Source: an optimization exercise on an open RTL-to-GDS flow (aim: small area). Production flows keep margins and buffers that such runs may drop.
RTL that was checked went through simulation tests only; none was proved equivalent to the original.
Not every run is shown, and edits may drop behaviour that the tests do not exercise.
Only the layout flow was run in run 4; the RTL was not checked for function there.

==> run_1/layer_met3.png <==
The bar under the picture is 200 um long. Cells faint in the background.
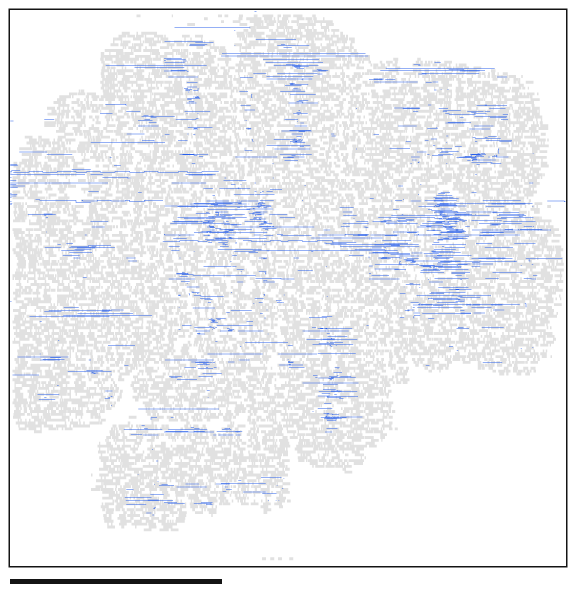
==> run_1/congestion.png <==
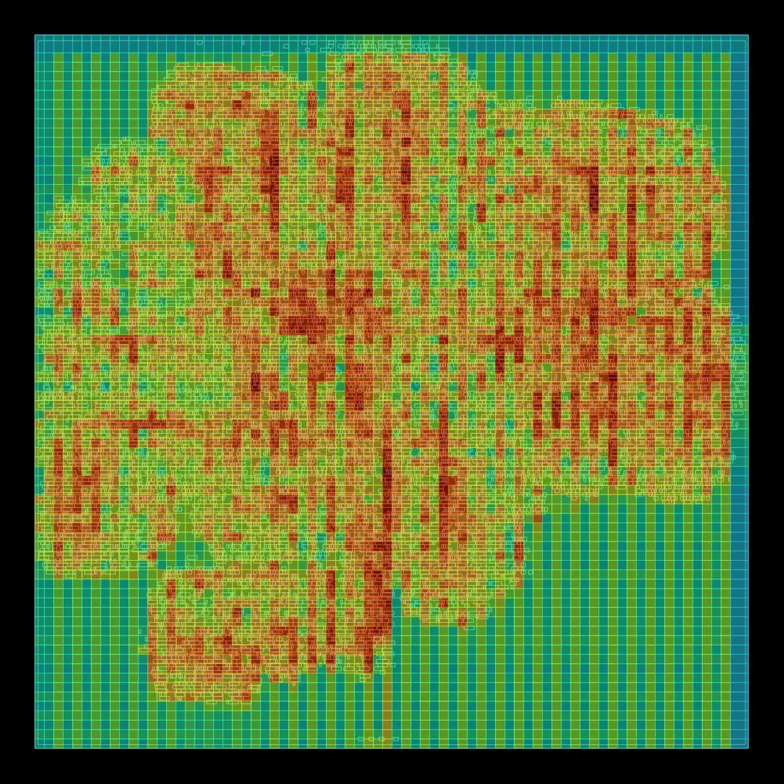
==> run_1/ir_drop.png <==
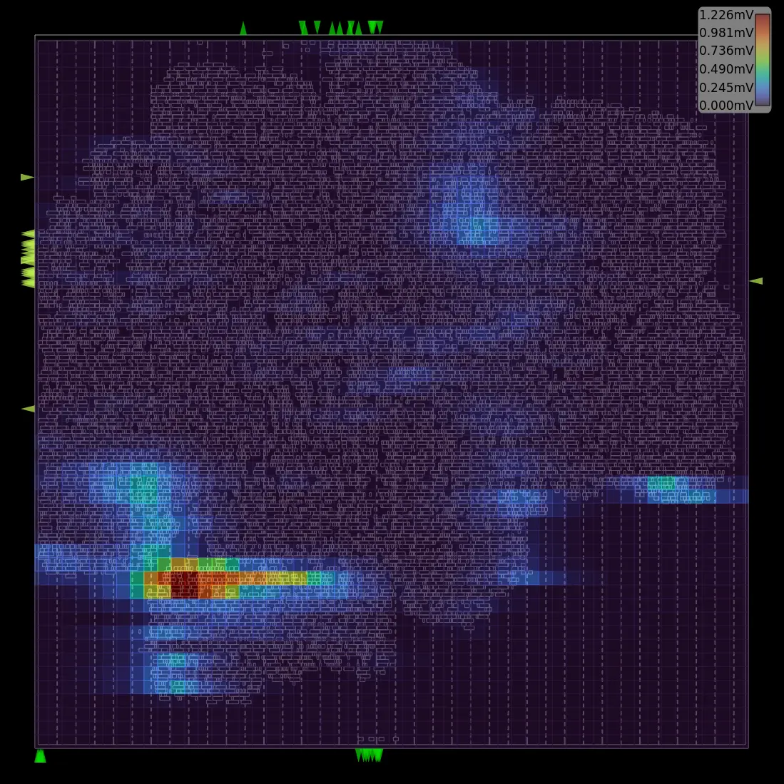
==> design.v <==
`timescale 1ns / 1ps
module spi_module
(
    input               I_clk       ,  
    input               I_rst_n     , 
    input               I_tx_en     , 
    input        [15:0]  I_data_in   , 
    output  reg  [7:0]  O_data_out  , 
    input               I_spi_miso  ,  
    output  reg         O_spi_sck   ,  
    output  reg         O_spi_cs    ,  
    output  reg         O_spi_mosi     
);
reg [5:0]   state      ; 
always @(posedge I_clk)
begin
    if(!I_rst_n)
        begin
            state  <=  6'd0    ;
            O_spi_cs    <=  1'b1    ;
            O_spi_sck   <=  1'b0    ;
            O_spi_mosi  <=  1'b0    ;
            O_data_out  <=  8'd0    ;
        end 
    else if(I_tx_en) 
        begin
            if(state==6'd50)
            begin
                state  <=  6'd0                    ; 
            end 
             O_spi_cs    <=  1'b0    ;  
            case(state)
                6'd1, 6'd3 , 6'd5 , 6'd7  , 
                6'd9, 6'd11, 6'd13, 6'd15 ,
                6'd17, 6'd19, 6'd21, 6'd23 ,
                6'd25 , 6'd27, 6'd29, 6'd31 : 
                    begin
                        O_spi_sck   <=  1'b1                ;
                        state  <=  state + 1'b1   ;
                    end
                6'd0:     
                    begin
                        O_spi_mosi  <=  I_data_in[15]        ;
                        O_spi_sck   <=  1'b0                ;
                        state  <=  state + 1'b1   ;          
                    end
                6'd2:     
                    begin
                        O_spi_mosi  <=  I_data_in[14]        ;
                        O_spi_sck   <=  1'b0                ;
                        state  <=  state + 1'b1   ;
                    end
                6'd4:     
                    begin
                        O_spi_mosi  <=  I_data_in[13]        ;
                        O_spi_sck   <=  1'b0                ;
                        state  <=  state + 1'b1   ;
                    end 
                6'd6:     
                    begin
                        O_spi_mosi  <=  I_data_in[12]        ;
                        O_spi_sck   <=  1'b0                ;
                        state  <=  state + 1'b1   ;
                    end 
                6'd8:     
                    begin
                        O_spi_mosi  <=  I_data_in[11]        ;
                        O_spi_sck   <=  1'b0                ;
                        state  <=  state + 1'b1   ;
                    end                            
                6'd10:     
                    begin
                        O_spi_mosi  <=  I_data_in[10]        ;
                        O_spi_sck   <=  1'b0                ;
                        state  <=  state + 1'b1   ;
                    end 
                6'd12:     
                    begin
                        O_spi_mosi  <=  I_data_in[9]        ;
                        O_spi_sck   <=  1'b0                ;
                        state  <=  state + 1'b1   ;
                    end 
                6'd14:     
                    begin
                        O_spi_mosi  <=  I_data_in[8]        ;
                        O_spi_sck   <=  1'b0                ;
                        state  <=  state + 1'b1   ;
                    end
                                   6'd16:     
                                       begin
                                           O_spi_mosi  <=  I_data_in[7]        ;
                                           O_spi_sck   <=  1'b0                ;
                                           state  <=  state + 1'b1   ;
                                       end
                                   6'd18:     
                                       begin
                                           O_spi_mosi  <=  I_data_in[6]        ;
                                           O_spi_sck   <=  1'b0                ;
                                           state  <=  state + 1'b1   ;
                                       end
                                   6'd20:     
                                       begin
                                           O_spi_mosi  <=  I_data_in[5]        ;
                                           O_spi_sck   <=  1'b0                ;
                                           state  <=  state + 1'b1   ;
                                       end 
                                   6'd22:     
                                       begin
                                           O_spi_mosi  <=  I_data_in[4]        ;
                                           O_spi_sck   <=  1'b0                ;
                                           state  <=  state + 1'b1   ;
                                       end 
                                   6'd24:     
                                       begin
                                           O_spi_mosi  <=  I_data_in[3]        ;
                                           O_spi_sck   <=  1'b0                ;
                                           state  <=  state + 1'b1   ;
                                       end                            
                                   6'd26:     
                                       begin
                                           O_spi_mosi  <=  I_data_in[2]        ;
                                           O_spi_sck   <=  1'b0                ;
                                           state  <=  state + 1'b1   ;
                                       end 
                                   6'd28:     
                                       begin
                                           O_spi_mosi  <=  I_data_in[1]        ;
                                           O_spi_sck   <=  1'b0                ;
                                           state  <=  state + 1'b1   ;
                                       end 
                                   6'd30:     
                                       begin
                                           O_spi_mosi  <=  I_data_in[0]        ;
                                           O_spi_sck   <=  1'b0                ;
                                           state  <=  state + 1'b1   ;
                                       end
                6'd32, 6'd34 , 6'd36 , 6'd38  , 
                6'd40, 6'd42, 6'd44, 6'd46, 6'd48 : 
                    begin
                        O_spi_sck  <=  1'b0                ;
                        state  <=  state + 1'b1   ;
                    end
                6'd33:     
                    begin                       
                        O_spi_sck       <=  1'b1                ;
                        state      <=  state + 1'b1   ;
                    end
                6'd35:     
                    begin
                        O_spi_sck       <=  1'b1                ;
                        state      <=  state + 1'b1   ;
                        O_data_out[7]   <=  I_spi_miso          ; 
                    end
                6'd37:     
                    begin
                        O_spi_sck       <=  1'b1                ;
                        state      <=  state + 1'b1   ;
                        O_data_out[6]   <=  I_spi_miso          ; 
                    end 
                6'd39:     
                    begin
                        O_spi_sck       <=  1'b1                ;
                        state      <=  state + 1'b1   ;
                        O_data_out[5]   <=  I_spi_miso          ; 
                    end 
                6'd41:     
                    begin
                        O_spi_sck       <=  1'b1                ;
                        state      <=  state + 1'b1   ;
                        O_data_out[4]   <=  I_spi_miso          ; 
                    end                            
                6'd43:     
                    begin
                        O_spi_sck       <=  1'b1                ;
                        state      <=  state + 1'b1   ;
                        O_data_out[3]   <=  I_spi_miso          ; 
                    end 
                6'd45:     
                    begin
                        O_spi_sck       <=  1'b1                ;
                        state      <=  state + 1'b1   ;
                        O_data_out[2]   <=  I_spi_miso          ; 
                    end 
                6'd47:     
                    begin
                        O_spi_sck       <=  1'b1                ;
                        state      <=  state + 1'b1   ;
                        O_data_out[1]   <=  I_spi_miso          ; 
                    end
                        6'd49:     
                                 begin
                                     O_spi_sck       <=  1'b1                ;
                                     state      <=  state + 1'b1   ;
                                     O_data_out[0]   <=  I_spi_miso          ; 
                                      O_spi_cs<=1'b1;
                                 end
                default:; 
            endcase 
        end    
    else
        begin
            state  <=  6'd0    ;
            O_spi_cs    <=  1'b1    ;
            O_spi_sck   <=  1'b0    ;
            O_spi_mosi  <=  1'b0    ;
            O_data_out  <=  8'd0    ;
        end   
end
endmodule
`timescale 1ns / 1ps
module spi_control(
        clk,
        I_rst_n,
        I_tx_en,
        rst,
        spi_x_out,
        spi_y_out,
        I_spi_miso,
        O_spi_sck,
        O_spi_cs,
        O_spi_mosi
    );
    input clk;
    output reg [3:0]spi_x_out;
    output reg[3:0]spi_y_out;
    input  I_rst_n; 
    input  I_tx_en;
    input  rst; 
    input    I_spi_miso;  
    output  wire         O_spi_sck;  
    output  wire         O_spi_cs  ;  
    output  wire         O_spi_mosi ;    
    wire [7:0]spi_data_out;
    reg [15:0]spi_data_in;
    spi_module spi(
        .I_clk(clk),
        .I_rst_n(I_rst_n), 
        .I_tx_en(I_tx_en), 
        .I_data_in(spi_data_in), 
        .O_data_out(spi_data_out), 
       .I_spi_miso(I_spi_miso) ,  
       .O_spi_sck(O_spi_sck)   ,  
       .O_spi_cs(O_spi_cs)    ,  
       .O_spi_mosi(O_spi_mosi)    
    );
    integer i;
    always@(posedge clk)
    begin
      if(rst)
      begin
        i=0;
        spi_data_in<=16'b0;
        spi_x_out<=4'b0;
        spi_y_out<=4'b0;
      end
      else
      begin
        i=i+1;
        if(i==1)
        begin
            spi_data_in<=16'b0000_1011_0000_1111;
        end
        else if(i==100)
        begin
             spi_y_out<=spi_data_out[3:0];
        end
        else if(i==101)
        begin
            spi_data_in<=16'b0000_1011_0001_0001;
        end
        else if(i==200)
        begin
             spi_x_out<=spi_data_out[3:0];
             i=0;
        end
      end
    end
endmodule
`timescale 1ns / 1ps
module draw_bullet1 #(parameter R=12)(
        clk,
        hcount,
        vcount,
        x,
        y,
        pixel
    );
    input clk;
    input [10:0]hcount;
    input [9:0]vcount;
    output wire [11:0]pixel;
    input [10:0]x;
    input [9:0]y;
    reg[11:0]color;
    always@(posedge clk)
    begin
        if ((hcount-x)*(hcount-x)+(vcount-y)*(vcount-y)<=R*R)
            color<=12'b1111_1111_1111;
        else
            color<=12'b0;
    end
    assign pixel=color;
endmodule
`timescale 1ns / 1ps
module draw_bullet2 #(parameter R=12)(
        clk,
        hcount,
        vcount,
        x,
        y,
        pixel
    );
    input clk;
    input [10:0]hcount;
    input [9:0]vcount;
    output wire [11:0]pixel;
    input [10:0]x;
    input [9:0]y;
    reg[11:0]color;
    always@(posedge clk)
    begin
        if ((hcount-x)*(hcount-x)+(vcount-y)*(vcount-y)<=R*R)
            color<=12'b1111_1111_1111;
        else
            color<=12'b0;
    end
    assign pixel=color;
endmodule
`timescale 1ns / 1ps
module bullet_move #(parameter X=500,Y=500)(
        frame,
        clk,
        rst,
        score,
        x,
        y,
        over
    );
    input frame;
    input clk;
    input rst;
    output reg [15:0]score;  
    output reg [10:0]x;
    output reg [9:0]y;
    input over;
    reg over_reg;
    reg [1:0] v_x;
    reg [1:0] v_y;
    reg sw_x; 
    reg sw_y; 
    always@(posedge clk)
    begin
        if(rst)
        begin
            x<=X;
            y<=Y;
            v_x<=2;
            v_y<=2;
            score<=0;
            sw_x<=0;
            sw_y<=0;
        end
        else if ( frame == 1 &&over==0) 
        begin
                    if(x==2||x==3)begin sw_x<=1;score<=score+1'b1;end
                     else if(x==762||x==761)begin sw_x<=0;score<=score+1'b1;end
                     if(y==36||y==37)begin sw_y<=1;score<=score+1'b1;end
                     else if (y==562||y==561)begin sw_y<=0;score<=score+1'b1;end
              if(sw_x==0)x<=x-v_x;
              else x<=x+v_x;
              if(sw_y==0)y<=y-v_y;
              else y<=y+v_y;
                   if(score[3:0]==10)
                            begin score[3:0]<=0;score[7:4]<=score[7:4]+1;end
                            if(score[7:4]==10)
                            begin score[7:4]<=0;score[11:8]<=score[11:8]+1;end
                            if(score[11:8]==10)
                            begin score[11:8]<=0;score[15:12]<=score[15:12]+1;end
                            if(score[15:12]==10)
                            begin score[11:8]<=0;end      
        end
    end
endmodule
`timescale 1ns / 1ps
module bullet_move2 #(parameter X=200,Y=500)(
        frame,
        clk,
        rst,
        x,
        y
    );
    input frame;
    input clk;
    input rst;
    output reg [10:0]x;
    output reg [9:0]y;
    reg over_reg;
    reg [1:0] v_x;
    reg [1:0] v_y;
    reg sw_x; 
    reg sw_y; 
    reg [3:0]tcount;
    always@(posedge clk)
    begin
         if(rst)
         begin
             sw_x<=0;
             sw_y<=0;
         end
         else
         begin
             if(x<=2)begin sw_x<=1;end
             else if(x>=762)begin sw_x<=0;end
             if(y<=36)begin sw_y<=1;end
             else if (y>=562)begin sw_y<=0;end
         end
    end
    always@(posedge clk)
    begin
        if(rst )
        begin
            x<=X;
            y<=Y;
            v_x<=2;
            v_y<=3;
        end
        else if ( frame == 1 ) 
        begin
              if(sw_x==0)x<=x-v_x;
              else x<=x+v_x;
              if(sw_y==0)y<=y-v_y;
              else y<=y+v_y;
        end
    end
endmodule
`timescale 1ns / 1ps
module draw_player1(
        clk,
        rst,
        frz,
        color_change,
        hcount,
        vcount,
        x,
        y,
        pixel,
        bullet1_x,
        bullet1_y,
        bullet2_x,
        bullet2_y,
        over
    );
    input clk;
    input rst;
    input frz;
    input color_change;
    input [10:0]hcount;
    input [9:0]vcount;
    input [10:0]x;
    input [9:0]y;
    output wire [11:0]pixel;
    input [10:0]bullet1_x;
    input [9:0]bullet1_y;
    input [10:0]bullet2_x;
    input [9:0]bullet2_y;
    output reg over;
    reg [11:0]pixel_reg;
    assign pixel=pixel_reg;
    reg [11:0]color_reg;
    integer R;
    reg [31:0]count;
    always@(posedge clk)
    begin
      if(rst)
      begin
        R<=10;
        count<=0;
        color_reg<=12'b0110_1100_0011;
        over<=0;
      end
      else
      begin
        if(frz)begin color_reg<=12'b0110_1100_0011;over<=0;end
        if(~frz)
         count <=count+1;
         if(count[20]==1&&color_change==0&&R>7)
         begin
            R<=R-2;
            count[20]<=0;
            color_reg<=color_reg+12'b0011_0011_0011;
         end
         if(count[19]==1)
         begin
                count[19] <=0;
                count[20]<=~count[20];
                R<=R+1;
         end
         if(x<2+R||(x+R)>762||(y-R)<36||(y+R)>562||
                  ((x-bullet1_x)*(x-bullet1_x)+(y-bullet1_y)*(y-bullet1_y)<(R+12)*(R+12))
                  ||
                  ((x-bullet2_x)*(x-bullet2_x)+(y-bullet2_y)*(y-bullet2_y)<(R+12)*(R+12))
                  )
         begin over<=1;R<=400;end
         else over<=0;
      end
    end
    always@(posedge clk)
    begin
        if ((hcount-x)*(hcount-x)+(vcount-y)*(vcount-y)<R*R)
        begin
                 pixel_reg<=color_reg;
        end
        else pixel_reg<=12'b0;
    end
endmodule
`timescale 1ns / 1ps
module player1_move #(parameter X = 500, Y = 200)(
    	frame, 
        clk,
        rst,
        frz,
        up,
        down,
        right,
        left,
        x,
        y,
        pattern_select,
        spi_x_out,
        spi_y_out
    );
    input frame;
    input clk;
    input rst;
    input frz;
    input up;
    input down;
    input right;
    input left;
    output reg [10:0]x;
    output reg [9:0]y;
    input pattern_select;
    input [3:0]spi_x_out;
    input [3:0]spi_y_out;
    reg signed [3:0]v_x;
    reg signed [3:0]v_y;
    reg [1:0]xdirect; 
    reg [1:0]ydirect; 
    always@(posedge clk)
    begin
        if ( rst ) 
            begin
                      x<=X;
                      y<=Y;
                      v_x<=1;
                      v_y<=1;
            end
        else if ( frame == 1 ) 
        begin
            if(pattern_select==0)
            begin
               if(left)x<=x-v_x;
               if(right)x<=x+v_x;
               if(up)y<=y-v_y;
               if(down)y<=y+v_y;
            end
            else 
            begin
                if(spi_x_out==1||spi_x_out==2)x<=x-v_x;
                else if(spi_x_out==3||spi_x_out==4)x<=x-2*v_x;
                else if(spi_x_out==4'b1110||spi_x_out==4'b1101)x<=x+v_x;
                else if(spi_x_out==4'b1100||spi_x_out==4'b1011)x<=x+2*v_x;
                if(spi_y_out==1||spi_y_out==2)y<=y+v_y;
                else if(spi_y_out==3||spi_y_out==4)y<=y+2*v_y;
                else if(spi_y_out==4'b1110||spi_y_out==4'b1101)y<=y-v_y;
                else if(spi_y_out==4'b1100||spi_y_out==4'b1011)y<=y-2*v_y;
            end
        end
    end
endmodule
`timescale 1ns / 1ps
module draw_board(
     clk,
     hcount,
     vcount,
     pixel
    );
    input clk;
    input [10:0] hcount;
    input [9:0] vcount;
    output wire [11:0] pixel;
    reg [11:0]pixel_reg;
    assign pixel=pixel_reg;
    always @ (posedge clk)
    begin
        if ( hcount == 0 || vcount == 30 || hcount == 768 || vcount == 568 )
            pixel_reg <= 12'hFFF;
        else
            pixel_reg <= 12'b0;
    end
endmodule
`timescale 1ns / 1ps
module final_out#(parameter WIDTH = 10,   
               HEIGHT = 40)(
    clk,
    rst,
    bullet1,
    bullet2,
    player,
    board,
    final_pixel,
    over,
    hcount,
    vcount
    );
    input clk;
    input rst;
    input [11:0]bullet1;
    input [11:0]bullet2;
    input [11:0]player;
    input [11:0]board;
    input [10:0]hcount;
    input [9:0]vcount;
    input over;
    output reg [11:0]final_pixel;
    reg [11:0]pixel_reg;
    localparam [7:0] x = 120;
    localparam [7:0] y = 245;
    always@(posedge clk)
    begin
        if(rst)begin final_pixel<=0;pixel_reg<=0;end
        else
            if(over==0)
             final_pixel <= board | bullet1 | bullet2 | player;
            else
            begin
                if(over==1)
                  if (
                                    ((hcount >= (x + 5*WIDTH + 3*HEIGHT) && hcount < (x + 6*WIDTH + 3*HEIGHT)) && (vcount >= y && vcount < (y + 2*WIDTH + HEIGHT))) ||  
                                    ((hcount >= (x + 5*WIDTH + 3*HEIGHT) && hcount < (x + 6*WIDTH + 3*HEIGHT)) && (vcount >= (y + 2*WIDTH + HEIGHT) && vcount < (y + 2*WIDTH + 2*HEIGHT))) ||  
                                    ((hcount >= (x + 5*WIDTH + 3*HEIGHT) && hcount < (x + 7*WIDTH + 4*HEIGHT)) && (vcount >= (y + 2*WIDTH + 2*HEIGHT) && vcount < (y + 3*WIDTH + 2*HEIGHT))) ||  
                                    ((hcount >= (x + 8*WIDTH + 4*HEIGHT) && hcount < (x + 10*WIDTH + 5*HEIGHT)) && (vcount >= y && vcount < (y + WIDTH))) ||  
                                    ((hcount >= (x + 8*WIDTH + 4*HEIGHT) && hcount < (x + 9*WIDTH + 4*HEIGHT)) && (vcount >= (y + WIDTH) && vcount < (y + 2*WIDTH + HEIGHT))) ||  
                                    ((hcount >= (x + 8*WIDTH + 4*HEIGHT) && hcount < (x + 9*WIDTH + 4*HEIGHT)) && (vcount >= (y + 2*WIDTH + HEIGHT) && vcount < (y + 2*WIDTH + 2*HEIGHT))) ||  
                                    ((hcount >= (x + 8*WIDTH + 4*HEIGHT) && hcount < (x + 10*WIDTH + 5*HEIGHT)) && (vcount >= (y + 2*WIDTH + 2*HEIGHT) && vcount < (y + 3*WIDTH + 2*HEIGHT))) ||  
                                    ((hcount >= (x + 9*WIDTH + 5*HEIGHT) && hcount < (x + 10*WIDTH + 5*HEIGHT)) && (vcount >= (y + WIDTH) && vcount < (y + 2*WIDTH + HEIGHT))) ||  
                                    ((hcount >= (x + 9*WIDTH + 5*HEIGHT) && hcount < (x + 10*WIDTH + 5*HEIGHT)) && (vcount >= (y + 2*WIDTH + HEIGHT) && vcount < (y + 2*WIDTH + 2*HEIGHT))) || 
                                    ((hcount >= (x + 11*WIDTH + 5*HEIGHT) && hcount < (x + 13*WIDTH + 6*HEIGHT)) && (vcount >= y && vcount < (y + WIDTH))) ||  
                                    ((hcount >= (x + 11*WIDTH + 5*HEIGHT) && hcount < (x + 12*WIDTH + 5*HEIGHT)) && (vcount >= (y + WIDTH) && vcount < (y + WIDTH + HEIGHT))) ||  
                                    ((hcount >= (x + 11*WIDTH + 5*HEIGHT) && hcount < (x + 13*WIDTH + 6*HEIGHT)) && (vcount >= (y + WIDTH + HEIGHT) && vcount < (y + 2*WIDTH + HEIGHT))) ||  
                                    ((hcount >= (x + 12*WIDTH + 6*HEIGHT) && hcount < (x + 13*WIDTH + 6*HEIGHT)) && (vcount >= (y + 2*WIDTH + HEIGHT) && vcount < (y + 2*WIDTH + 2*HEIGHT))) ||  
                                    ((hcount >= (x + 11*WIDTH + 5*HEIGHT) && hcount < (x + 13*WIDTH + 6*HEIGHT)) && (vcount >= (y + 2*WIDTH + 2*HEIGHT) && vcount < (y + 3*WIDTH + 2*HEIGHT))) || 
                                    ((hcount >= (x + 14*WIDTH + 6*HEIGHT) && hcount < (x + 16*WIDTH + 7*HEIGHT)) && (vcount >= y && vcount < (y + WIDTH))) ||  
                                    ((hcount >= (x + 14*WIDTH + 6*HEIGHT + HEIGHT/2) && hcount < (x + 15*WIDTH + 6*HEIGHT + HEIGHT/2)) && (vcount >= y && vcount < (y + 2*WIDTH + HEIGHT))) ||  
                                    ((hcount >= (x + 14*WIDTH + 6*HEIGHT + HEIGHT/2) && hcount < (x + 15*WIDTH + 6*HEIGHT + HEIGHT/2)) && (vcount >= (y + 2*WIDTH + HEIGHT) && vcount < (y + 3*WIDTH + 2*HEIGHT))) 
                                   )
                                   pixel_reg <= 12'h0FF;
                               else 
                                   pixel_reg <= 12'b0;
                  final_pixel<=pixel_reg;     
       end
    end
endmodule
`timescale 1ns / 1ps
module vga(
        clk, 
		rst,
		frz,
		color_change,
		score2,
		vsync,
		hsync,
		VGA_R,
		VGA_G,
		VGA_B,
		up,
		down,
		right,
		left,
		pattern_select,
		over,
		spi_x_out,
		spi_y_out
    );
    input clk; 
    input rst;
    input frz;
    input color_change;
    output vsync;
    output hsync;
    output [3:0] VGA_R;
    output [3:0] VGA_G;
    output [3:0] VGA_B;
    input up;
    input down;
    input right;
    input left;
    wire [15:0]score;
    output wire [15:0]score2;
    input pattern_select;
    input [3:0]spi_x_out;
    input [3:0]spi_y_out;
    wire [11:0]pixel;
    wire [10:0] bullet1_x;
    wire [9:0] bullet1_y;
    wire[11:0]bullet1_pixel;
    wire [10:0] bullet2_x;
    wire [9:0] bullet2_y;
    wire[11:0]bullet2_pixel;
    wire [10:0]player_x;
    wire  [9:0]player_y;
    wire[11:0]player_pixel;
    wire [11:0]board_pixel;
    output wire over;
    reg	 vs;
    reg hs;
    reg [10:0] hcount;
    reg [9:0] vcount;
    reg [9:0] counter;
    reg frame;
    wire hsyncon;
    wire hsyncoff;
    wire hreset;
    wire vclk;
    assign hsyncon = (hcount == 855);
    assign hsyncoff = (hcount == 975);
    assign hreset = (hcount == 1039);
    wire vsyncon,vsyncoff,vreset;
    assign vsyncon = hreset & (vcount == 636);
    assign vsyncoff = hreset & (vcount == 642);
    assign vreset = hreset & (vcount == 665);
    assign vclk = 1'b1;
    always @(posedge clk) 
    begin
        if (rst == 1)  
        begin
            hcount <= 0;
            vcount <= 0;
            vs <= 1;
            hs <= 1;
            counter <= 0;
            frame <= 0;
        end
        else 
        begin
            if ( vclk == 1 ) 
            begin
                hcount <= hreset ? 0 : hcount + 1; 
                hs <= hsyncon ? 0 : hsyncoff ? 1 : hs;   
                vcount <= hreset ? (vreset ? 0 : vcount + 1) : vcount; 
                vs <= vsyncon ? 0 : vsyncoff ? 1 : vs;   
                if ( vs == 0 )
                    counter <= counter + 1;
                if ( counter ==  30 &&  frz == 0)    
                begin
                    counter <= 0;
                    frame <= 1;
                end
                else
                    frame <= 0;
            end
        end
    end
    draw_bullet1 bullet1(
        .clk(clk),
        .hcount(hcount),
        .vcount(vcount),
        .x(bullet1_x),
        .y(bullet1_y),
        .pixel(bullet1_pixel)
    );
    bullet_move movebullet1(
         .frame(frame),
         .clk(clk),
         .rst(rst),
         .score(score2),
         .x(bullet1_x),
         .y(bullet1_y),
         .over(over)
    );
    draw_bullet2 bullet2(
        .clk(clk),
        .hcount(hcount),
        .vcount(vcount),
        .x(bullet2_x),
        .y(bullet2_y),
        .pixel(bullet2_pixel)
    );
    bullet_move2 movebullet2(
         .frame(frame),
         .clk(clk),
         .rst(rst),
         .x(bullet2_x),
         .y(bullet2_y)
    );
    draw_player1 player(
        .clk(clk),
        .rst(rst),
        .frz(frz),
        .hcount(hcount),
        .vcount(vcount),
        .x(player_x),
        .y(player_y),
        .color_change(color_change),
        .pixel(player_pixel),
        .bullet1_x(bullet1_x),
        .bullet1_y(bullet1_y),
        .bullet2_x(bullet2_x),
        .bullet2_y(bullet2_y),
        .over(over)
    );
    player1_move moveplayer1(
    	.frame(frame), 
        .clk(clk),
        .rst(rst),
        .frz(frz),
	    .up(up),
        .down(down),
        .right(right),
        .left(left),
        .x(player_x),
        .y(player_y),
        .pattern_select(pattern_select),
        .spi_x_out(spi_x_out),
        .spi_y_out(spi_y_out)
    );
    draw_board board1(
        .clk(clk),
        .hcount(hcount),
        .vcount(vcount),
        .pixel(board_pixel)
    );
    final_out finalout(
        .clk(clk),
        .rst(rst),
        .bullet1(bullet1_pixel),
        .bullet2(bullet2_pixel),
        .player(player_pixel),
        .board(board_pixel),
        .final_pixel(pixel),
        .over(over),
		.hcount(hcount),
        .vcount(vcount)
    );
    assign VGA_R=pixel[11:8];
    assign VGA_G=pixel[7:4];
    assign VGA_B=pixel[3:0];
    assign vsync = ~vs;
    assign hsync = ~hs;
endmodule
`timescale 1ns / 1ps
module seg_display(
        clk,
        rst,
        seven_seg,
        sel,
        over,
        idata
    );
    input clk;
    input rst;
    input[15:0]idata;
    output [7:0]seven_seg;
    output [7:0]sel;
    input over;
    reg [31:0] count;
    reg [7:0]seg_reg;
    reg[7:0]sel_reg;
    reg [3:0]disp_data;
    assign seven_seg=seg_reg;
    assign sel=sel_reg;
    always@(posedge clk)
    begin
         if(rst)
                count <=0;
         else
         begin
         count <=count+1;
         if(count==500000)
                count <=1;
         end
    end
    always@(*)    
             begin
                 case(count[13:11])
                 3'b000:disp_data<=idata[3:0];
                 3'b001:disp_data<=idata[7:4];
                 3'b010:disp_data<=idata[11:8];
                 3'b011:disp_data<=idata[15:12];             
                 default:disp_data<=4'b1111;
                 endcase
    end 
    always@(*)
    begin
            case(disp_data)
            4'h0: seg_reg=8'hc0;
            4'h1: seg_reg=8'hf9;
            4'h2: seg_reg=8'ha4;
            4'h3: seg_reg=8'hb0;
            4'h4: seg_reg=8'h99;
            4'h5: seg_reg=8'h92;
            4'h6: seg_reg=8'h82;
            4'h7: seg_reg=8'hf8;
            4'h8: seg_reg=8'h80;
            4'h9: seg_reg=8'h90;
            default:seg_reg<=8'hff;
            endcase
    end
    always@(*)
           begin
               case(count[13:11])
               3'b000:sel_reg<=8'b1111_1110;
               3'b001:sel_reg<=8'b1111_1101;
               3'b010:sel_reg<=8'b1111_1011;
               3'b011:sel_reg<=8'b1111_0111;
               3'b100:sel_reg<=8'b1110_1111;
               3'b101:sel_reg<=8'b1101_1111;
               3'b110:sel_reg<=8'b1011_1111;
               3'b111:sel_reg<=8'b0111_1111;
               endcase
     end
endmodule
`timescale 1ns / 1ps
module top_logic(  
		clk,
		rst,
		frz,
		level,
		Dout,
		vsync,
		hsync,
		VGA_R,
		VGA_G,
		VGA_B,
		BTNU,
		BTND,
		BTNL,
		BTNR,
        seven_seg,
        sel,
        pattern_select,
         I_spi_miso,
         O_spi_sck,
         O_spi_cs,
         O_spi_mosi
);
	input clk;
    input rst;
    input frz;
    input [4:0]level;
    input Dout;
    output vsync;
    output hsync;
    output [3:0] VGA_R;
    output [3:0] VGA_G;
    output [3:0] VGA_B;
    input BTNU;
    input BTND;
    input BTNR;
    input BTNL;
    output [7:0]seven_seg;
    output [7:0] sel;
    wire left;
    wire right;
    wire up;
    wire down;
    assign left=BTNL;
    assign right=BTNR;
    assign up=BTNU;
    assign down=BTND;
    input    I_spi_miso;  
    output  wire         O_spi_sck;  
    output  wire         O_spi_cs  ;  
    output  wire         O_spi_mosi ;    
    input pattern_select;
    wire [3:0]spi_x_out;
    wire [3:0]spi_y_out;
    wire [15:0]score;
    wire over;
   spi_control spi(
                .clk(clk),
                .I_rst_n(!rst),
                .I_tx_en(1'b1),
                .rst(rst),
                .spi_x_out(spi_x_out),
                .spi_y_out(spi_y_out),
                .I_spi_miso(I_spi_miso),
                .O_spi_sck(O_spi_sck),
                .O_spi_cs(O_spi_cs),
                .O_spi_mosi(O_spi_mosi)
    );
    vga VGA( 
			 .clk(clk),
			 .rst(rst),
			 .frz(~frz),
			 .color_change(Dout),
			 .score2(score),
			 .vsync(vsync),
			 .hsync(hsync),
			 .VGA_R(VGA_R),
			 .VGA_G(VGA_G),
			 .VGA_B(VGA_B),
			 .up(up),
			 .down(down),
			 .right(right),
			 .left(left),
			 .pattern_select(pattern_select),
			 .over(over),
			 .spi_x_out(spi_x_out),
			 .spi_y_out(spi_y_out)
	);
    seg_display seg(
            .clk(clk),
            .seven_seg(seven_seg),
            .sel(sel),
            .rst(rst),
            .over(over),
            .idata(score)
    );
endmodule
==> run.sh <==
#!/bin/bash
# synth_recipe.tcl (not shown) runs the flow's synth.tcl, then flattens the netlist and writes it again
# the make line also repeats each setting of config.mk as NAME=value (left out here)
make -C /OpenROAD-flow-scripts/flow DESIGN_CONFIG=/design/flow/config.mk WORK_HOME=/design/flow/orfs CLKGATE_MAP_FILE= SYNTH_SCRIPT=/design/flow/synth_recipe.tcl finish
==> config.mk <==
export PLATFORM = sky130hd
export DESIGN_NAME = top_logic
export DESIGN_NICKNAME = top_logic
export VERILOG_FILES = /design/flow/design.v
export SDC_FILE = /design/flow/constraint.sdc
export NUM_CORES = 4
export LEC_CHECK = 0
export CAP_MARGIN = 20
export CORE_MARGIN = 2
export CORE_UTILIZATION = 40
export SLEW_MARGIN = 20
==> constraint.sdc <==
create_clock -name core_clock -period 20.0 [get_ports {clk}]
set_input_delay 4.0000 -clock core_clock [delete_from_list [all_inputs] [get_ports {clk}]]
set_output_delay 4.0000 -clock core_clock [all_outputs]
set_load 0.01 [all_outputs]
==> implementation parameters, run 1 <==
Parameter                              Value

Status
  Outcome  no timing/DRC/antenna violations

Flow run
  Number of maximum-capacitance constraint violations    0

Finish
  Count of filler cells inserted in the layout    between 20000 and 30000
  Design Area, Final    114000 um2
  Share of final-layout standard cells stronger than drive strength 1    0.0273
  Count of placed standard cells in the final layout, fillers left out    15700

Worst setup path
  Crit path largest cell delay    about 0.68 ns
  Total stage count of the critical path    just under 60
  Crit Path Class    reg -> reg
  Cell type group with the largest total delay on the critical path    adder cells
  RR Endpoint    VGA.bullet2.color[10]$_DFF_P_
  Required time of the critical path    20.55 ns
  Critical Path Source    VGA.vcount[0]$_SDFFE_PP0P_
  Critical-path cell with the highest stage delay    sky130_fd_sc_hd__fa_1
  Top cell by count, worst path    sky130_fd_sc_hd__fa_1
  Crit-path max FO    14
  Startpoint type of the worst setup path    register
  Buf+Inv Stages, Crit Path    13

Placed design
  Number of port buffers    41
  Post-placement cell count    15600
  Area after DPL    113000 um2

Yosys
  Synthesized-area fraction occupied by and/or/nand/nor cells    0.124
  Avg Inst Size Synth    8.90 um2
  Post-Synthesis Cells    12100
  Warnings, synthesis    12
  Compound-gate portion of the synthesized area    0.0707
  Synthesized cell area    approximately 110000 um2
  Most instantiated cells after synthesis    3229 x sky130_fd_sc_hd__inv_1, 2361 x sky130_fd_sc_hd__fa_1, 1125 x sky130_fd_sc_hd__ha_1, 990 x sky130_fd_sc_hd__nor2_1, 880 x sky130_fd_sc_hd__nand2_1
  Top FF cell, synth    sky130_fd_sc_hd__dfxtp_1
  Count of state elements after synthesis    304

STA
  Period minus WS final    16.58 ns
  Final hold viol count    0
  Final Worst Setup Slack    3.42 ns
  Post-Route Setup TNS    0 ns
  Worst relative slew slack    0.299
  Max Slew Vio Count    0
  Worst-case clock skew    0.0669 ns
  Tightest Pin Transition    1.04 ns

Clocking
  Post-CTS Setup Bufs    0
  Number of buffers added to fix hold violations after cts    0
  TritonCTS clock tree    done
  Num CTS Buffers    40
  Cell chosen for the clock root    sky130_fd_sc_hd__clkbuf_16
  Clock latency (worst-skew pair)    0.64 ns

Floorplan
  Total I/O pin count    48
  Site Rows    190

Routing
  Sum of routed wire length over all layers    270000 um

Worst hold path
  Number of cells on the worst hold path    1

Global route
  Number of antenna violations at the first check in global routing    4
About layer_met3.png:
nets with wire on the layer: 602
main direction: horizontal
wire length on this layer: 13600 um
share of all routed wire: 5.1%

About congestion.png:
GRT Total Usage: 0.203
average wire per standard cell: 17.2 um

About ir_drop.png:

## run 1: placed cells by master, fill, tap and decap left out, types with 32 or more instances in the layout
cell,count
sky130_fd_sc_hd__o21ai_0,241
sky130_fd_sc_hd__a21o_1,114
sky130_fd_sc_hd__and2_1,113
sky130_fd_sc_hd__a21boi_0,32
sky130_fd_sc_hd__inv_1,3229
sky130_fd_sc_hd__o21a_1,59
sky130_fd_sc_hd__or2_2,59
sky130_fd_sc_hd__nand4_1,83
sky130_fd_sc_hd__ha_1,1125
sky130_fd_sc_hd__clkbuf_16,40
sky130_fd_sc_hd__xor2_1,216
sky130_fd_sc_hd__dfxtp_1,301
sky130_fd_sc_hd__nand3_1,160
sky130_fd_sc_hd__nor4_1,46
sky130_fd_sc_hd__buf_4,150
sky130_fd_sc_hd__fa_1,2361
sky130_fd_sc_hd__and3_1,65
sky130_fd_sc_hd__clkinv_1,47
sky130_fd_sc_hd__clkdlybuf4s50_1,40
sky130_fd_sc_hd__mux2i_1,40
sky130_fd_sc_hd__xnor2_1,418
sky130_fd_sc_hd__a31oi_1,38
sky130_fd_sc_hd__nor3_1,168
sky130_fd_sc_hd__a21oi_1,356
sky130_fd_sc_hd__nor2b_1,61
sky130_fd_sc_hd__a211oi_1,40
sky130_fd_sc_hd__nand2_1,880
sky130_fd_sc_hd__or3_1,64
sky130_fd_sc_hd__nor2_1,990
sky130_fd_sc_hd__nand2b_1,119
sky130_fd_sc_hd__o21bai_1,68
## run 1: cell type report
type | instances | area (um2) | share of cell area
diodes | 3 | 7.51 | 0.0000656
clock buffers | 51 | 1090 | 0.00954
clock inverters | 22 | 388 | 0.00339
inverters | 3280 | 12300 | 0.108
multi-input cells | 8279 | 88600 | 0.774
flip-flops and latches | 304 | 6090 | 0.0532
well taps | 3552 | 4440 | 0.0388
repair buffers | 191 | 1540 | 0.0134
## run 1: routing by layer
layer,GRT usage,vias up,share of wire
li1,-,36700,-
met1,0.286,39000,0.45
met2,0.342,1879,0.47
met3,0.0187,299,0.050
met4,0.0394,0,0.022
met5,0,-,0
==> run_1/io_placement.png <==
Pins as bars across the die edge, other pins in gray.
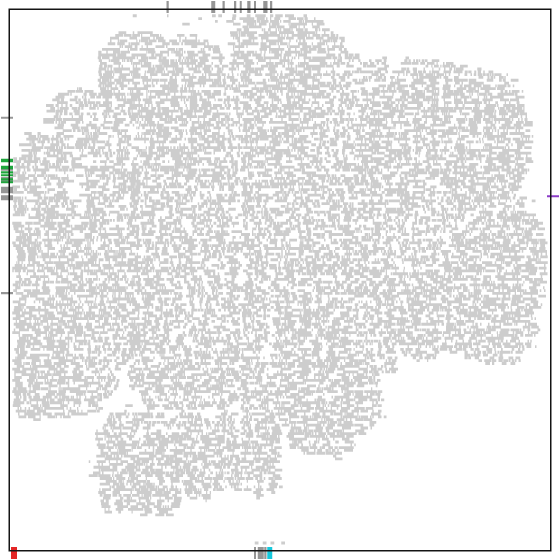

==> run 2: a larger rewrite; changed files in full <==
==> design.v <==
module sq9(input [8:0] r, output [17:0] r2);
    wire s1 = (r[0] & r[7]) ^ (r[1] & r[6]);
    wire s2 = (r[0] & r[7]) & (r[1] & r[6]);
    wire s3 = (r[0] & r[8]) ^ (r[1] & r[7]);
    wire s4 = (r[0] & r[8]) & (r[1] & r[7]);
    wire s5 = (r[1] & r[8]) ^ (r[2] & r[7]) ^ (r[3] & r[6]);
    wire s6 = ((r[1] & r[8]) & (r[2] & r[7])) | ((r[1] & r[8]) & (r[3] & r[6])) | ((r[2] & r[7]) & (r[3] & r[6]));
    wire s7 = (r[0] & r[5]) ^ (r[1] & r[4]);
    wire s8 = (r[0] & r[5]) & (r[1] & r[4]);
    wire s9 = (r[0] & r[6]) ^ (r[1] & r[5]);
    wire s10 = (r[0] & r[6]) & (r[1] & r[5]);
    wire s11 = (r[2] & r[5]) ^ (r[3] & r[4]) ^ r[4];
    wire s12 = ((r[2] & r[5]) & (r[3] & r[4])) | ((r[2] & r[5]) & r[4]) | ((r[3] & r[4]) & r[4]);
    wire s13 = (r[2] & r[6]) ^ (r[3] & r[5]) ^ s3;
    wire s14 = ((r[2] & r[6]) & (r[3] & r[5])) | ((r[2] & r[6]) & s3) | ((r[3] & r[5]) & s3);
    wire s15 = (r[4] & r[5]) ^ r[5] ^ s5;
    wire s16 = ((r[4] & r[5]) & r[5]) | ((r[4] & r[5]) & s5) | (r[5] & s5);
    wire s17 = (r[2] & r[8]) ^ (r[3] & r[7]) ^ (r[4] & r[6]);
    wire s18 = ((r[2] & r[8]) & (r[3] & r[7])) | ((r[2] & r[8]) & (r[4] & r[6])) | ((r[3] & r[7]) & (r[4] & r[6]));
    wire s19 = (r[3] & r[8]) ^ (r[4] & r[7]) ^ (r[5] & r[6]);
    wire s20 = ((r[3] & r[8]) & (r[4] & r[7])) | ((r[3] & r[8]) & (r[5] & r[6])) | ((r[4] & r[7]) & (r[5] & r[6]));
    wire s21 = (r[0] & r[3]) ^ (r[1] & r[2]);
    wire s22 = (r[0] & r[3]) & (r[1] & r[2]);
    wire s23 = (r[0] & r[4]) ^ (r[1] & r[3]);
    wire s24 = (r[0] & r[4]) & (r[1] & r[3]);
    wire s25 = (r[2] & r[3]) ^ r[3] ^ s7;
    wire s26 = ((r[2] & r[3]) & r[3]) | ((r[2] & r[3]) & s7) | (r[3] & s7);
    wire s27 = (r[2] & r[4]) ^ s9 ^ s8;
    wire s28 = ((r[2] & r[4]) & s9) | ((r[2] & r[4]) & s8) | (s9 & s8);
    wire s29 = s1 ^ s11 ^ s10;
    wire s30 = (s1 & s11) | (s1 & s10) | (s11 & s10);
    wire s31 = s2 ^ s13 ^ s12;
    wire s32 = (s2 & s13) | (s2 & s12) | (s13 & s12);
    wire s33 = s4 ^ s15 ^ s14;
    wire s34 = (s4 & s15) | (s4 & s14) | (s15 & s14);
    wire s35 = s6 ^ s17 ^ s16;
    wire s36 = (s6 & s17) | (s6 & s16) | (s17 & s16);
    wire s37 = r[6] ^ s19 ^ s18;
    wire s38 = (r[6] & s19) | (r[6] & s18) | (s19 & s18);
    wire s39 = (r[4] & r[8]) ^ (r[5] & r[7]) ^ s20;
    wire s40 = ((r[4] & r[8]) & (r[5] & r[7])) | ((r[4] & r[8]) & s20) | ((r[5] & r[7]) & s20);
    wire s41 = (r[5] & r[8]) ^ (r[6] & r[7]) ^ r[7];
    wire s42 = ((r[5] & r[8]) & (r[6] & r[7])) | ((r[5] & r[8]) & r[7]) | ((r[6] & r[7]) & r[7]);
    wire s43 = (r[0] & r[1]) ^ r[1];
    wire s44 = (r[0] & r[1]) & r[1];
    wire s45 = (r[0] & r[2]) ^ s44;
    wire s46 = (r[0] & r[2]) & s44;
    wire s47 = r[2] ^ s21 ^ s46;
    wire s48 = (r[2] & s21) | (r[2] & s46) | (s21 & s46);
    wire s49 = s23 ^ s22 ^ s48;
    wire s50 = (s23 & s22) | (s23 & s48) | (s22 & s48);
    wire s51 = s25 ^ s24 ^ s50;
    wire s52 = (s25 & s24) | (s25 & s50) | (s24 & s50);
    wire s53 = s27 ^ s26 ^ s52;
    wire s54 = (s27 & s26) | (s27 & s52) | (s26 & s52);
    wire s55 = s29 ^ s28 ^ s54;
    wire s56 = (s29 & s28) | (s29 & s54) | (s28 & s54);
    wire s57 = s31 ^ s30 ^ s56;
    wire s58 = (s31 & s30) | (s31 & s56) | (s30 & s56);
    wire s59 = s33 ^ s32 ^ s58;
    wire s60 = (s33 & s32) | (s33 & s58) | (s32 & s58);
    wire s61 = s35 ^ s34 ^ s60;
    wire s62 = (s35 & s34) | (s35 & s60) | (s34 & s60);
    wire s63 = s37 ^ s36 ^ s62;
    wire s64 = (s37 & s36) | (s37 & s62) | (s36 & s62);
    wire s65 = s39 ^ s38 ^ s64;
    wire s66 = (s39 & s38) | (s39 & s64) | (s38 & s64);
    wire s67 = s41 ^ s40 ^ s66;
    wire s68 = (s41 & s40) | (s41 & s66) | (s40 & s66);
    wire s69 = (r[6] & r[8]) ^ s42 ^ s68;
    wire s70 = ((r[6] & r[8]) & s42) | ((r[6] & r[8]) & s68) | (s42 & s68);
    wire s71 = (r[7] & r[8]) ^ r[8] ^ s70;
    wire s72 = ((r[7] & r[8]) & r[8]) | ((r[7] & r[8]) & s70) | (r[8] & s70);
    assign r2 = {s72, s71, s69, s67, s65, s63, s61, s59, s57, s55, s53, s51, s49, s47, s45, s43, 1'b0, r[0]};
endmodule
module sq_thr(input [8:0] r, input [17:0] r2, output [17:0] s2);
    wire h1 = r2[4] ^ r[0];
    wire h2 = r2[4] & r[0];
    wire h3 = r2[5] ^ r[1];
    wire h4 = r2[5] & r[1];
    wire h5 = r2[6] ^ r[2];
    wire h6 = r2[6] & r[2];
    wire h7 = r2[7] ^ r[3] ^ r[4];
    wire h8 = (r2[7] & r[3]) | (r2[7] & r[4]) | (r[3] & r[4]);
    wire h9 = r2[8] ^ r[4];
    wire h10 = r2[8] & r[4];
    wire h11 = r2[9] ^ r[5];
    wire h12 = r2[9] & r[5];
    wire h13 = r2[10] ^ r[6];
    wire h14 = r2[10] & r[6];
    wire h15 = r2[11] ^ r[7];
    wire h16 = r2[11] & r[7];
    wire h17 = r[1] ^ 1'b1;
    wire h18 = r[1] & 1'b1;
    wire h19 = r[2] ^ h3 ^ h2;
    wire h20 = (r[2] & h3) | (r[2] & h2) | (h3 & h2);
    wire h21 = r[3] ^ h5 ^ h4;
    wire h22 = (r[3] & h5) | (r[3] & h4) | (h5 & h4);
    wire h23 = 1'b1 ^ h7 ^ h6;
    wire h24 = (1'b1 & h7) | (1'b1 & h6) | (h7 & h6);
    wire h25 = r[5] ^ h9 ^ h8;
    wire h26 = (r[5] & h9) | (r[5] & h8) | (h9 & h8);
    wire h27 = r[6] ^ h11 ^ h10;
    wire h28 = (r[6] & h11) | (r[6] & h10) | (h11 & h10);
    wire h29 = r[7] ^ h13 ^ h12;
    wire h30 = (r[7] & h13) | (r[7] & h12) | (h13 & h12);
    wire h31 = r[8] ^ h15 ^ h14;
    wire h32 = (r[8] & h15) | (r[8] & h14) | (h15 & h14);
    wire h33 = r2[12] ^ r[8] ^ h16;
    wire h34 = (r2[12] & r[8]) | (r2[12] & h16) | (r[8] & h16);
    wire h35 = r2[3] ^ r[0];
    wire h36 = r2[3] & r[0];
    wire h37 = h1 ^ h17 ^ h36;
    wire h38 = (h1 & h17) | (h1 & h36) | (h17 & h36);
    wire h39 = h19 ^ h18 ^ h38;
    wire h40 = (h19 & h18) | (h19 & h38) | (h18 & h38);
    wire h41 = h21 ^ h20 ^ h40;
    wire h42 = (h21 & h20) | (h21 & h40) | (h20 & h40);
    wire h43 = h23 ^ h22 ^ h42;
    wire h44 = (h23 & h22) | (h23 & h42) | (h22 & h42);
    wire h45 = h25 ^ h24 ^ h44;
    wire h46 = (h25 & h24) | (h25 & h44) | (h24 & h44);
    wire h47 = h27 ^ h26 ^ h46;
    wire h48 = (h27 & h26) | (h27 & h46) | (h26 & h46);
    wire h49 = h29 ^ h28 ^ h48;
    wire h50 = (h29 & h28) | (h29 & h48) | (h28 & h48);
    wire h51 = h31 ^ h30 ^ h50;
    wire h52 = (h31 & h30) | (h31 & h50) | (h30 & h50);
    wire h53 = h33 ^ h32 ^ h52;
    wire h54 = (h33 & h32) | (h33 & h52) | (h32 & h52);
    wire h55 = r2[13] ^ h34 ^ h54;
    wire h56 = (r2[13] & h34) | (r2[13] & h54) | (h34 & h54);
    wire h57 = r2[14] ^ h56;
    wire h58 = r2[14] & h56;
    wire h59 = r2[15] ^ h58;
    wire h60 = r2[15] & h58;
    wire h61 = r2[16] ^ h60;
    wire h62 = r2[16] & h60;
    wire h63 = r2[17] ^ h62;
    wire h64 = r2[17] & h62;
    assign s2 = {h63, h61, h59, h57, h55, h53, h51, h49, h47, h45, h43, h41, h39, h37, h35, r2[2], r2[1], r2[0]};
endmodule
module sumsq_lt(input [8:0] a, input [8:0] b, input [17:0] t, output lt);
    wire q1 = (a[0] & a[7]) ^ (a[1] & a[6]) ^ (a[2] & a[5]);
    wire q2 = ((a[0] & a[7]) & (a[1] & a[6])) | ((a[0] & a[7]) & (a[2] & a[5])) | ((a[1] & a[6]) & (a[2] & a[5]));
    wire q3 = (a[0] & a[8]) ^ (a[1] & a[7]);
    wire q4 = (a[0] & a[8]) & (a[1] & a[7]);
    wire q5 = (a[1] & a[8]) ^ (a[2] & a[7]) ^ (a[3] & a[6]);
    wire q6 = ((a[1] & a[8]) & (a[2] & a[7])) | ((a[1] & a[8]) & (a[3] & a[6])) | ((a[2] & a[7]) & (a[3] & a[6]));
    wire q7 = (a[4] & a[5]) ^ a[5];
    wire q8 = (a[4] & a[5]) & a[5];
    wire q9 = (a[0] & a[3]) ^ (a[1] & a[2]);
    wire q10 = (a[0] & a[3]) & (a[1] & a[2]);
    wire q11 = (a[0] & a[5]) ^ (a[1] & a[4]) ^ (a[2] & a[3]);
    wire q12 = ((a[0] & a[5]) & (a[1] & a[4])) | ((a[0] & a[5]) & (a[2] & a[3])) | ((a[1] & a[4]) & (a[2] & a[3]));
    wire q13 = a[3] ^ (b[0] & b[5]);
    wire q14 = a[3] & (b[0] & b[5]);
    wire q15 = (a[0] & a[6]) ^ (a[1] & a[5]) ^ (a[2] & a[4]);
    wire q16 = ((a[0] & a[6]) & (a[1] & a[5])) | ((a[0] & a[6]) & (a[2] & a[4])) | ((a[1] & a[5]) & (a[2] & a[4]));
    wire q17 = (b[0] & b[6]) ^ (b[1] & b[5]);
    wire q18 = (b[0] & b[6]) & (b[1] & b[5]);
    wire q19 = (a[3] & a[4]) ^ a[4] ^ (b[0] & b[7]);
    wire q20 = ((a[3] & a[4]) & a[4]) | ((a[3] & a[4]) & (b[0] & b[7])) | (a[4] & (b[0] & b[7]));
    wire q21 = (b[1] & b[6]) ^ (b[2] & b[5]) ^ (b[3] & b[4]);
    wire q22 = ((b[1] & b[6]) & (b[2] & b[5])) | ((b[1] & b[6]) & (b[3] & b[4])) | ((b[2] & b[5]) & (b[3] & b[4]));
    wire q23 = b[4] ^ ~t[8];
    wire q24 = b[4] & ~t[8];
    wire q25 = (a[2] & a[6]) ^ (a[3] & a[5]) ^ (b[0] & b[8]);
    wire q26 = ((a[2] & a[6]) & (a[3] & a[5])) | ((a[2] & a[6]) & (b[0] & b[8])) | ((a[3] & a[5]) & (b[0] & b[8]));
    wire q27 = (b[1] & b[7]) ^ (b[2] & b[6]) ^ (b[3] & b[5]);
    wire q28 = ((b[1] & b[7]) & (b[2] & b[6])) | ((b[1] & b[7]) & (b[3] & b[5])) | ((b[2] & b[6]) & (b[3] & b[5]));
    wire q29 = ~t[9] ^ q3 ^ q2;
    wire q30 = (~t[9] & q3) | (~t[9] & q2) | (q3 & q2);
    wire q31 = (b[1] & b[8]) ^ (b[2] & b[7]) ^ (b[3] & b[6]);
    wire q32 = ((b[1] & b[8]) & (b[2] & b[7])) | ((b[1] & b[8]) & (b[3] & b[6])) | ((b[2] & b[7]) & (b[3] & b[6]));
    wire q33 = (b[4] & b[5]) ^ b[5] ^ ~t[10];
    wire q34 = ((b[4] & b[5]) & b[5]) | ((b[4] & b[5]) & ~t[10]) | (b[5] & ~t[10]);
    wire q35 = q5 ^ q7 ^ q4;
    wire q36 = (q5 & q7) | (q5 & q4) | (q7 & q4);
    wire q37 = (a[2] & a[8]) ^ (a[3] & a[7]) ^ (a[4] & a[6]);
    wire q38 = ((a[2] & a[8]) & (a[3] & a[7])) | ((a[2] & a[8]) & (a[4] & a[6])) | ((a[3] & a[7]) & (a[4] & a[6]));
    wire q39 = (b[2] & b[8]) ^ (b[3] & b[7]) ^ (b[4] & b[6]);
    wire q40 = ((b[2] & b[8]) & (b[3] & b[7])) | ((b[2] & b[8]) & (b[4] & b[6])) | ((b[3] & b[7]) & (b[4] & b[6]));
    wire q41 = ~t[11] ^ q6 ^ q8;
    wire q42 = (~t[11] & q6) | (~t[11] & q8) | (q6 & q8);
    wire q43 = (a[3] & a[8]) ^ (a[4] & a[7]) ^ (a[5] & a[6]);
    wire q44 = ((a[3] & a[8]) & (a[4] & a[7])) | ((a[3] & a[8]) & (a[5] & a[6])) | ((a[4] & a[7]) & (a[5] & a[6]));
    wire q45 = a[6] ^ (b[3] & b[8]) ^ (b[4] & b[7]);
    wire q46 = (a[6] & (b[3] & b[8])) | (a[6] & (b[4] & b[7])) | ((b[3] & b[8]) & (b[4] & b[7]));
    wire q47 = (b[5] & b[6]) ^ b[6] ^ ~t[12];
    wire q48 = ((b[5] & b[6]) & b[6]) | ((b[5] & b[6]) & ~t[12]) | (b[6] & ~t[12]);
    wire q49 = (a[4] & a[8]) ^ (a[5] & a[7]) ^ (b[4] & b[8]);
    wire q50 = ((a[4] & a[8]) & (a[5] & a[7])) | ((a[4] & a[8]) & (b[4] & b[8])) | ((a[5] & a[7]) & (b[4] & b[8]));
    wire q51 = (a[5] & a[8]) ^ (a[6] & a[7]) ^ a[7];
    wire q52 = ((a[5] & a[8]) & (a[6] & a[7])) | ((a[5] & a[8]) & a[7]) | ((a[6] & a[7]) & a[7]);
    wire q53 = (a[0] & a[1]) ^ a[1];
    wire q54 = (a[0] & a[1]) & a[1];
    wire q55 = a[2] ^ (b[0] & b[3]) ^ (b[1] & b[2]);
    wire q56 = (a[2] & (b[0] & b[3])) | (a[2] & (b[1] & b[2])) | ((b[0] & b[3]) & (b[1] & b[2]));
    wire q57 = (a[0] & a[4]) ^ (a[1] & a[3]) ^ (b[0] & b[4]);
    wire q58 = ((a[0] & a[4]) & (a[1] & a[3])) | ((a[0] & a[4]) & (b[0] & b[4])) | ((a[1] & a[3]) & (b[0] & b[4]));
    wire q59 = (b[1] & b[3]) ^ ~t[5];
    wire q60 = (b[1] & b[3]) & ~t[5];
    wire q61 = (b[1] & b[4]) ^ (b[2] & b[3]) ^ b[3];
    wire q62 = ((b[1] & b[4]) & (b[2] & b[3])) | ((b[1] & b[4]) & b[3]) | ((b[2] & b[3]) & b[3]);
    wire q63 = ~t[6] ^ q11 ^ q13;
    wire q64 = (~t[6] & q11) | (~t[6] & q13) | (q11 & q13);
    wire q65 = (b[2] & b[4]) ^ ~t[7] ^ q15;
    wire q66 = ((b[2] & b[4]) & ~t[7]) | ((b[2] & b[4]) & q15) | (~t[7] & q15);
    wire q67 = q17 ^ q12 ^ q14;
    wire q68 = (q17 & q12) | (q17 & q14) | (q12 & q14);
    wire q69 = q1 ^ q19 ^ q21;
    wire q70 = (q1 & q19) | (q1 & q21) | (q19 & q21);
    wire q71 = q23 ^ q16 ^ q18;
    wire q72 = (q23 & q16) | (q23 & q18) | (q16 & q18);
    wire q73 = q25 ^ q27 ^ q29;
    wire q74 = (q25 & q27) | (q25 & q29) | (q27 & q29);
    wire q75 = q20 ^ q22 ^ q24;
    wire q76 = (q20 & q22) | (q20 & q24) | (q22 & q24);
    wire q77 = q31 ^ q33 ^ q35;
    wire q78 = (q31 & q33) | (q31 & q35) | (q33 & q35);
    wire q79 = q26 ^ q28 ^ q30;
    wire q80 = (q26 & q28) | (q26 & q30) | (q28 & q30);
    wire q81 = q37 ^ q39 ^ q41;
    wire q82 = (q37 & q39) | (q37 & q41) | (q39 & q41);
    wire q83 = q32 ^ q34 ^ q36;
    wire q84 = (q32 & q34) | (q32 & q36) | (q34 & q36);
    wire q85 = q43 ^ q45 ^ q47;
    wire q86 = (q43 & q45) | (q43 & q47) | (q45 & q47);
    wire q87 = q38 ^ q40 ^ q42;
    wire q88 = (q38 & q40) | (q38 & q42) | (q40 & q42);
    wire q89 = (b[5] & b[7]) ^ ~t[13] ^ q49;
    wire q90 = ((b[5] & b[7]) & ~t[13]) | ((b[5] & b[7]) & q49) | (~t[13] & q49);
    wire q91 = q44 ^ q46 ^ q48;
    wire q92 = (q44 & q46) | (q44 & q48) | (q46 & q48);
    wire q93 = (b[5] & b[8]) ^ (b[6] & b[7]) ^ b[7];
    wire q94 = ((b[5] & b[8]) & (b[6] & b[7])) | ((b[5] & b[8]) & b[7]) | ((b[6] & b[7]) & b[7]);
    wire q95 = ~t[14] ^ q51 ^ q50;
    wire q96 = (~t[14] & q51) | (~t[14] & q50) | (q51 & q50);
    wire q97 = (a[6] & a[8]) ^ (b[6] & b[8]) ^ ~t[15];
    wire q98 = ((a[6] & a[8]) & (b[6] & b[8])) | ((a[6] & a[8]) & ~t[15]) | ((b[6] & b[8]) & ~t[15]);
    wire q99 = (a[7] & a[8]) ^ a[8] ^ (b[7] & b[8]);
    wire q100 = ((a[7] & a[8]) & a[8]) | ((a[7] & a[8]) & (b[7] & b[8])) | (a[8] & (b[7] & b[8]));
    wire q101 = a[0] ^ b[0];
    wire q102 = a[0] & b[0];
    wire q103 = (b[0] & b[1]) ^ b[1];
    wire q104 = (b[0] & b[1]) & b[1];
    wire q105 = (a[0] & a[2]) ^ (b[0] & b[2]) ^ ~t[3];
    wire q106 = ((a[0] & a[2]) & (b[0] & b[2])) | ((a[0] & a[2]) & ~t[3]) | ((b[0] & b[2]) & ~t[3]);
    wire q107 = b[2] ^ ~t[4] ^ q9;
    wire q108 = (b[2] & ~t[4]) | (b[2] & q9) | (~t[4] & q9);
    wire q109 = q10 ^ q57 ^ q59;
    wire q110 = (q10 & q57) | (q10 & q59) | (q57 & q59);
    wire q111 = q61 ^ q63 ^ q58;
    wire q112 = (q61 & q63) | (q61 & q58) | (q63 & q58);
    wire q113 = q65 ^ q67 ^ q62;
    wire q114 = (q65 & q67) | (q65 & q62) | (q67 & q62);
    wire q115 = q69 ^ q71 ^ q66;
    wire q116 = (q69 & q71) | (q69 & q66) | (q71 & q66);
    wire q117 = q73 ^ q75 ^ q70;
    wire q118 = (q73 & q75) | (q73 & q70) | (q75 & q70);
    wire q119 = q77 ^ q79 ^ q74;
    wire q120 = (q77 & q79) | (q77 & q74) | (q79 & q74);
    wire q121 = q81 ^ q83 ^ q78;
    wire q122 = (q81 & q83) | (q81 & q78) | (q83 & q78);
    wire q123 = q85 ^ q87 ^ q82;
    wire q124 = (q85 & q87) | (q85 & q82) | (q87 & q82);
    wire q125 = q89 ^ q91 ^ q86;
    wire q126 = (q89 & q91) | (q89 & q86) | (q91 & q86);
    wire q127 = q93 ^ q95 ^ q90;
    wire q128 = (q93 & q95) | (q93 & q90) | (q95 & q90);
    wire q129 = q52 ^ q97 ^ q94;
    wire q130 = (q52 & q97) | (q52 & q94) | (q97 & q94);
    wire q131 = b[8] ^ ~t[16] ^ q99;
    wire q132 = (b[8] & ~t[16]) | (b[8] & q99) | (~t[16] & q99);
    wire q133 = ~t[0] ^ 1'b1;
    wire q134 = ~t[0] & 1'b1;
    wire q135 = ~t[1] ^ q102;
    wire q136 = ~t[1] & q102;
    wire q137 = ~t[2] ^ q53 ^ q103;
    wire q138 = (~t[2] & q53) | (~t[2] & q103) | (q53 & q103);
    wire q139 = q54 ^ q105 ^ q104;
    wire q140 = (q54 & q105) | (q54 & q104) | (q105 & q104);
    wire q141 = q55 ^ q107 ^ q106;
    wire q142 = (q55 & q107) | (q55 & q106) | (q107 & q106);
    wire q143 = q56 ^ q109 ^ q108;
    wire q144 = (q56 & q109) | (q56 & q108) | (q109 & q108);
    wire q145 = q60 ^ q111 ^ q110;
    wire q146 = (q60 & q111) | (q60 & q110) | (q111 & q110);
    wire q147 = q64 ^ q113 ^ q112;
    wire q148 = (q64 & q113) | (q64 & q112) | (q113 & q112);
    wire q149 = q68 ^ q115 ^ q114;
    wire q150 = (q68 & q115) | (q68 & q114) | (q115 & q114);
    wire q151 = q72 ^ q117 ^ q116;
    wire q152 = (q72 & q117) | (q72 & q116) | (q117 & q116);
    wire q153 = q76 ^ q119 ^ q118;
    wire q154 = (q76 & q119) | (q76 & q118) | (q119 & q118);
    wire q155 = q80 ^ q121 ^ q120;
    wire q156 = (q80 & q121) | (q80 & q120) | (q121 & q120);
    wire q157 = q84 ^ q123 ^ q122;
    wire q158 = (q84 & q123) | (q84 & q122) | (q123 & q122);
    wire q159 = q88 ^ q125 ^ q124;
    wire q160 = (q88 & q125) | (q88 & q124) | (q125 & q124);
    wire q161 = q92 ^ q127 ^ q126;
    wire q162 = (q92 & q127) | (q92 & q126) | (q127 & q126);
    wire q163 = q96 ^ q129 ^ q128;
    wire q164 = (q96 & q129) | (q96 & q128) | (q129 & q128);
    wire q165 = q98 ^ q131 ^ q130;
    wire q166 = (q98 & q131) | (q98 & q130) | (q131 & q130);
    wire q167 = ~t[17] ^ q100 ^ q132;
    wire q168 = (~t[17] & q100) | (~t[17] & q132) | (q100 & q132);
    wire q169 = q101 & q133;
    wire q170 = (q135 & q134) | (q135 & q169) | (q134 & q169);
    wire q171 = (q137 & q136) | (q137 & q170) | (q136 & q170);
    wire q172 = (q139 & q138) | (q139 & q171) | (q138 & q171);
    wire q173 = (q141 & q140) | (q141 & q172) | (q140 & q172);
    wire q174 = (q143 & q142) | (q143 & q173) | (q142 & q173);
    wire q175 = (q145 & q144) | (q145 & q174) | (q144 & q174);
    wire q176 = (q147 & q146) | (q147 & q175) | (q146 & q175);
    wire q177 = (q149 & q148) | (q149 & q176) | (q148 & q176);
    wire q178 = (q151 & q150) | (q151 & q177) | (q150 & q177);
    wire q179 = (q153 & q152) | (q153 & q178) | (q152 & q178);
    wire q180 = (q155 & q154) | (q155 & q179) | (q154 & q179);
    wire q181 = (q157 & q156) | (q157 & q180) | (q156 & q180);
    wire q182 = (q159 & q158) | (q159 & q181) | (q158 & q181);
    wire q183 = (q161 & q160) | (q161 & q182) | (q160 & q182);
    wire q184 = (q163 & q162) | (q163 & q183) | (q162 & q183);
    wire q185 = (q165 & q164) | (q165 & q184) | (q164 & q184);
    wire q186 = (q167 & q166) | (q167 & q185) | (q166 & q185);
    wire q187 = (1'b1 & q168) | (1'b1 & q186) | (q168 & q186);
    assign lt = ~q187;
endmodule
module top_logic(
    input clk,
    input rst,
    input frz,
    input [4:0] level,
    input Dout,
    output vsync,
    output hsync,
    output [3:0] VGA_R,
    output [3:0] VGA_G,
    output [3:0] VGA_B,
    input BTNU,
    input BTND,
    input BTNL,
    input BTNR,
    output [7:0] seven_seg,
    output [7:0] sel,
    input pattern_select,
    input I_spi_miso,
    output O_spi_sck,
    output O_spi_cs,
    output O_spi_mosi
);
    reg [10:0] hcount;
    reg [9:0]  vcount;
    reg [9:0]  counter;
    reg        frame;
    wire hreset = (hcount == 11'd1039);
    wire vs = !(vcount >= 10'd637 && vcount <= 10'd642);      
    wire hs = !(hcount >= 11'd856 && hcount <= 11'd975);
    always @(posedge clk) begin
        if (rst) begin
            hcount  <= 0;
            vcount  <= 0;
            counter <= 0;
            frame   <= 0;
        end else begin
            hcount <= hreset ? 11'd0 : hcount + 11'd1;
            if (hreset) vcount <= (vcount == 10'd665) ? 10'd0 : vcount + 10'd1;
            if (counter == 10'd30 && frz) begin
                counter <= 0;
                frame   <= 1;
            end else begin
                if (!vs) counter <= counter + 10'd1;
                frame <= 0;
            end
        end
    end
    assign vsync = ~vs;
    assign hsync = ~hs;
    wire paused = ~frz;
    reg [10:0] b1x;
    reg [9:0]  b1y;
    reg        b1sx, b1sy;
    reg [15:0] score;
    reg        over;
    always @(posedge clk) begin
        if (rst) begin
            b1x <= 11'd500;
            b1y <= 10'd500;
            b1sx <= 0;
            b1sy <= 0;
            score <= 0;
        end else if (frame && !over) begin
            if (b1x == 11'd2 || b1x == 11'd3) begin b1sx <= 1; score <= score + 1'b1; end
            else if (b1x == 11'd762 || b1x == 11'd761) begin b1sx <= 0; score <= score + 1'b1; end
            if (b1y == 10'd36 || b1y == 10'd37) begin b1sy <= 1; score <= score + 1'b1; end
            else if (b1y == 10'd562 || b1y == 10'd561) begin b1sy <= 0; score <= score + 1'b1; end
            b1x <= b1sx ? b1x + 11'd2 : b1x - 11'd2;
            b1y <= b1sy ? b1y + 10'd2 : b1y - 10'd2;
            if (score[3:0] == 10) begin score[3:0] <= 0; score[7:4] <= score[7:4] + 1'b1; end
            if (score[7:4] == 10) begin score[7:4] <= 0; score[11:8] <= score[11:8] + 1'b1; end
            if (score[11:8] == 10) begin score[11:8] <= 0; score[15:12] <= score[15:12] + 1'b1; end
            if (score[15:12] == 10) begin score[11:8] <= 0; end
        end
    end
    reg [10:0] b2x;
    reg [9:0]  b2y;
    reg        b2sx, b2sy;
    always @(posedge clk) begin
        if (rst) begin
            b2sx <= 0;
            b2sy <= 0;
        end else begin
            if (b2x <= 11'd2) b2sx <= 1;
            else if (b2x >= 11'd762) b2sx <= 0;
            if (b2y <= 10'd36) b2sy <= 1;
            else if (b2y >= 10'd562) b2sy <= 0;
        end
    end
    always @(posedge clk) begin
        if (rst) begin
            b2x <= 11'd200;
            b2y <= 10'd500;
        end else if (frame) begin
            b2x <= b2sx ? b2x + 11'd2 : b2x - 11'd2;
            b2y <= b2sy ? b2y + 10'd3 : b2y - 10'd3;
        end
    end
    reg [7:0] spi_i;           
    reg [5:0] state;           
    reg       cs_r, sck_r, mosi_r;
    reg [3:0] dout;
    reg [3:0] spi_x_out, spi_y_out;
    wire sel0f = (spi_i != 8'd0) && (spi_i <= 8'd100);    
    always @(posedge clk) begin
        if (rst) begin
            spi_i <= 0;
            spi_x_out <= 0;
            spi_y_out <= 0;
        end else begin
            spi_i <= (spi_i == 8'd199) ? 8'd0 : spi_i + 8'd1;
            if (spi_i == 8'd99)  spi_y_out <= dout;
            if (spi_i == 8'd199) spi_x_out <= dout;
        end
    end
    reg mosi_bit;
    always @(*) begin
        case (state[4:1])
            4'd4, 4'd6, 4'd7, 4'd15: mosi_bit = 1'b1;
            4'd11: mosi_bit = ~sel0f;
            4'd12, 4'd13, 4'd14: mosi_bit = sel0f;
            default: mosi_bit = 1'b0;
        endcase
    end
    always @(posedge clk) begin
        if (rst) begin
            state <= 0;
            cs_r <= 1;
            sck_r <= 0;
            mosi_r <= 0;
            dout <= 0;
        end else begin
            state <= (state == 6'd50) ? 6'd0 : state + 6'd1;
            cs_r <= (state == 6'd49);
            if (state != 6'd50) sck_r <= state[0];
            if (state <= 6'd30 && !state[0]) mosi_r <= mosi_bit;
            if (state == 6'd43) dout[3] <= I_spi_miso;
            if (state == 6'd45) dout[2] <= I_spi_miso;
            if (state == 6'd47) dout[1] <= I_spi_miso;
            if (state == 6'd49) dout[0] <= I_spi_miso;
        end
    end
    assign O_spi_cs = cs_r;
    assign O_spi_sck = sck_r;
    assign O_spi_mosi = mosi_r;
    reg [10:0] px;
    reg [9:0]  py;
    always @(posedge clk) begin
        if (rst) begin
            px <= 11'd500;
            py <= 10'd200;
        end else if (frame) begin
            if (!pattern_select) begin
                if (BTNL) px <= px - 11'd1;
                if (BTNR) px <= px + 11'd1;
                if (BTNU) py <= py - 10'd1;
                if (BTND) py <= py + 10'd1;
            end else begin
                if (spi_x_out == 4'd1 || spi_x_out == 4'd2) px <= px - 11'd1;
                else if (spi_x_out == 4'd3 || spi_x_out == 4'd4) px <= px - 11'd2;
                else if (spi_x_out == 4'd14 || spi_x_out == 4'd13) px <= px + 11'd1;
                else if (spi_x_out == 4'd12 || spi_x_out == 4'd11) px <= px + 11'd2;
                if (spi_y_out == 4'd1 || spi_y_out == 4'd2) py <= py + 10'd1;
                else if (spi_y_out == 4'd3 || spi_y_out == 4'd4) py <= py + 10'd2;
                else if (spi_y_out == 4'd14 || spi_y_out == 4'd13) py <= py - 10'd1;
                else if (spi_y_out == 4'd12 || spi_y_out == 4'd11) py <= py - 10'd2;
            end
        end
    end
    reg [8:0]  R;              
    reg [18:0] cnt;            
    reg        c19, c20;       
    reg [11:0] color;
    wire [11:0] dx1 = {1'b0, px} - {1'b0, b1x};
    wire [10:0] dy1 = {1'b0, py} - {1'b0, b1y};
    wire [11:0] dx2 = {1'b0, px} - {1'b0, b2x};
    wire [10:0] dy2 = {1'b0, py} - {1'b0, b2y};
    wire [10:0] ax1 = (dx1[10:0] ^ {11{dx1[11]}}) + dx1[11];
    wire [9:0]  ay1 = (dy1[9:0] ^ {10{dy1[10]}}) + dy1[10];
    wire [10:0] ax2 = (dx2[10:0] ^ {11{dx2[11]}}) + dx2[11];
    wire [9:0]  ay2 = (dy2[9:0] ^ {10{dy2[10]}}) + dy2[10];
    wire [17:0] R2, S2;
    sq9    u_r2(.r(R), .r2(R2));
    sq_thr u_s2(.r(R), .r2(R2), .s2(S2));
    wire lt1, lt2;
    sumsq_lt u_h1(.a(ax1[8:0]), .b(ay1[8:0]), .t(S2), .lt(lt1));
    sumsq_lt u_h2(.a(ax2[8:0]), .b(ay2[8:0]), .t(S2), .lt(lt2));
    wire hit1 = (ax1[10:9] == 2'b0) && !ay1[9] && lt1;
    wire hit2 = (ax2[10:9] == 2'b0) && !ay2[9] && lt2;
    wire [9:0]  Rp2 = {1'b0, R} + 10'd2;
    wire [11:0] xpR = {1'b0, px} + {3'b0, R};
    wire [10:0] ypR = {1'b0, py} + {2'b0, R};
    wire [10:0] yR36 = {2'b0, R} + 11'd36;
    wire wall = ({1'b0, px} < {2'b0, Rp2}) || (xpR > 12'd762) ||
                ({1'b0, py} >= {2'b0, R} && {1'b0, py} < yR36) || (ypR > 11'd562);
    wire collide = wall || hit1 || hit2;
    wire shrink = c20 && !Dout && (R > 9'd7);
    always @(posedge clk) begin
        if (rst) begin
            R <= 9'd10;
            cnt <= 0;
            c19 <= 0;
            c20 <= 0;
            color <= 12'h6C3;
            over <= 0;
        end else begin
            if (paused) color <= 12'h6C3;
            if (!paused) {c19, cnt} <= {1'b0, cnt} + 20'd1;
            if (shrink) begin
                R <= R - 9'd2;
                c20 <= 0;
                color <= color + 12'h333;
            end
            if (c19) begin
                c19 <= 0;
                c20 <= ~c20;
                R <= R + 9'd1;
            end
            if (collide) R <= 9'd400;
            over <= collide;
        end
    end
    wire [11:0] h12 = {1'b0, hcount} + 12'd12;
    wire [10:0] v12 = {1'b0, vcount} + 11'd12;
    wire [11:0] ex1 = h12 - {1'b0, b1x};
    wire [10:0] ey1 = v12 - {1'b0, b1y};
    wire [11:0] ex2 = h12 - {1'b0, b2x};
    wire [10:0] ey2 = v12 - {1'b0, b2y};
    wire [4:0] ahx1 = (ex1[4:0] >= 5'd12) ? ex1[4:0] - 5'd12 : 5'd12 - ex1[4:0];
    wire [4:0] avy1 = (ey1[4:0] >= 5'd12) ? ey1[4:0] - 5'd12 : 5'd12 - ey1[4:0];
    wire [4:0] ahx2 = (ex2[4:0] >= 5'd12) ? ex2[4:0] - 5'd12 : 5'd12 - ex2[4:0];
    wire [4:0] avy2 = (ey2[4:0] >= 5'd12) ? ey2[4:0] - 5'd12 : 5'd12 - ey2[4:0];
    wire [8:0] qb1 = ahx1[3:0] * ahx1[3:0] + avy1[3:0] * avy1[3:0];
    wire [8:0] qb2 = ahx2[3:0] * ahx2[3:0] + avy2[3:0] * avy2[3:0];
    wire in_b1 = (ex1 <= 12'd24) && (ey1 <= 11'd24) && (qb1 <= 9'd144);
    wire in_b2 = (ex2 <= 12'd24) && (ey2 <= 11'd24) && (qb2 <= 9'd144);
    wire in_bd = (hcount == 11'd0) || (vcount == 10'd30) || (hcount == 11'd768) || (vcount == 10'd568);
    wire [11:0] hxp = {1'b0, hcount} - {1'b0, px};
    wire [10:0] vyp = {1'b0, vcount} - {1'b0, py};
    wire [10:0] ahxp = (hxp[10:0] ^ {11{hxp[11]}}) + hxp[11];
    wire [9:0]  avyp = (vyp[9:0] ^ {10{vyp[10]}}) + vyp[10];
    wire ltp;
    sumsq_lt u_p(.a(ahxp[8:0]), .b(avyp[8:0]), .t(R2), .lt(ltp));
    wire in_p = (ahxp[10:9] == 2'b0) && !avyp[9] && ltp;
    reg [11:0] s1;             
    always @(posedge clk)
        s1 <= (in_b1 || in_b2 || in_bd) ? 12'hFFF : (in_p ? color : 12'h000);
    localparam WIDTH = 10, HEIGHT = 40;
    localparam [7:0] x = 120;
    localparam [7:0] y = 245;
    wire text =
        ((hcount >= (x + 5*WIDTH + 3*HEIGHT) && hcount < (x + 6*WIDTH + 3*HEIGHT)) && (vcount >= y && vcount < (y + 2*WIDTH + HEIGHT))) ||
        ((hcount >= (x + 5*WIDTH + 3*HEIGHT) && hcount < (x + 6*WIDTH + 3*HEIGHT)) && (vcount >= (y + 2*WIDTH + HEIGHT) && vcount < (y + 2*WIDTH + 2*HEIGHT))) ||
        ((hcount >= (x + 5*WIDTH + 3*HEIGHT) && hcount < (x + 7*WIDTH + 4*HEIGHT)) && (vcount >= (y + 2*WIDTH + 2*HEIGHT) && vcount < (y + 3*WIDTH + 2*HEIGHT))) ||
        ((hcount >= (x + 8*WIDTH + 4*HEIGHT) && hcount < (x + 10*WIDTH + 5*HEIGHT)) && (vcount >= y && vcount < (y + WIDTH))) ||
        ((hcount >= (x + 8*WIDTH + 4*HEIGHT) && hcount < (x + 9*WIDTH + 4*HEIGHT)) && (vcount >= (y + WIDTH) && vcount < (y + 2*WIDTH + HEIGHT))) ||
        ((hcount >= (x + 8*WIDTH + 4*HEIGHT) && hcount < (x + 9*WIDTH + 4*HEIGHT)) && (vcount >= (y + 2*WIDTH + HEIGHT) && vcount < (y + 2*WIDTH + 2*HEIGHT))) ||
        ((hcount >= (x + 8*WIDTH + 4*HEIGHT) && hcount < (x + 10*WIDTH + 5*HEIGHT)) && (vcount >= (y + 2*WIDTH + 2*HEIGHT) && vcount < (y + 3*WIDTH + 2*HEIGHT))) ||
        ((hcount >= (x + 9*WIDTH + 5*HEIGHT) && hcount < (x + 10*WIDTH + 5*HEIGHT)) && (vcount >= (y + WIDTH) && vcount < (y + 2*WIDTH + HEIGHT))) ||
        ((hcount >= (x + 9*WIDTH + 5*HEIGHT) && hcount < (x + 10*WIDTH + 5*HEIGHT)) && (vcount >= (y + 2*WIDTH + HEIGHT) && vcount < (y + 2*WIDTH + 2*HEIGHT))) ||
        ((hcount >= (x + 11*WIDTH + 5*HEIGHT) && hcount < (x + 13*WIDTH + 6*HEIGHT)) && (vcount >= y && vcount < (y + WIDTH))) ||
        ((hcount >= (x + 11*WIDTH + 5*HEIGHT) && hcount < (x + 12*WIDTH + 5*HEIGHT)) && (vcount >= (y + WIDTH) && vcount < (y + WIDTH + HEIGHT))) ||
        ((hcount >= (x + 11*WIDTH + 5*HEIGHT) && hcount < (x + 13*WIDTH + 6*HEIGHT)) && (vcount >= (y + WIDTH + HEIGHT) && vcount < (y + 2*WIDTH + HEIGHT))) ||
        ((hcount >= (x + 12*WIDTH + 6*HEIGHT) && hcount < (x + 13*WIDTH + 6*HEIGHT)) && (vcount >= (y + 2*WIDTH + HEIGHT) && vcount < (y + 2*WIDTH + 2*HEIGHT))) ||
        ((hcount >= (x + 11*WIDTH + 5*HEIGHT) && hcount < (x + 13*WIDTH + 6*HEIGHT)) && (vcount >= (y + 2*WIDTH + 2*HEIGHT) && vcount < (y + 3*WIDTH + 2*HEIGHT))) ||
        ((hcount >= (x + 14*WIDTH + 6*HEIGHT) && hcount < (x + 16*WIDTH + 7*HEIGHT)) && (vcount >= y && vcount < (y + WIDTH))) ||
        ((hcount >= (x + 14*WIDTH + 6*HEIGHT + HEIGHT/2) && hcount < (x + 15*WIDTH + 6*HEIGHT + HEIGHT/2)) && (vcount >= y && vcount < (y + 2*WIDTH + HEIGHT))) ||
        ((hcount >= (x + 14*WIDTH + 6*HEIGHT + HEIGHT/2) && hcount < (x + 15*WIDTH + 6*HEIGHT + HEIGHT/2)) && (vcount >= (y + 2*WIDTH + HEIGHT) && vcount < (y + 3*WIDTH + 2*HEIGHT)));
    reg        txt;            
    reg [11:0] final_pixel;
    always @(posedge clk) begin
        if (rst) begin
            final_pixel <= 0;
            txt <= 0;
        end else if (!over) begin
            final_pixel <= s1;
        end else begin
            txt <= text;
            final_pixel <= {4'h0, {8{txt}}};
        end
    end
    assign VGA_R = final_pixel[11:8];
    assign VGA_G = final_pixel[7:4];
    assign VGA_B = final_pixel[3:0];
    reg [18:0] scnt;
    always @(posedge clk) begin
        if (rst) scnt <= 0;
        else scnt <= (scnt == 19'd500000) ? 19'd1 : scnt + 19'd1;
    end
    reg [3:0] digit;
    always @(*) begin
        case (scnt[13:11])
            3'd0: digit = score[3:0];
            3'd1: digit = score[7:4];
            3'd2: digit = score[11:8];
            3'd3: digit = score[15:12];
            default: digit = 4'hF;
        endcase
    end
    reg [7:0] seg;
    always @(*) begin
        case (digit)
            4'h0: seg = 8'hc0;
            4'h1: seg = 8'hf9;
            4'h2: seg = 8'ha4;
            4'h3: seg = 8'hb0;
            4'h4: seg = 8'h99;
            4'h5: seg = 8'h92;
            4'h6: seg = 8'h82;
            4'h7: seg = 8'hf8;
            4'h8: seg = 8'h80;
            4'h9: seg = 8'h90;
            default: seg = 8'hff;
        endcase
    end
    assign seven_seg = seg;
    assign sel = ~(8'd1 << scnt[13:11]);
endmodule
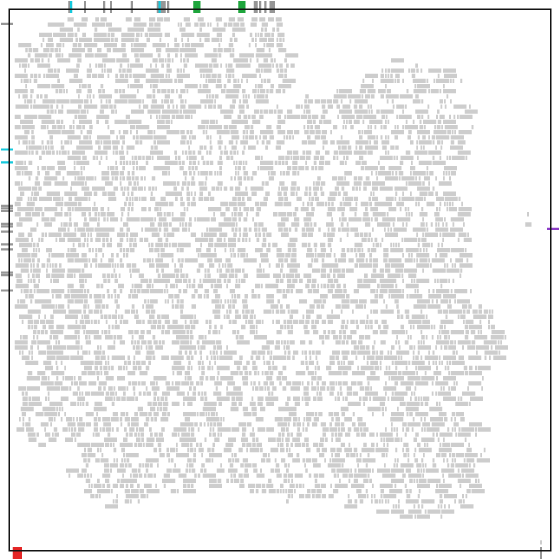
(run_2/io_placement.png)
Pins as bars across the die edge, other pins in gray.
| port | color | pins | direction | edge |
|---|---|---|---|---|
| `level` | red | 5 | input | south |
| `Dout` | purple | 1 | input | east |
| `sel` | green | 8 | output | north |
| `VGA_B` | cyan | 4 | output | 2 north, 2 west |
all pins by edge: 27 north, 14 west, 6 south, 1 east

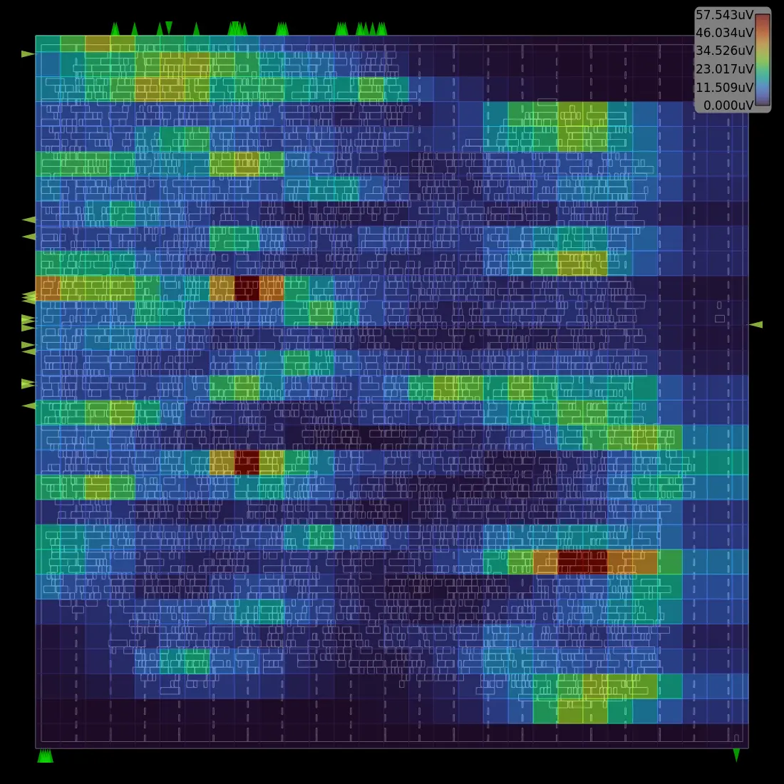
(run_2/ir_drop.png)

==> run 2 against run 1 <==
Net effect:
- still clean on timing, DRC and antenna
- design area is 70% lower
- first-iteration DRC count fell by 57%
- register-to-register slack improved by 5.2 ns
- wire length down 67%
- critical path type unchanged
==> implementation parameters, run 2 <==
Parameter                              Value

STA
  Max Slew Vio Count    0
  Worst relative slew slack    0.251
  Post-Route Setup TNS    0 ns
  Final Worst Setup Slack    between 8 and 9 ns
  Tightest Pin Transition    1.12 ns
  Worst-case clock skew    0.0205 ns
  Period minus WS final    approximately 11 ns

Status
  Outcome  no timing/DRC/antenna violations

Yosys
  Synthesized cell area    31900 um2
  Top FF cell, synth    sky130_fd_sc_hd__dfxtp_1
  Post-Synthesis Cells    4003
  Synthesized-area fraction occupied by and/or/nand/nor cells    0.206
  Compound-gate portion of the synthesized area    0.176

Worst setup path
  Required time of the critical path    20.40 ns
  Startpoint type of the worst setup path    register
  Top cell by count, worst path    sky130_fd_sc_hd__fa_1
  Buf+Inv Stages, Crit Path    10

Clocking
  Post-CTS Setup Bufs    0
  Num CTS Buffers    27
  Clock latency (worst-skew pair)    0.57 ns

Finish
  Final sequential cell count    228
  Multi-Input Combinational    3185
  Diode count    0
  Signal buffers share of area    0.0206
  Leading cell types in the layout, fill and taps excluded    455 x sky130_fd_sc_hd__inv_1, 423 x sky130_fd_sc_hd__nor2_1, 329 x sky130_fd_sc_hd__nand2_1
  Combined area of the multi-input logic cells    25100 um2
  Non-clock inverter instance count of the final layout    about 460
  Bufs w/o clock    81
  Clock buf/inv share    0.0266

Placed design
  Area after DPL    approximately 33000 um2

Routing
  Top layer reached by signal wires    met4
  Post-route met1 wirelength    41800 um
  Detailed-routed wire length on met2    between 40000 and 50000 um
  Met3 Wirelength    roughly 4300 um

Global route
  Number of antenna violations at the first check in global routing    0
  Met1 Track Usage GR    0.304
  GRT Total Usage    0.213
  Met3 track demand over resource in global routing    0.0160

Floorplan
  Taps Inserted    between 1000 and 1500
[run 2: changes by cell type in the layout (fill, tap and decap cells not counted), moves of 144 or more]
cell / change
sky130_fd_sc_hd__inv_1: -2774
sky130_fd_sc_hd__fa_1: -2089
sky130_fd_sc_hd__ha_1: -801
sky130_fd_sc_hd__nor2_1: -567
sky130_fd_sc_hd__nand2_1: -551
sky130_fd_sc_hd__xnor2_1: -198
sky130_fd_sc_hd__a21oi_1: -144
[run 2: through the flow]
stage	instances
4_1_cts	5056
6_report	5056
3_5_place_dp	5006
3_3_place_gp	5006
2_1_floorplan	4003
5_1_grt	5056
[run 2: cells by family after synthesis]
| kind of cell | after synthesis |
|---|---|
| fa+ha+maj | 601 |
| compound gates | 853 |
| flops | 228 |
| simple gates | 1362 |
| xor+xnor | 334 |
| buf+inv | 590 |
| other cells | 1 |
| mux | 34 |
[run 2: worst max path at each step]
| stage | startpoint | end | slack, ns | depth (start not counted) |
|---|---|---|---|---|
| final | R[3]$_SDFFE_PP1P_ | R[1]$_SDFFE_PP1P_ | 8.64 | 37 |
| after global placement | R[1]$_SDFFE_PP1P_ | R[3]$_SDFFE_PP1P_ | 8.55 | 34 |
| after CTS | R[3]$_SDFFE_PP1P_ | R[1]$_SDFFE_PP1P_ | 8.57 | 37 |
| after global routing | R[3]$_SDFFE_PP1P_ | R[1]$_SDFFE_PP1P_ | 8.02 | 37 |
| after floorplan | R[3]$_SDFFE_PP1P_ | R[1]$_SDFFE_PP1P_ | 10.22 | 39 |
| after detailed placement | R[1]$_SDFFE_PP1P_ | R[1]$_SDFFE_PP1P_ | 8.59 | 34 |
[run 2: worst reg2reg max path, delay by kind of cell (launching register included)]
family	cells	cell delay (ns)
AO/OA/AOI/OAI	6	1.67
AND/OR/NAND/NOR	2	0.68
flip-flops	1	0.78
buffers and inverters	10	0.94
adder cells (fa/ha/maj)	19	7.10
==> run_2/layer_met3.png <==
The bar under the picture is 100 um long. Cells faint in the background.
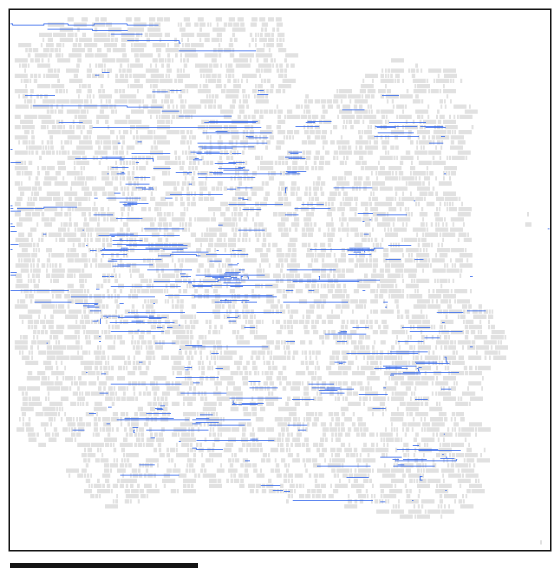

--- run 3: outline of the changes from run 2 ---
design.v: 651 -> 761 lines; modules unchanged: 3
  rca: new, 11 lines
  rinc: new, 10 lines
  rlt: new, 9 lines
  absdiff: new, 7 lines
  top_logic: edited, 319 -> 392 lines
==> module rlt as of run 3 <==
module rlt #(parameter W = 8) (input [W-1:0] a, input [W-1:0] b, output lt);
    wire [W:0] c;
    assign c[0] = 1'b1;
    genvar i;
    generate for (i = 0; i < W; i = i + 1) begin : g
        assign c[i+1] = (a[i] & ~b[i]) | (a[i] & c[i]) | (~b[i] & c[i]);
    end endgenerate
    assign lt = ~c[W];
endmodule
==> module rca as of run 3 <==
module rca #(parameter W = 8) (input [W-1:0] a, input [W-1:0] b, input ci,
                               output [W-1:0] s, output co);
    wire [W:0] c;
    assign c[0] = ci;
    genvar i;
    generate for (i = 0; i < W; i = i + 1) begin : g
        assign s[i] = a[i] ^ b[i] ^ c[i];
        assign c[i+1] = (a[i] & b[i]) | (a[i] & c[i]) | (b[i] & c[i]);
    end endgenerate
    assign co = c[W];
endmodule
==> module rinc as of run 3 <==
module rinc #(parameter W = 8) (input [W-1:0] a, input ci, output [W-1:0] s, output co);
    wire [W:0] c;
    assign c[0] = ci;
    genvar i;
    generate for (i = 0; i < W; i = i + 1) begin : g
        assign s[i] = a[i] ^ c[i];
        assign c[i+1] = a[i] & c[i];
    end endgenerate
    assign co = c[W];
endmodule
==> module absdiff as of run 3 <==
module absdiff #(parameter W = 8) (input [W-1:0] a, input [W-1:0] b, output [W-1:0] d);
    wire [W-1:0] s;
    wire nb;                          
    rca #(W) u_sub(.a(a), .b(~b), .ci(1'b1), .s(s), .co(nb));
    wire co_unused;
    rinc #(W) u_neg(.a(s ^ {W{~nb}}), .ci(~nb), .s(d), .co(co_unused));
endmodule
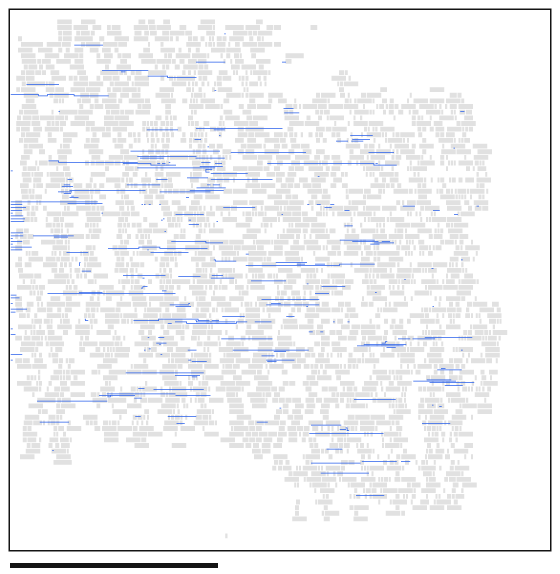
(run_3/layer_met3.png)
The bar under the picture is 100 um long. Cells faint in the background.
longest straight run: 61.4 um
main direction: horizontal
wire length on this layer: 2310 um
nets with wire on the layer: 158
share of all routed wire: 3.6%

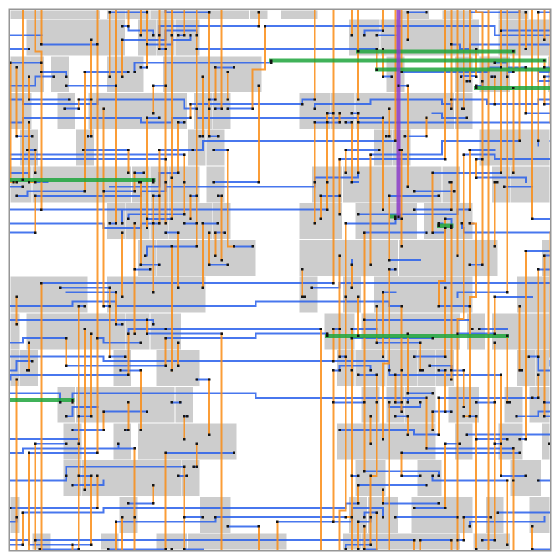
(run_3/detail.png)
Window x 175 to 215, y 45 to 85 um. Cells in gray, sequential cells in the stronger gray; small squares are vias.
| layer | color |
|---|---|
| metal 2 | orange |
| metal 1 | blue |
| metal 4 | purple |
| metal 3 | green |
cells with their middle in the window: 99
sequential cells in the window: 0
most frequent: inv_1 (28), fa_1 (21), nand2_1 (19)

==> run 3 against run 2 <==
Net effect:
- fmax is 3.1% lower
- hold slack better by 0.0021 ns
- critical path depth unchanged
- utilization is 0.39 points higher
- synthesized cell count fell by 31%
- die area shrank 18%
- critical path type unchanged
- largest cell class unchanged
==> implementation parameters, run 3 <==
Parameter                              Value

Worst setup path
  Crit Path Class    reg -> reg
  Crit-path max FO    12
  Top cell by count, worst path    sky130_fd_sc_hd__fa_1
  Startpoint type of the worst setup path    register
  Crit path largest cell delay    0.58 ns
  Required time of the critical path    20.45 ns

Finish
  Commonest non-fill, non-tap cell in the layout    sky130_fd_sc_hd__inv_1
  Combined area of the multi-input logic cells    19700 um2
  Diode count    0
  Sequential cell area    between 4000 and 5000 um2
  Leading cell types in the layout, fill and taps excluded    424 x sky130_fd_sc_hd__inv_1, 403 x sky130_fd_sc_hd__fa_1, 286 x sky130_fd_sc_hd__ha_1
  Count of filler cells inserted in the layout    6172
  Share of final-layout standard cells stronger than drive strength 1    0.0291

Placed design
  Post-placement cell count    3584
  Number of port buffers    41

Floorplan
  Total I/O pin count    48
  Site Rows    between 90 and 100

STA
  Tightest Pin Transition    1.01 ns
  Max Slew Vio Count    0
  Final hold viol count    0
  Post-Route Setup TNS    0 ns
  Worst relative slew slack    0.320
  Worst-case clock skew    0.0132 ns
  Period minus WS final    11.73 ns

Yosys
  Top FF cell, synth    sky130_fd_sc_hd__dfxtp_1
  Most instantiated cells after synthesis    425 x sky130_fd_sc_hd__inv_1, 403 x sky130_fd_sc_hd__fa_1, 286 x sky130_fd_sc_hd__ha_1, 226 x sky130_fd_sc_hd__dfxtp_1, 224 x sky130_fd_sc_hd__nand2_1
  Count of state elements after synthesis    226
  Synthesized cell area    26200 um2
  Compound-gate portion of the synthesized area    0.0886

Clocking
  TritonCTS clock tree    done
  Number of buffers added to fix hold violations after cts    0
  Post-CTS Setup Bufs    0
  Clock latency (worst-skew pair)    around 0.56 ns

Routing
  Sum of routed wire length over all layers    around 65000 um
  Average wire per standard cell    17.8 um

Flow run
  Number of maximum-capacitance constraint violations    0

Status
  Outcome  no timing/DRC/antenna violations
## run 3: area by class of cell
type                            instances  share of cell area
Multi-Input combinational cell       2027               0.696
Sequential cell                       226               0.160
Inverter                              428              0.0567
Tap cell                              855              0.0377
Clock buffer                           37              0.0284
Timing Repair Buffer                   48              0.0162
Clock inverter                         13             0.00490
## run 3: critical path: cells and delay by family, from the launching register on
family	cells	cell delay [ns]
adder cells (fa/ha/maj)	24	8.45
AO/OA/AOI/OAI	5	1.37
AND/OR/NAND/NOR	2	0.68
buffers and inverters	5	0.56
flip-flops	1	0.39
XOR/XNOR	1	0.14
## run 3: path summary, 6_finish.rpt
| path | from | end | slack [ns] | cells past startpoint |
|---|---|---|---|---|
| setup / recovery | hcount[0]$_SDFF_PP0_ | s1[1]$_SDFF_PP1_ | 8.27 | 37 |
| hold / removal | s1[8]$_SDFF_PP1_ | final_pixel[8]$_SDFF_PP0_ | 0.43 | 1 |
| hold reg to reg | s1[8]$_SDFF_PP1_ | final_pixel[8]$_SDFF_PP0_ | 0.43 | 1 |
| setup reg to reg | hcount[0]$_SDFF_PP0_ | s1[1]$_SDFF_PP1_ | 8.27 | 37 |
## run 3: metrics by stage
step | hold WS, ns | setup slack (ns) | util | cell area (um2)
after floorplan | 0.406 | 9.42 | - | 26200
after global placement | 0.411 | 8.49 | 0.424 | 27400
after detailed placement | 0.414 | 8.33 | 0.424 | 27400
after CTS | 0.430 | 8.28 | 0.439 | 28300
after global routing | 0.441 | 7.70 | 0.439 | 28300
final | 0.426 | 8.27 | 0.439 | 28300
## run 3: metal layers
metal  GRT usage  share of wire  vias up  routed length, um
li1            -              -     8910                  -
met1       0.263           0.44     9520              28700
met2       0.347           0.49      392              32000
met3      0.0162          0.036       97               2310
met4      0.0535          0.029        0               1850
met5           0              0        -                  0
==> run_3/flops_by_reg.png <==
The bar under the picture is 100 um long. Other sequential cells in the stronger gray, the rest of the logic in the fainter gray.
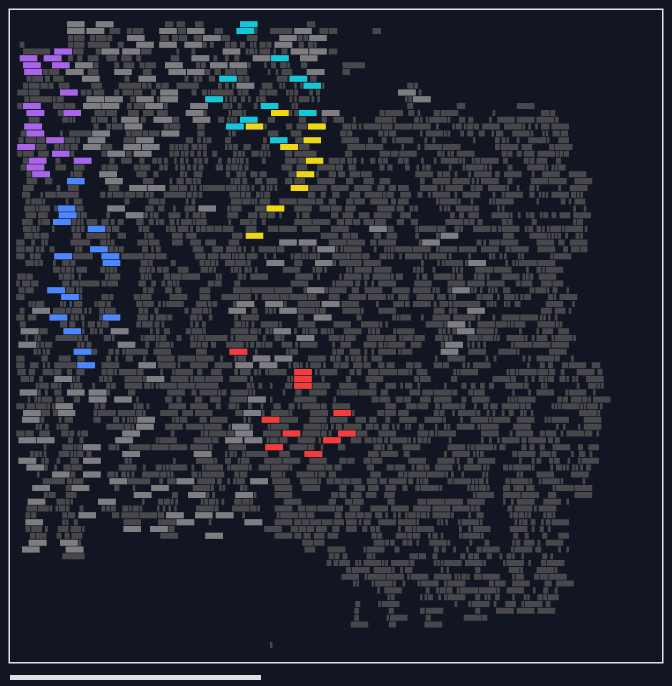

--- run 4: outline of the changes from run 3 ---
design.v: 761 -> 959 lines; modules unchanged: 7
  sumsq: new, 167 lines
  top_logic: edited, 392 -> 423 lines
--- a/config.mk
+++ b/config.mk
@@ -9,3 +9,5 @@
 export CORE_MARGIN = 2
 export CORE_UTILIZATION = 40
+export CTS_BUF_LIST = sky130_fd_sc_hd__clkbuf_4
+export CTS_CLUSTER_SIZE = 30
 export SLEW_MARGIN = 20
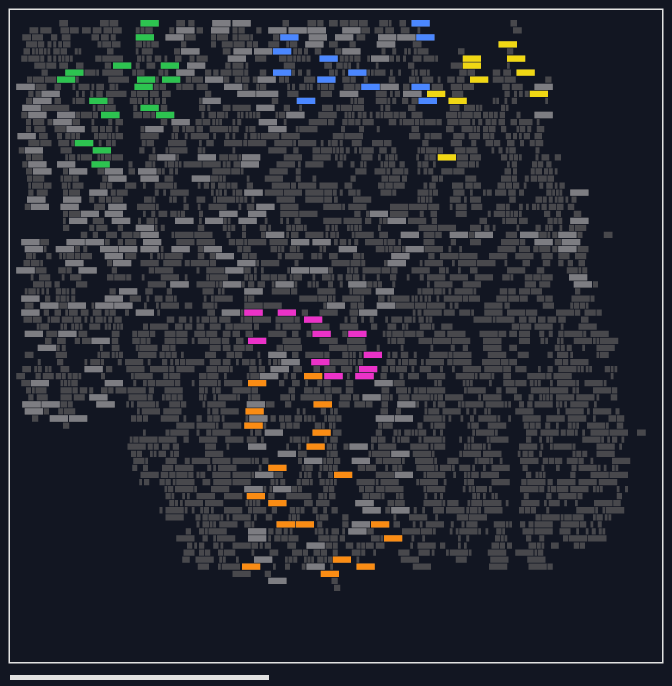
(run_4/flops_by_reg.png)
The bar under the picture is 100 um long. Other sequential cells in the stronger gray, the rest of the logic in the fainter gray.
| signal | color | flops |
|---|---|---|
| `px` | magenta | 11 |
| `score` | green | 16 |
| `colorD` | blue | 12 |
| `vcount` | yellow | 10 |
| `D1` | orange | 19 |
not colored: 190

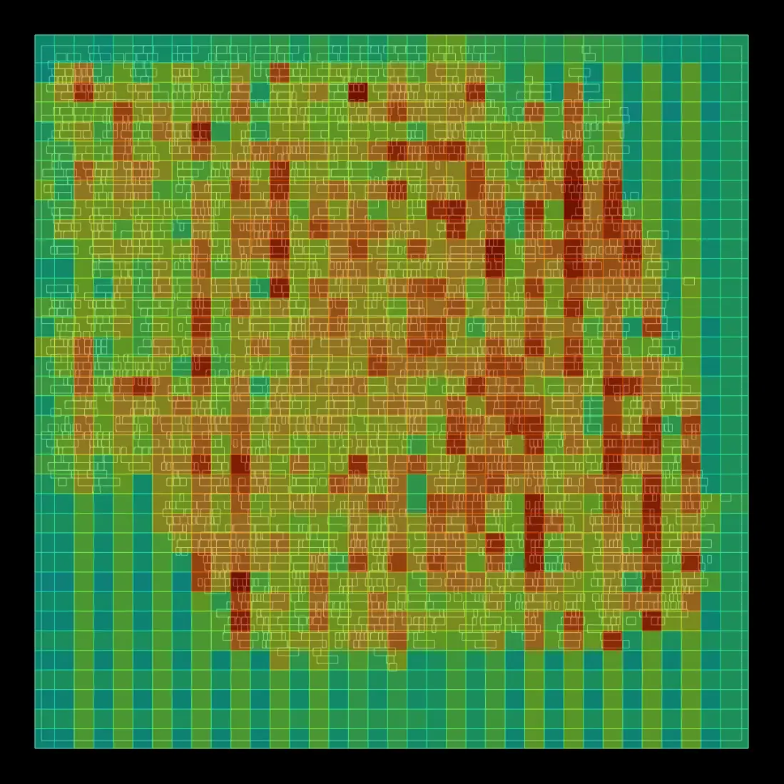
(run_4/congestion.png)
met1 Track Usage GR: 0.259
average wire per standard cell: 16.5 um
GRT Total Usage: 0.188

==> run 4 against run 3 <==
Net effect:
- via count decreased by 6.2%
- design area decreased by 6.2%
- final cell count decreased by 4.3%
- global-route usage decreased by 1.0 points
- highest routed layer unchanged
- critical path type is now in -> reg
- still clean on timing, DRC and antenna
==> implementation parameters, run 4 <==
Parameter                              Value

STA
  Worst relative slew slack    0.341
  Max Slew Vio Count    0
  Period minus WS final    roughly 18 ns
  Post-Route Setup TNS    0 ns
  Worst-case clock skew    0.0745 ns

Global route
  Global routing's busiest layer    met2
  Number of antenna violations at the first check in global routing    3
  Met3 track demand over resource in global routing    0.0311

Finish
  Share of final-layout standard cells stronger than drive strength 1    0.0684
  Sequential cell area    around 5200 um2
  End-of-flow core utilization    0.441
  Non-clock inverter instance count of the final layout    370
  Area-dominant class    multi-input combinational cells
  Final sequential cell count    258
  Share of cell area taken by flip-flops and latches    0.194
  Signal buffers share of area    0.0189
  Diode count    2
  Leading cell types in the layout, fill and taps excluded    362 x sky130_fd_sc_hd__inv_1, 318 x sky130_fd_sc_hd__fa_1, 257 x sky130_fd_sc_hd__dfxtp_1
  Count of filler cells inserted in the layout    5870
  Clock buf/inv share    0.0374
  Fraction of standard cell area in multi-input logic    0.660
  Multi-Input Combinational    1873

Clocking
  Cell chosen for the clock root    sky130_fd_sc_hd__clkbuf_4
  Num CTS Buffers    76
  Clock latency (worst-skew pair)    roughly 0.83 ns

Routing
  Met3 Wirelength    2820 um
  Post-route met1 wirelength    27100 um

Yosys
  Synthesized cell area    approximately 24000 um2
  Warnings, synthesis    1
  Count of state elements after synthesis    258
  Avg Inst Size Synth    9.44 um2

Worst setup path
  Startpoint type of the worst setup path    input pin
  Critical-path cell with the highest stage delay    sky130_fd_sc_hd__clkdlybuf4s50_1
  Crit path largest cell delay    roughly 0.58 ns

Placed design
  Area after DPL    25600 um2

Floorplan
  Site Rows    90
  Taps Inserted    slightly below 800

Flow run
  Number of maximum-capacitance constraint violations    0

Status
  Outcome  no timing/DRC/antenna violations
[run 4: changes by cell type after synthesis, moves of 31 or more]
| cell | delta |
|---|---|
| sky130_fd_sc_hd__dfxtp_1 | +32 |
| sky130_fd_sc_hd__fa_1 | -85 |
| sky130_fd_sc_hd__nor2_1 | +31 |
| sky130_fd_sc_hd__ha_1 | -31 |
| sky130_fd_sc_hd__and2_1 | -46 |
| sky130_fd_sc_hd__inv_1 | -63 |
| sky130_fd_sc_hd__nand2_1 | -41 |
[run 4: path summary, 6_finish.rpt]
check	start	endpoint	slack [ns]	cells past startpoint
worst max-delay path	pattern_select	R[1]$_SDFFE_PP1P_	1.54	46
worst max register to register	frame$_SDFF_PP0_	R[1]$_SDFFE_PP1P_	4.57	47
worst min-delay path	b2xh[9]$_SDFFE_PP0P_	b2sx$_SDFFE_PP0P_	0.45	1
worst min register to register	b2xh[9]$_SDFFE_PP0P_	b2sx$_SDFFE_PP0P_	0.45	1
[run 4: logic make-up (layout without fill, tap and decap cells)]
group                    count (synthesis)  after routing  share of synthesized area
multiplexers                            59             59                     0.0269
XOR/XNOR                               105            105                     0.0376
adder cells (fa/ha/maj)                581            581                      0.394
flip-flops                             258            258                      0.211
other                                    1              3                   0.000153
AO/OA/AOI/OAI                          352            352                     0.0963
AND/OR/NAND/NOR                        775            775                      0.162
buffers and inverters                  460            561                     0.0715
[run 4: worst max-delay path: cells and delay by family]
family | cells | cell delay [ns]
buffers and inverters | 5 | 0.84
XOR/XNOR | 1 | 0.14
adder cells (fa/ha/maj) | 31 | 12.00
multiplexers | 1 | 0.26
AND/OR/NAND/NOR | 3 | 0.62
AO/OA/AOI/OAI | 5 | 1.20
[run 4: through the flow]
step / instances / setup slack (ns) / hold WS [ns]
final: 3476 / 1.54 / 0.445
after global placement: 3334 / 0.905 / 0.438
after detailed placement: 3334 / 0.722 / 0.440
after global routing: 3476 / 0.942 / 0.464
after floorplan: 2591 / 2.22 / 0.421
after CTS: 3473 / 1.62 / 0.449
==> run_4/detail.png <==
Window x 168 to 208, y 43 to 83 um. Cells in gray, sequential cells in the stronger gray; small squares are vias.
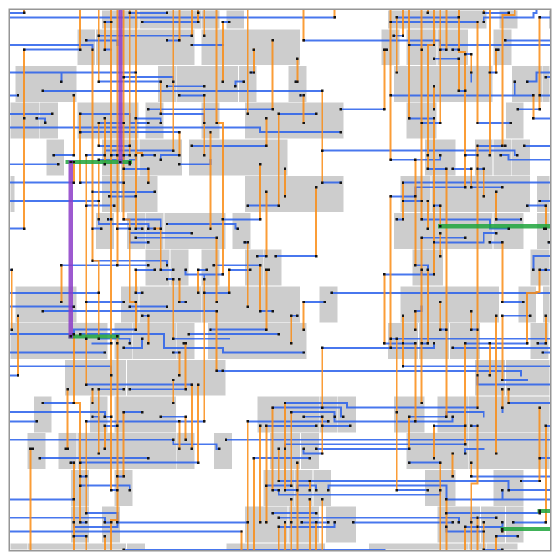

==> inputs of run 5 (changes only) <==
--- a/design.v
+++ b/design.v
@@ -758,4 +758,5 @@
     reg [11:0] colorD;         
     reg [1:0]  cop;            
+    reg frame_d;
     reg [18:0] D1, D2;
     reg far1, far2;
@@ -771,17 +772,17 @@
     always @(posedge clk) begin
         if (rst) begin
+            frame_d <= 0;
             D1 <= 19'd90000;       
+            D2 <= 19'd180000;      
             far1 <= 0;
-        end else if (frame) begin
-            D1 <= uD;
-            far1 <= ufar;
+            far2 <= 0;
+        end else begin
+            frame_d <= frame;
+            if (frame) begin D1 <= uD; far1 <= ufar; end
+            if (frame_d) begin D2 <= uD; far2 <= ufar; end
         end
     end
-    always @(posedge clk) begin
-        D2 <= uD;
-        far2 <= ufar;
-    end
-    wire [18:0] D2x = frame ? D2 : uD;
-    wire far2x = frame ? far2 : ufar;
+    wire [18:0] D2x = frame_d ? uD : D2;
+    wire far2x = frame_d ? ufar : far2;
     wire [17:0] R2, S2;
     sq9    u_r2(.r(R), .r2(R2));
--- a/config.mk
+++ b/config.mk
@@ -9,5 +9,3 @@
 export CORE_MARGIN = 2
 export CORE_UTILIZATION = 40
-export CTS_BUF_LIST = sky130_fd_sc_hd__clkbuf_4
-export CTS_CLUSTER_SIZE = 30
 export SLEW_MARGIN = 20
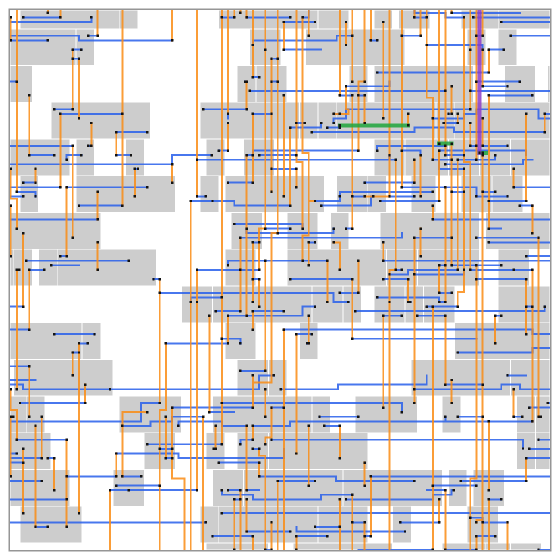
(run_5/detail.png)
Window x 169 to 209, y 43 to 83 um. Cells in gray, sequential cells in the stronger gray; small squares are vias.
| layer | color |
|---|---|
| metal 1 | blue |
| metal 3 | green |
| metal 4 | purple |
| metal 2 | orange |
sequential cells in the window: 0
cells with their middle in the window: 105
most frequent: inv_1 (28), fa_1 (28), and2_1 (19)

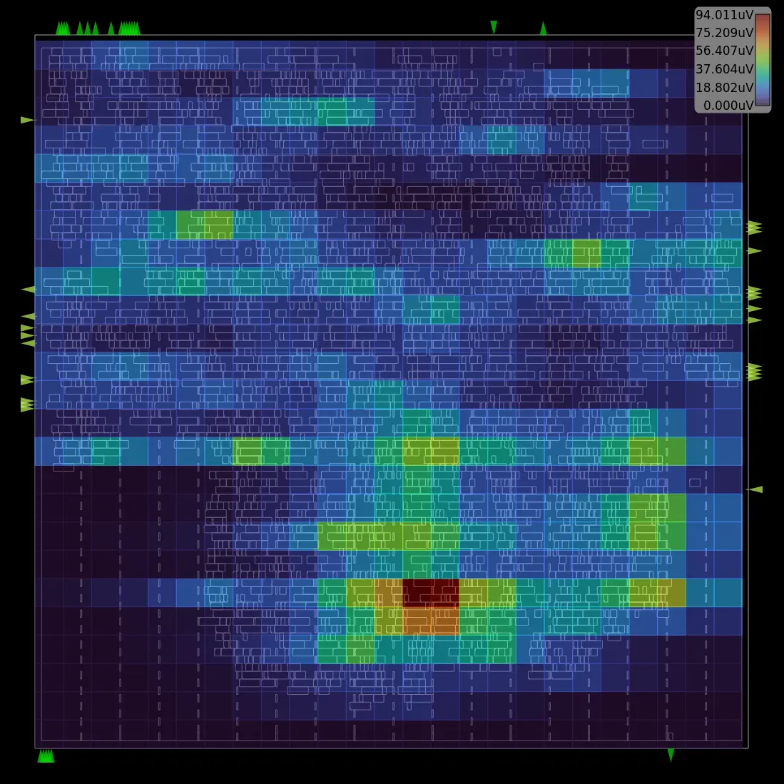
(run_5/ir_drop.png)

==> run 5 against run 4 <==
Net effect:
- via count increased by 0.44%
- synthesized cell count rose by 1.2%
- still clean on timing, DRC and antenna
- setup slack worse by 0.44 ns
- critical path depth is 2 higher
- global-route usage shrank 0.12 points
- count of clock-buffer cells in the layout decreased by 59
==> implementation parameters, run 5 <==
Parameter                              Value

Flow run
  Number of maximum-capacitance constraint violations    0

Global route
  Met2 usage in global routing    0.323
  Met3 track demand over resource in global routing    0.0229
  Met1 Track Usage GR    0.248

STA
  Worst-case clock skew    0.0331 ns
  Tightest Pin Transition    0.918 ns

Status
  Outcome  no timing/DRC/antenna violations

Yosys
  Count of state elements after synthesis    about 260
  Post-Synthesis Cells    around 2600
  Warnings, synthesis    1
  Most instantiated cells after synthesis    359 x sky130_fd_sc_hd__inv_1, 317 x sky130_fd_sc_hd__fa_1, 259 x sky130_fd_sc_hd__dfxtp_1, 259 x sky130_fd_sc_hd__ha_1, 207 x sky130_fd_sc_hd__nand2_1

Worst hold path
  Source of the worst hold timing path    b2xh[9]$_SDFFE_PP0P_
  Number of cells on the worst hold path    1
  Endpoint with the worst hold slack    b2sx$_SDFFE_PP0P_

Clocking
  Cell chosen for the clock root    sky130_fd_sc_hd__clkbuf_16
  Clock latency (worst-skew pair)    0.57 ns
  TritonCTS clock tree    done

Routing
  Sum of routed wire length over all layers    57000 um
  Average wire per standard cell    16.6 um

Worst setup path
  Critical-path cell with the highest stage delay    sky130_fd_sc_hd__fa_1
  Startpoint type of the worst setup path    input pin
  Crit-path max FO    11
  Crit Path Class    in -> reg
  Reg-to-reg critical path startpoint    frame$_SDFF_PP0_
  Required time of the critical path    approximately 20 ns
  Top cell by count, worst path    sky130_fd_sc_hd__fa_1

Placed design
  Placement-stage worst setup slack    just under 0.6 ns

Finish
  Count of placed standard cells in the final layout, fillers left out    3428
  Commonest non-fill, non-tap cell in the layout    sky130_fd_sc_hd__inv_1

Floorplan
  Site Rows    90
==> run 5: kinds of logic after synthesis <==
group / after synthesis / share of synthesized area
DFF: 259 / 0.211
muxes: 53 / 0.0238
AOI/OAI and AO/OA: 367 / 0.0971
other: 1 / 0.000152
xor gates and xnor gates: 106 / 0.0377
adders and majority gates: 590 / 0.395
buffers and inverters: 456 / 0.0718
and+or+nand+nor: 791 / 0.164
==> run 5: final cells by class <==
cell class | count | area, um2 | share of cell area
tap | 782 | 978 | 0.0365
inverter | 363 | 1360 | 0.0508
sequential | 259 | 5190 | 0.193
clock buffer | 49 | 978 | 0.0365
timing repair buffer | 53 | 498 | 0.0186
multi-input combinational | 1908 | 17700 | 0.659
clock inverter | 14 | 136 | 0.00509
==> run 5: through the flow <==
stage | utilization | hold WS, ns
after floorplan | - | 0.421
after global routing | 0.443 | 0.494
after CTS | 0.443 | 0.465
final | 0.443 | 0.459
after detailed placement | 0.424 | 0.448
after global placement | 0.424 | 0.443
==> run 5: worst max-delay path, delay by kind of cell <==
| family | cells | cell delay (ns) |
|---|---|---|
| AO/OA/AOI/OAI | 3 | 0.67 |
| AND/OR/NAND/NOR | 3 | 0.82 |
| buffers and inverters | 8 | 0.99 |
| XOR/XNOR | 1 | 0.25 |
| adder cells (fa/ha/maj) | 33 | 12.54 |
==> run 5: worst max path at each step <==
stage | startpoint | to | slack, ns
after floorplan | pattern_select | R[0]$_SDFFE_PP0P_ | 2.03
after global placement | pattern_select | R[3]$_SDFFE_PP1P_ | 0.73
after detailed placement | pattern_select | R[1]$_SDFFE_PP1P_ | 0.60
after CTS | pattern_select | R[1]$_SDFFE_PP1P_ | 1.13
after global routing | pattern_select | R[0]$_SDFFE_PP0P_ | 0.43
final | pattern_select | R[1]$_SDFFE_PP1P_ | 1.10
==> run 5: per-layer routing <==
| layer | vias to the layer above | share of wire |
|---|---|---|
| met2 | 340 | 0.48 |
| met5 | - | 0.00023 |
| met4 | 2 | 0.021 |
| met3 | 76 | 0.040 |
| met1 | 8839 | 0.46 |
| li1 | 8577 | - |
==> run_5/layer_met3.png <==
The bar under the picture is 100 um long. Cells faint in the background.
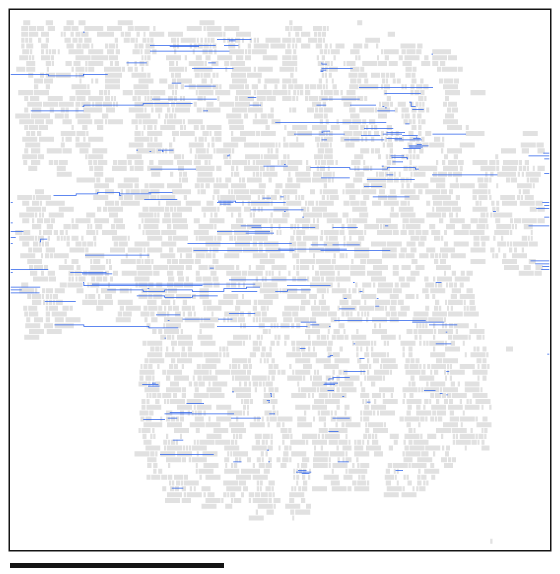

==> inputs of run 6 (changes only) <==
--- a/design.v
+++ b/design.v
@@ -528,4 +528,11 @@
     assign lt = ~c[W];
 endmodule
+module absdiff_n #(parameter W = 8) (input [W-1:0] a, input [W-1:0] nb, output [W-1:0] d);
+    wire [W-1:0] s;
+    wire ge;                          
+    rca #(W) u_sub(.a(a), .b(nb), .ci(1'b1), .s(s), .co(ge));
+    wire co_unused;
+    rinc #(W) u_neg(.a(s ^ {W{~ge}}), .ci(~ge), .s(d), .co(co_unused));
+endmodule
 module absdiff #(parameter W = 8) (input [W-1:0] a, input [W-1:0] b, output [W-1:0] d);
     wire [W-1:0] s;
@@ -569,5 +576,5 @@
     wire hco, vco, cco;
     rinc #(11) u_hinc(.a(hcount), .ci(1'b1), .s(hcount_inc), .co(hco));
-    rinc #(10) u_vinc(.a(vcount), .ci(1'b1), .s(vcount_inc), .co(vco));
+    rinc #(10) u_vinc(.a(vcount), .ci(hreset), .s(vcount_inc), .co(vco));
     rinc #(10) u_cinc(.a(counter), .ci(!vs), .s(counter_inc), .co(cco));
     always @(posedge clk) begin
@@ -579,5 +586,5 @@
         end else begin
             hcount <= hreset ? 11'd0 : hcount_inc;
-            if (hreset) vcount <= (vcount == 10'd665) ? 10'd0 : vcount_inc;
+            vcount <= (hreset && vcount == 10'd665) ? 10'd0 : vcount_inc;
             if (counter == 10'd30 && frz) begin
                 counter <= 0;
@@ -592,18 +599,17 @@
     assign hsync = ~hs;
     wire paused = ~frz;
-    reg [9:0]  b1xh;
-    reg [8:0]  b1yh;
+    reg [9:0]  nb1xh;
+    reg [8:0]  nb1yh;
     reg        b1sx, b1sy;
     reg [15:0] score;
     reg        over;
-    wire [10:0] b1x = {b1xh, 1'b0};
-    wire [9:0]  b1y = {b1yh, 1'b0};
-    wire [9:0]  b1xh_n;
-    wire [8:0]  b1yh_n;
+    wire [9:0]  nb1xh_n;       
+    wire [8:0]  nb1yh_n;
     wire [15:0] score_inc;
     wire [3:0]  d1_inc, d2_inc, d3_inc;
     wire u0, u1, u2, u3, u4, u5;
-    rca  #(10) u_b1x(.a(b1xh), .b({{9{~b1sx}}, 1'b1}), .ci(1'b0), .s(b1xh_n), .co(u0));
-    rca  #(9)  u_b1y(.a(b1yh), .b({{8{~b1sy}}, 1'b1}), .ci(1'b0), .s(b1yh_n), .co(u1));
+    wire b1mv = frame && !over;
+    rca  #(10) u_b1x(.a(nb1xh), .b({{9{b1mv & b1sx}}, b1mv}), .ci(1'b0), .s(nb1xh_n), .co(u0));
+    rca  #(9)  u_b1y(.a(nb1yh), .b({{8{b1mv & b1sy}}, b1mv}), .ci(1'b0), .s(nb1yh_n), .co(u1));
     assign score_inc[15:4] = score[15:4];
     rinc #(4)  u_sc(.a(score[3:0]), .ci(1'b1), .s(score_inc[3:0]), .co(u2));
@@ -611,21 +617,23 @@
     rinc #(4)  u_d2(.a(score[11:8]), .ci(1'b1), .s(d2_inc), .co(u4));
     rinc #(4)  u_d3(.a(score[15:12]), .ci(1'b1), .s(d3_inc), .co(u5));
-    wire b1mv = frame && !over;
-    wire [9:0] b1xh_nx = b1mv ? b1xh_n : b1xh;     
-    wire [8:0] b1yh_nx = b1mv ? b1yh_n : b1yh;
     always @(posedge clk) begin
         if (rst) begin
-            b1xh <= 10'd250;
-            b1yh <= 9'd250;
+            nb1xh <= ~10'd250;
+            nb1yh <= ~9'd250;
+        end else begin
+            nb1xh <= nb1xh_n;
+            nb1yh <= nb1yh_n;
+        end
+    end
+    always @(posedge clk) begin
+        if (rst) begin
             b1sx <= 0;
             b1sy <= 0;
             score <= 0;
         end else if (b1mv) begin
-            if (b1xh == 10'd1) begin b1sx <= 1; score <= score_inc; end
-            else if (b1xh == 10'd381) begin b1sx <= 0; score <= score_inc; end
-            if (b1yh == 9'd18) begin b1sy <= 1; score <= score_inc; end
-            else if (b1yh == 9'd281) begin b1sy <= 0; score <= score_inc; end
-            b1xh <= b1xh_n;
-            b1yh <= b1yh_n;
+            if (nb1xh == ~10'd1) begin b1sx <= 1; score <= score_inc; end
+            else if (nb1xh == ~10'd381) begin b1sx <= 0; score <= score_inc; end
+            if (nb1yh == ~9'd18) begin b1sy <= 1; score <= score_inc; end
+            else if (nb1yh == ~9'd281) begin b1sy <= 0; score <= score_inc; end
             if (score[3:0] == 10) begin score[3:0] <= 0; score[7:4] <= d1_inc; end
             if (score[7:4] == 10) begin score[7:4] <= 0; score[11:8] <= d2_inc; end
@@ -634,12 +642,11 @@
         end
     end
-    reg [9:0]  b2xh;
-    reg [9:0]  b2y;
+    reg [9:0]  nb2xh;
+    reg [9:0]  nb2y;
     reg        b2sx, b2sy;
-    wire [10:0] b2x = {b2xh, 1'b0};
-    wire [9:0]  b2xh_n, b2y_n;
+    wire [9:0]  nb2xh_n, nb2y_n;
     wire u6, u7;
-    rca #(10) u_b2x(.a(b2xh), .b({{9{~b2sx}}, 1'b1}), .ci(1'b0), .s(b2xh_n), .co(u6));
-    rca #(10) u_b2y(.a(b2y), .b({{8{~b2sy}}, 2'b11 ^ {~b2sy, 1'b0}}), .ci(1'b0), .s(b2y_n), .co(u7));
+    rca #(10) u_b2x(.a(nb2xh), .b({{9{frame & b2sx}}, frame}), .ci(1'b0), .s(nb2xh_n), .co(u6));
+    rca #(10) u_b2y(.a(nb2y), .b({{8{frame & b2sy}}, frame & ~b2sy, frame}), .ci(1'b0), .s(nb2y_n), .co(u7));
     always @(posedge clk) begin
         if (rst) begin
@@ -647,17 +654,17 @@
             b2sy <= 0;
         end else begin
-            if (b2xh <= 10'd1) b2sx <= 1;
-            else if (b2xh >= 10'd381) b2sx <= 0;
-            if (b2y <= 10'd36) b2sy <= 1;
-            else if (b2y >= 10'd562) b2sy <= 0;
+            if (nb2xh >= ~10'd1) b2sx <= 1;
+            else if (nb2xh <= ~10'd381) b2sx <= 0;
+            if (nb2y >= ~10'd36) b2sy <= 1;
+            else if (nb2y <= ~10'd562) b2sy <= 0;
         end
     end
     always @(posedge clk) begin
         if (rst) begin
-            b2xh <= 10'd100;
-            b2y <= 10'd500;
-        end else if (frame) begin
-            b2xh <= b2xh_n;
-            b2y <= b2y_n;
+            nb2xh <= ~10'd100;
+            nb2y <= ~10'd500;
+        end else begin
+            nb2xh <= nb2xh_n;
+            nb2y <= nb2y_n;
         end
     end
@@ -758,37 +765,36 @@
     reg [11:0] colorD;         
     reg [1:0]  cop;            
-    reg frame_d;
-    reg [18:0] D1, D2;
+    reg [17:0] D1, D2;
     reg far1, far2;
-    wire [10:0] ub_x = frame ? {b1xh_nx, 1'b0} : b2x;
-    wire [9:0]  ub_y = frame ? {b1yh_nx, 1'b0} : b2y;
+    wire [10:0] nub_x = frame ? {nb1xh_n, 1'b1} : {nb2xh, 1'b1};
+    wire [9:0]  nub_y = frame ? {nb1yh_n, 1'b1} : nb2y;
     wire [10:0] uax;
     wire [9:0]  uay;
-    absdiff #(11) u_uax(.a(px_n), .b(ub_x), .d(uax));
-    absdiff #(10) u_uay(.a(py_n), .b(ub_y), .d(uay));
+    absdiff_n #(11) u_uax(.a(px_n), .nb(nub_x), .d(uax));
+    absdiff_n #(10) u_uay(.a(py_n), .nb(nub_y), .d(uay));
     wire [18:0] uD;
     sumsq u_sq(.a(uax[8:0]), .b(uay[8:0]), .s(uD));
-    wire ufar = (uax[10:9] != 2'b0) || uay[9];
+    wire ufar = (uax[10:9] != 2'b0) || uay[9] || uD[18];
     always @(posedge clk) begin
         if (rst) begin
-            frame_d <= 0;
-            D1 <= 19'd90000;       
-            D2 <= 19'd180000;      
+            D1 <= 18'd90000;       
             far1 <= 0;
-            far2 <= 0;
-        end else begin
-            frame_d <= frame;
-            if (frame) begin D1 <= uD; far1 <= ufar; end
-            if (frame_d) begin D2 <= uD; far2 <= ufar; end
+        end else if (frame) begin
+            D1 <= uD[17:0];
+            far1 <= ufar;
         end
     end
-    wire [18:0] D2x = frame_d ? uD : D2;
-    wire far2x = frame_d ? ufar : far2;
+    always @(posedge clk) begin
+        D2 <= uD[17:0];
+        far2 <= ufar;
+    end
+    wire [17:0] D2x = frame ? D2 : uD[17:0];
+    wire far2x = frame ? far2 : ufar;
     wire [17:0] R2, S2;
     sq9    u_r2(.r(R), .r2(R2));
     sq_thr u_s2(.r(R), .r2(R2), .s2(S2));
     wire lt1, lt2;
-    rlt #(19) u_lt1(.a(D1), .b({1'b0, S2}), .lt(lt1));
-    rlt #(19) u_lt2(.a(D2x), .b({1'b0, S2}), .lt(lt2));
+    rlt #(18) u_lt1(.a(D1), .b(S2), .lt(lt1));
+    rlt #(18) u_lt2(.a(D2x), .b(S2), .lt(lt2));
     wire hit1 = !far1 && lt1;
     wire hit2 = !far2x && lt2;
@@ -810,5 +816,5 @@
     wire [11:0] color_n;
     wire cnt_co, u16;
-    rca  #(9)  u_rn(.a(R), .b(c19 ? 9'd1 : 9'h1FE), .ci(1'b0), .s(R_n), .co(u12));
+    rca  #(9)  u_rn(.a(R), .b({{7{shrink & !c19}}, shrink & !c19, c19}), .ci(1'b0), .s(R_n), .co(u12));
     rinc #(19) u_cnt(.a(cnt), .ci(!paused), .s(cnt_inc), .co(cnt_co));
     rca  #(12) u_col(.a(colorD), .b(12'h333), .ci(1'b0), .s(color_n), .co(u16));
@@ -829,6 +835,5 @@
                 c20 <= ~c20;
             end
-            if (collide) R <= 9'd400;
-            else if (c19 || shrink) R <= R_n;
+            R <= collide ? 9'd400 : R_n;
             over <= collide;
         end
@@ -845,8 +850,8 @@
     wire [10:0] ey1, ey2;
     wire u20, u21, u22, u23;
-    rca #(12) u_ex1(.a(h12), .b(~{1'b0, b1x}), .ci(1'b1), .s(ex1), .co(u20));
-    rca #(11) u_ey1(.a(v12), .b(~{1'b0, b1y}), .ci(1'b1), .s(ey1), .co(u21));
-    rca #(12) u_ex2(.a(h12), .b(~{1'b0, b2x}), .ci(1'b1), .s(ex2), .co(u22));
-    rca #(11) u_ey2(.a(v12), .b(~{1'b0, b2y}), .ci(1'b1), .s(ey2), .co(u23));
+    rca #(12) u_ex1(.a(h12), .b({1'b1, nb1xh, 1'b1}), .ci(1'b1), .s(ex1), .co(u20));
+    rca #(11) u_ey1(.a(v12), .b({1'b1, nb1yh, 1'b1}), .ci(1'b1), .s(ey1), .co(u21));
+    rca #(12) u_ex2(.a(h12), .b({1'b1, nb2xh, 1'b1}), .ci(1'b1), .s(ex2), .co(u22));
+    rca #(11) u_ey2(.a(v12), .b({1'b1, nb2y}), .ci(1'b1), .s(ey2), .co(u23));
     wire in_b1 = (ex1[11:5] == 7'd0) && (ey1[10:5] == 6'd0) && disc12(ex1[4:0], ey1[4:0]);
     wire in_b2 = (ex2[11:5] == 7'd0) && (ey2[10:5] == 6'd0) && disc12(ex2[4:0], ey2[4:0]);
--- a/config.mk
+++ b/config.mk
@@ -9,3 +9,5 @@
 export CORE_MARGIN = 2
 export CORE_UTILIZATION = 40
+export CTS_CLUSTER_DIAMETER = 100
+export CTS_CLUSTER_SIZE = 20
 export SLEW_MARGIN = 20
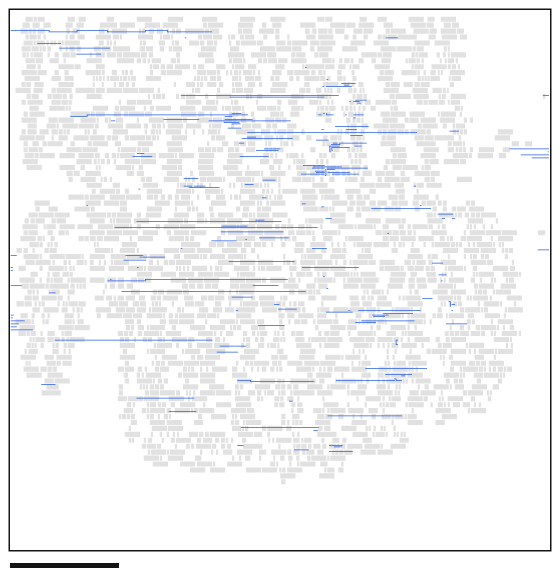
(run_6/layer_met3.png)
The bar under the picture is 50 um long. Cells faint in the background.
main direction: horizontal
share of all routed wire: 3.7%
wire length on this layer: 1960 um

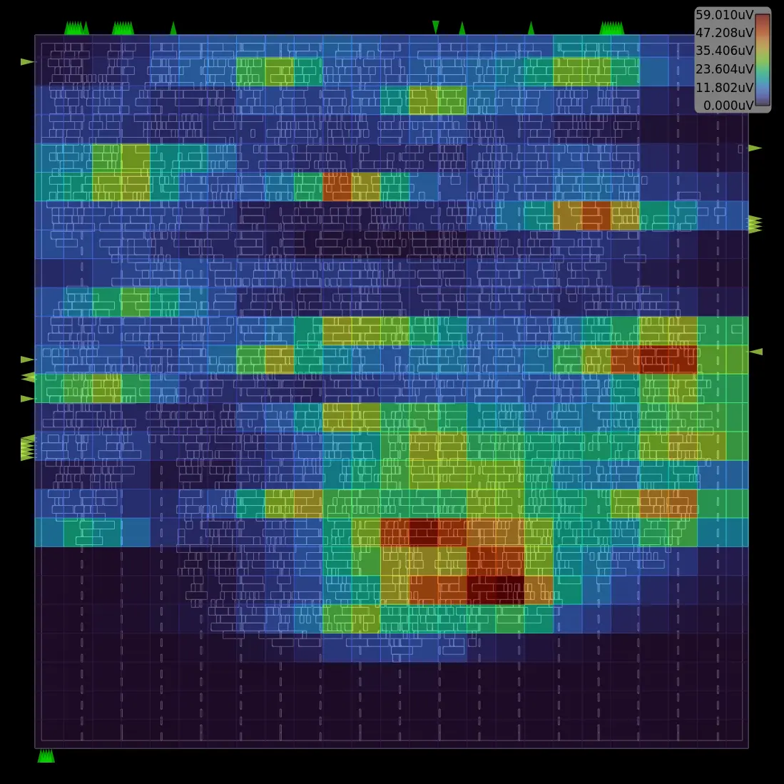
(run_6/ir_drop.png)

==> run 6 against run 5 <==
Net effect:
- sequential cell count shrank 3
- die area is 3.5% lower
- count of clock-buffer cells in the layout is 29 lower
- final cell count fell by 5.3%
- non-clock buffer count is 6 lower
- register-to-register slack worse by 0.33 ns
- design area shrank 5.0%
- critical path type unchanged
==> implementation parameters, run 6 <==
Parameter                              Value

Clocking
  Post-CTS Setup Bufs    0

Finish
  Combined area of the multi-input logic cells    17000 um2
  Final sequential cell count    roughly 260
  Non-clock inverter instance count of the final layout    372
  End-of-flow core utilization    0.433
  Clock buf/inv share    0.0224
  Clk_buf instances    20

STA
  Worst hold slack    0.477 ns
  Final hold viol count    0
  Worst relative slew slack    0.374
  Period minus WS final    18.64 ns
  Tightest Pin Transition    slightly above 0.9 ns

Yosys
  Count of state elements after synthesis    around 260
  Post-Synthesis Cells    2469
  Warnings, synthesis    1
  Most instantiated cells after synthesis    367 x sky130_fd_sc_hd__inv_1, 318 x sky130_fd_sc_hd__fa_1, 259 x sky130_fd_sc_hd__ha_1, 256 x sky130_fd_sc_hd__dfxtp_1, 160 x sky130_fd_sc_hd__nand2_1

Status
  Outcome  no timing/DRC/antenna violations

Worst setup path
  Crit Path Class    in -> reg

Global route
  Number of antenna violations at the first check in global routing    0
  Met2 usage in global routing    0.300
  GRT Total Usage    0.178

Routing
  Post-route met1 wirelength    between 20000 and 25000 um
  Detailed-routed wire length on met2    24900 um
  Average wire per standard cell    16.3 um

Flow run
  Number of maximum-capacitance constraint violations    0

Floorplan
  Taps Inserted    773
==> run 6: cell count changes after synthesis, moves of 15 or more <==
cell                       delta
sky130_fd_sc_hd__nor2b_1     +25
sky130_fd_sc_hd__nor3_1      -15
sky130_fd_sc_hd__o211ai_1    -22
sky130_fd_sc_hd__clkbuf_1    -26
sky130_fd_sc_hd__nor2_1      -28
sky130_fd_sc_hd__nand2_1     -47
sky130_fd_sc_hd__o21ai_0     -36
==> run 6: worst min-delay path: cells and delay by family (launching register included) <==
kind / cells / cell delay [ns]
compound gates: 1 / 0.05
flops: 1 / 0.33
simple gates: 1 / 0.06
==> run 6: worst paths after layout <==
check        slack (ns)                        end              startpoint
max                1.36            R[1]$_SDFF_PP1_          pattern_select
min                0.48  final_pixel[5]$_SDFF_PP0_  colorD[5]$_SDFFE_PP0P_
max reg2reg        4.52            R[1]$_SDFF_PP1_         over$_SDFF_PP0_
min reg2reg        0.48  final_pixel[5]$_SDFF_PP0_  colorD[5]$_SDFFE_PP0P_
==> run 6: per-stage QoR <==
| stage | setup WS (ns) | cell area (um2) | instances |
|---|---|---|---|
| 2_1_floorplan | 1.75 | 23800 | 2469 |
| 3_3_place_gp | 0.975 | 24900 | 3219 |
| 3_5_place_dp | 0.835 | 24900 | 3219 |
| 4_1_cts | 1.37 | 25500 | 3245 |
| 5_1_grt | 0.751 | 25500 | 3245 |
| 6_report | 1.36 | 25500 | 3245 |
==> run 6: cell families (layout without fill, tap and decap cells) <==
logic type,Yosys count,after routing,synth area share
simple gates,747,747,0.166
fa+ha+maj,585,585,0.408
buf+inv,442,445,0.0702
compound gates,283,283,0.0773
flops,256,256,0.216
xor+xnor,97,97,0.0358
mux,58,58,0.0270
other cells,1,1,0.000158

-- static timing again, ports no longer ideal --
In the flow no input, the clock included, has a driving cell. The finished layouts below were timed again as built, in two steps. Step 1 assumes that a clkbuf_16 drives the clock port and a buf_2 every other input. Step 2 moves the port delays by t, midway between the first and last clock arrival at a register: inputs arrive t later, outputs are due t later. That takes back most of the time a late clock gives input paths. Slacks: ideal / step 1 / step 2; pairs: ideal / step 1.
| run | t, ns | setup WS [ns] | hold slack, ns | clock arrival spread, ns | cell pins on the clock port's net |
|---|---|---|---|---|---|
| run 1 | 0.690 | 3.419 / 3.419 / 3.419 | 0.421 / 0.421 / 0.421 | 0.071 / 0.072 | 1 |
| run 2 | 0.623 | 8.638 / 8.638 / 8.638 | 0.424 / 0.424 / 0.424 | 0.021 / 0.021 | 1 |
| run 3 | 0.601 | 8.272 / 8.272 / 8.272 | 0.426 / 0.426 / 0.426 | 0.013 / 0.013 | 1 |
| run 4 | 0.841 | 1.543 / 1.572 / 0.731 | 0.445 / 0.445 / 0.445 | 0.074 / 0.074 | 1 |
| run 5 | 0.613 | 1.104 / 1.132 / 0.519 | 0.459 / 0.459 / 0.459 | 0.039 / 0.039 | 1 |
| run 6 | 0.576 | 1.361 / 1.393 / 0.818 | 0.477 / 0.477 / 0.477 | 0.039 / 0.039 | 1 |
After both steps every run listed still meets setup and hold. For run 4, which loses most, drivers alone change the setup slack by +0.029 ns; drivers and shift together by -0.812 ns.
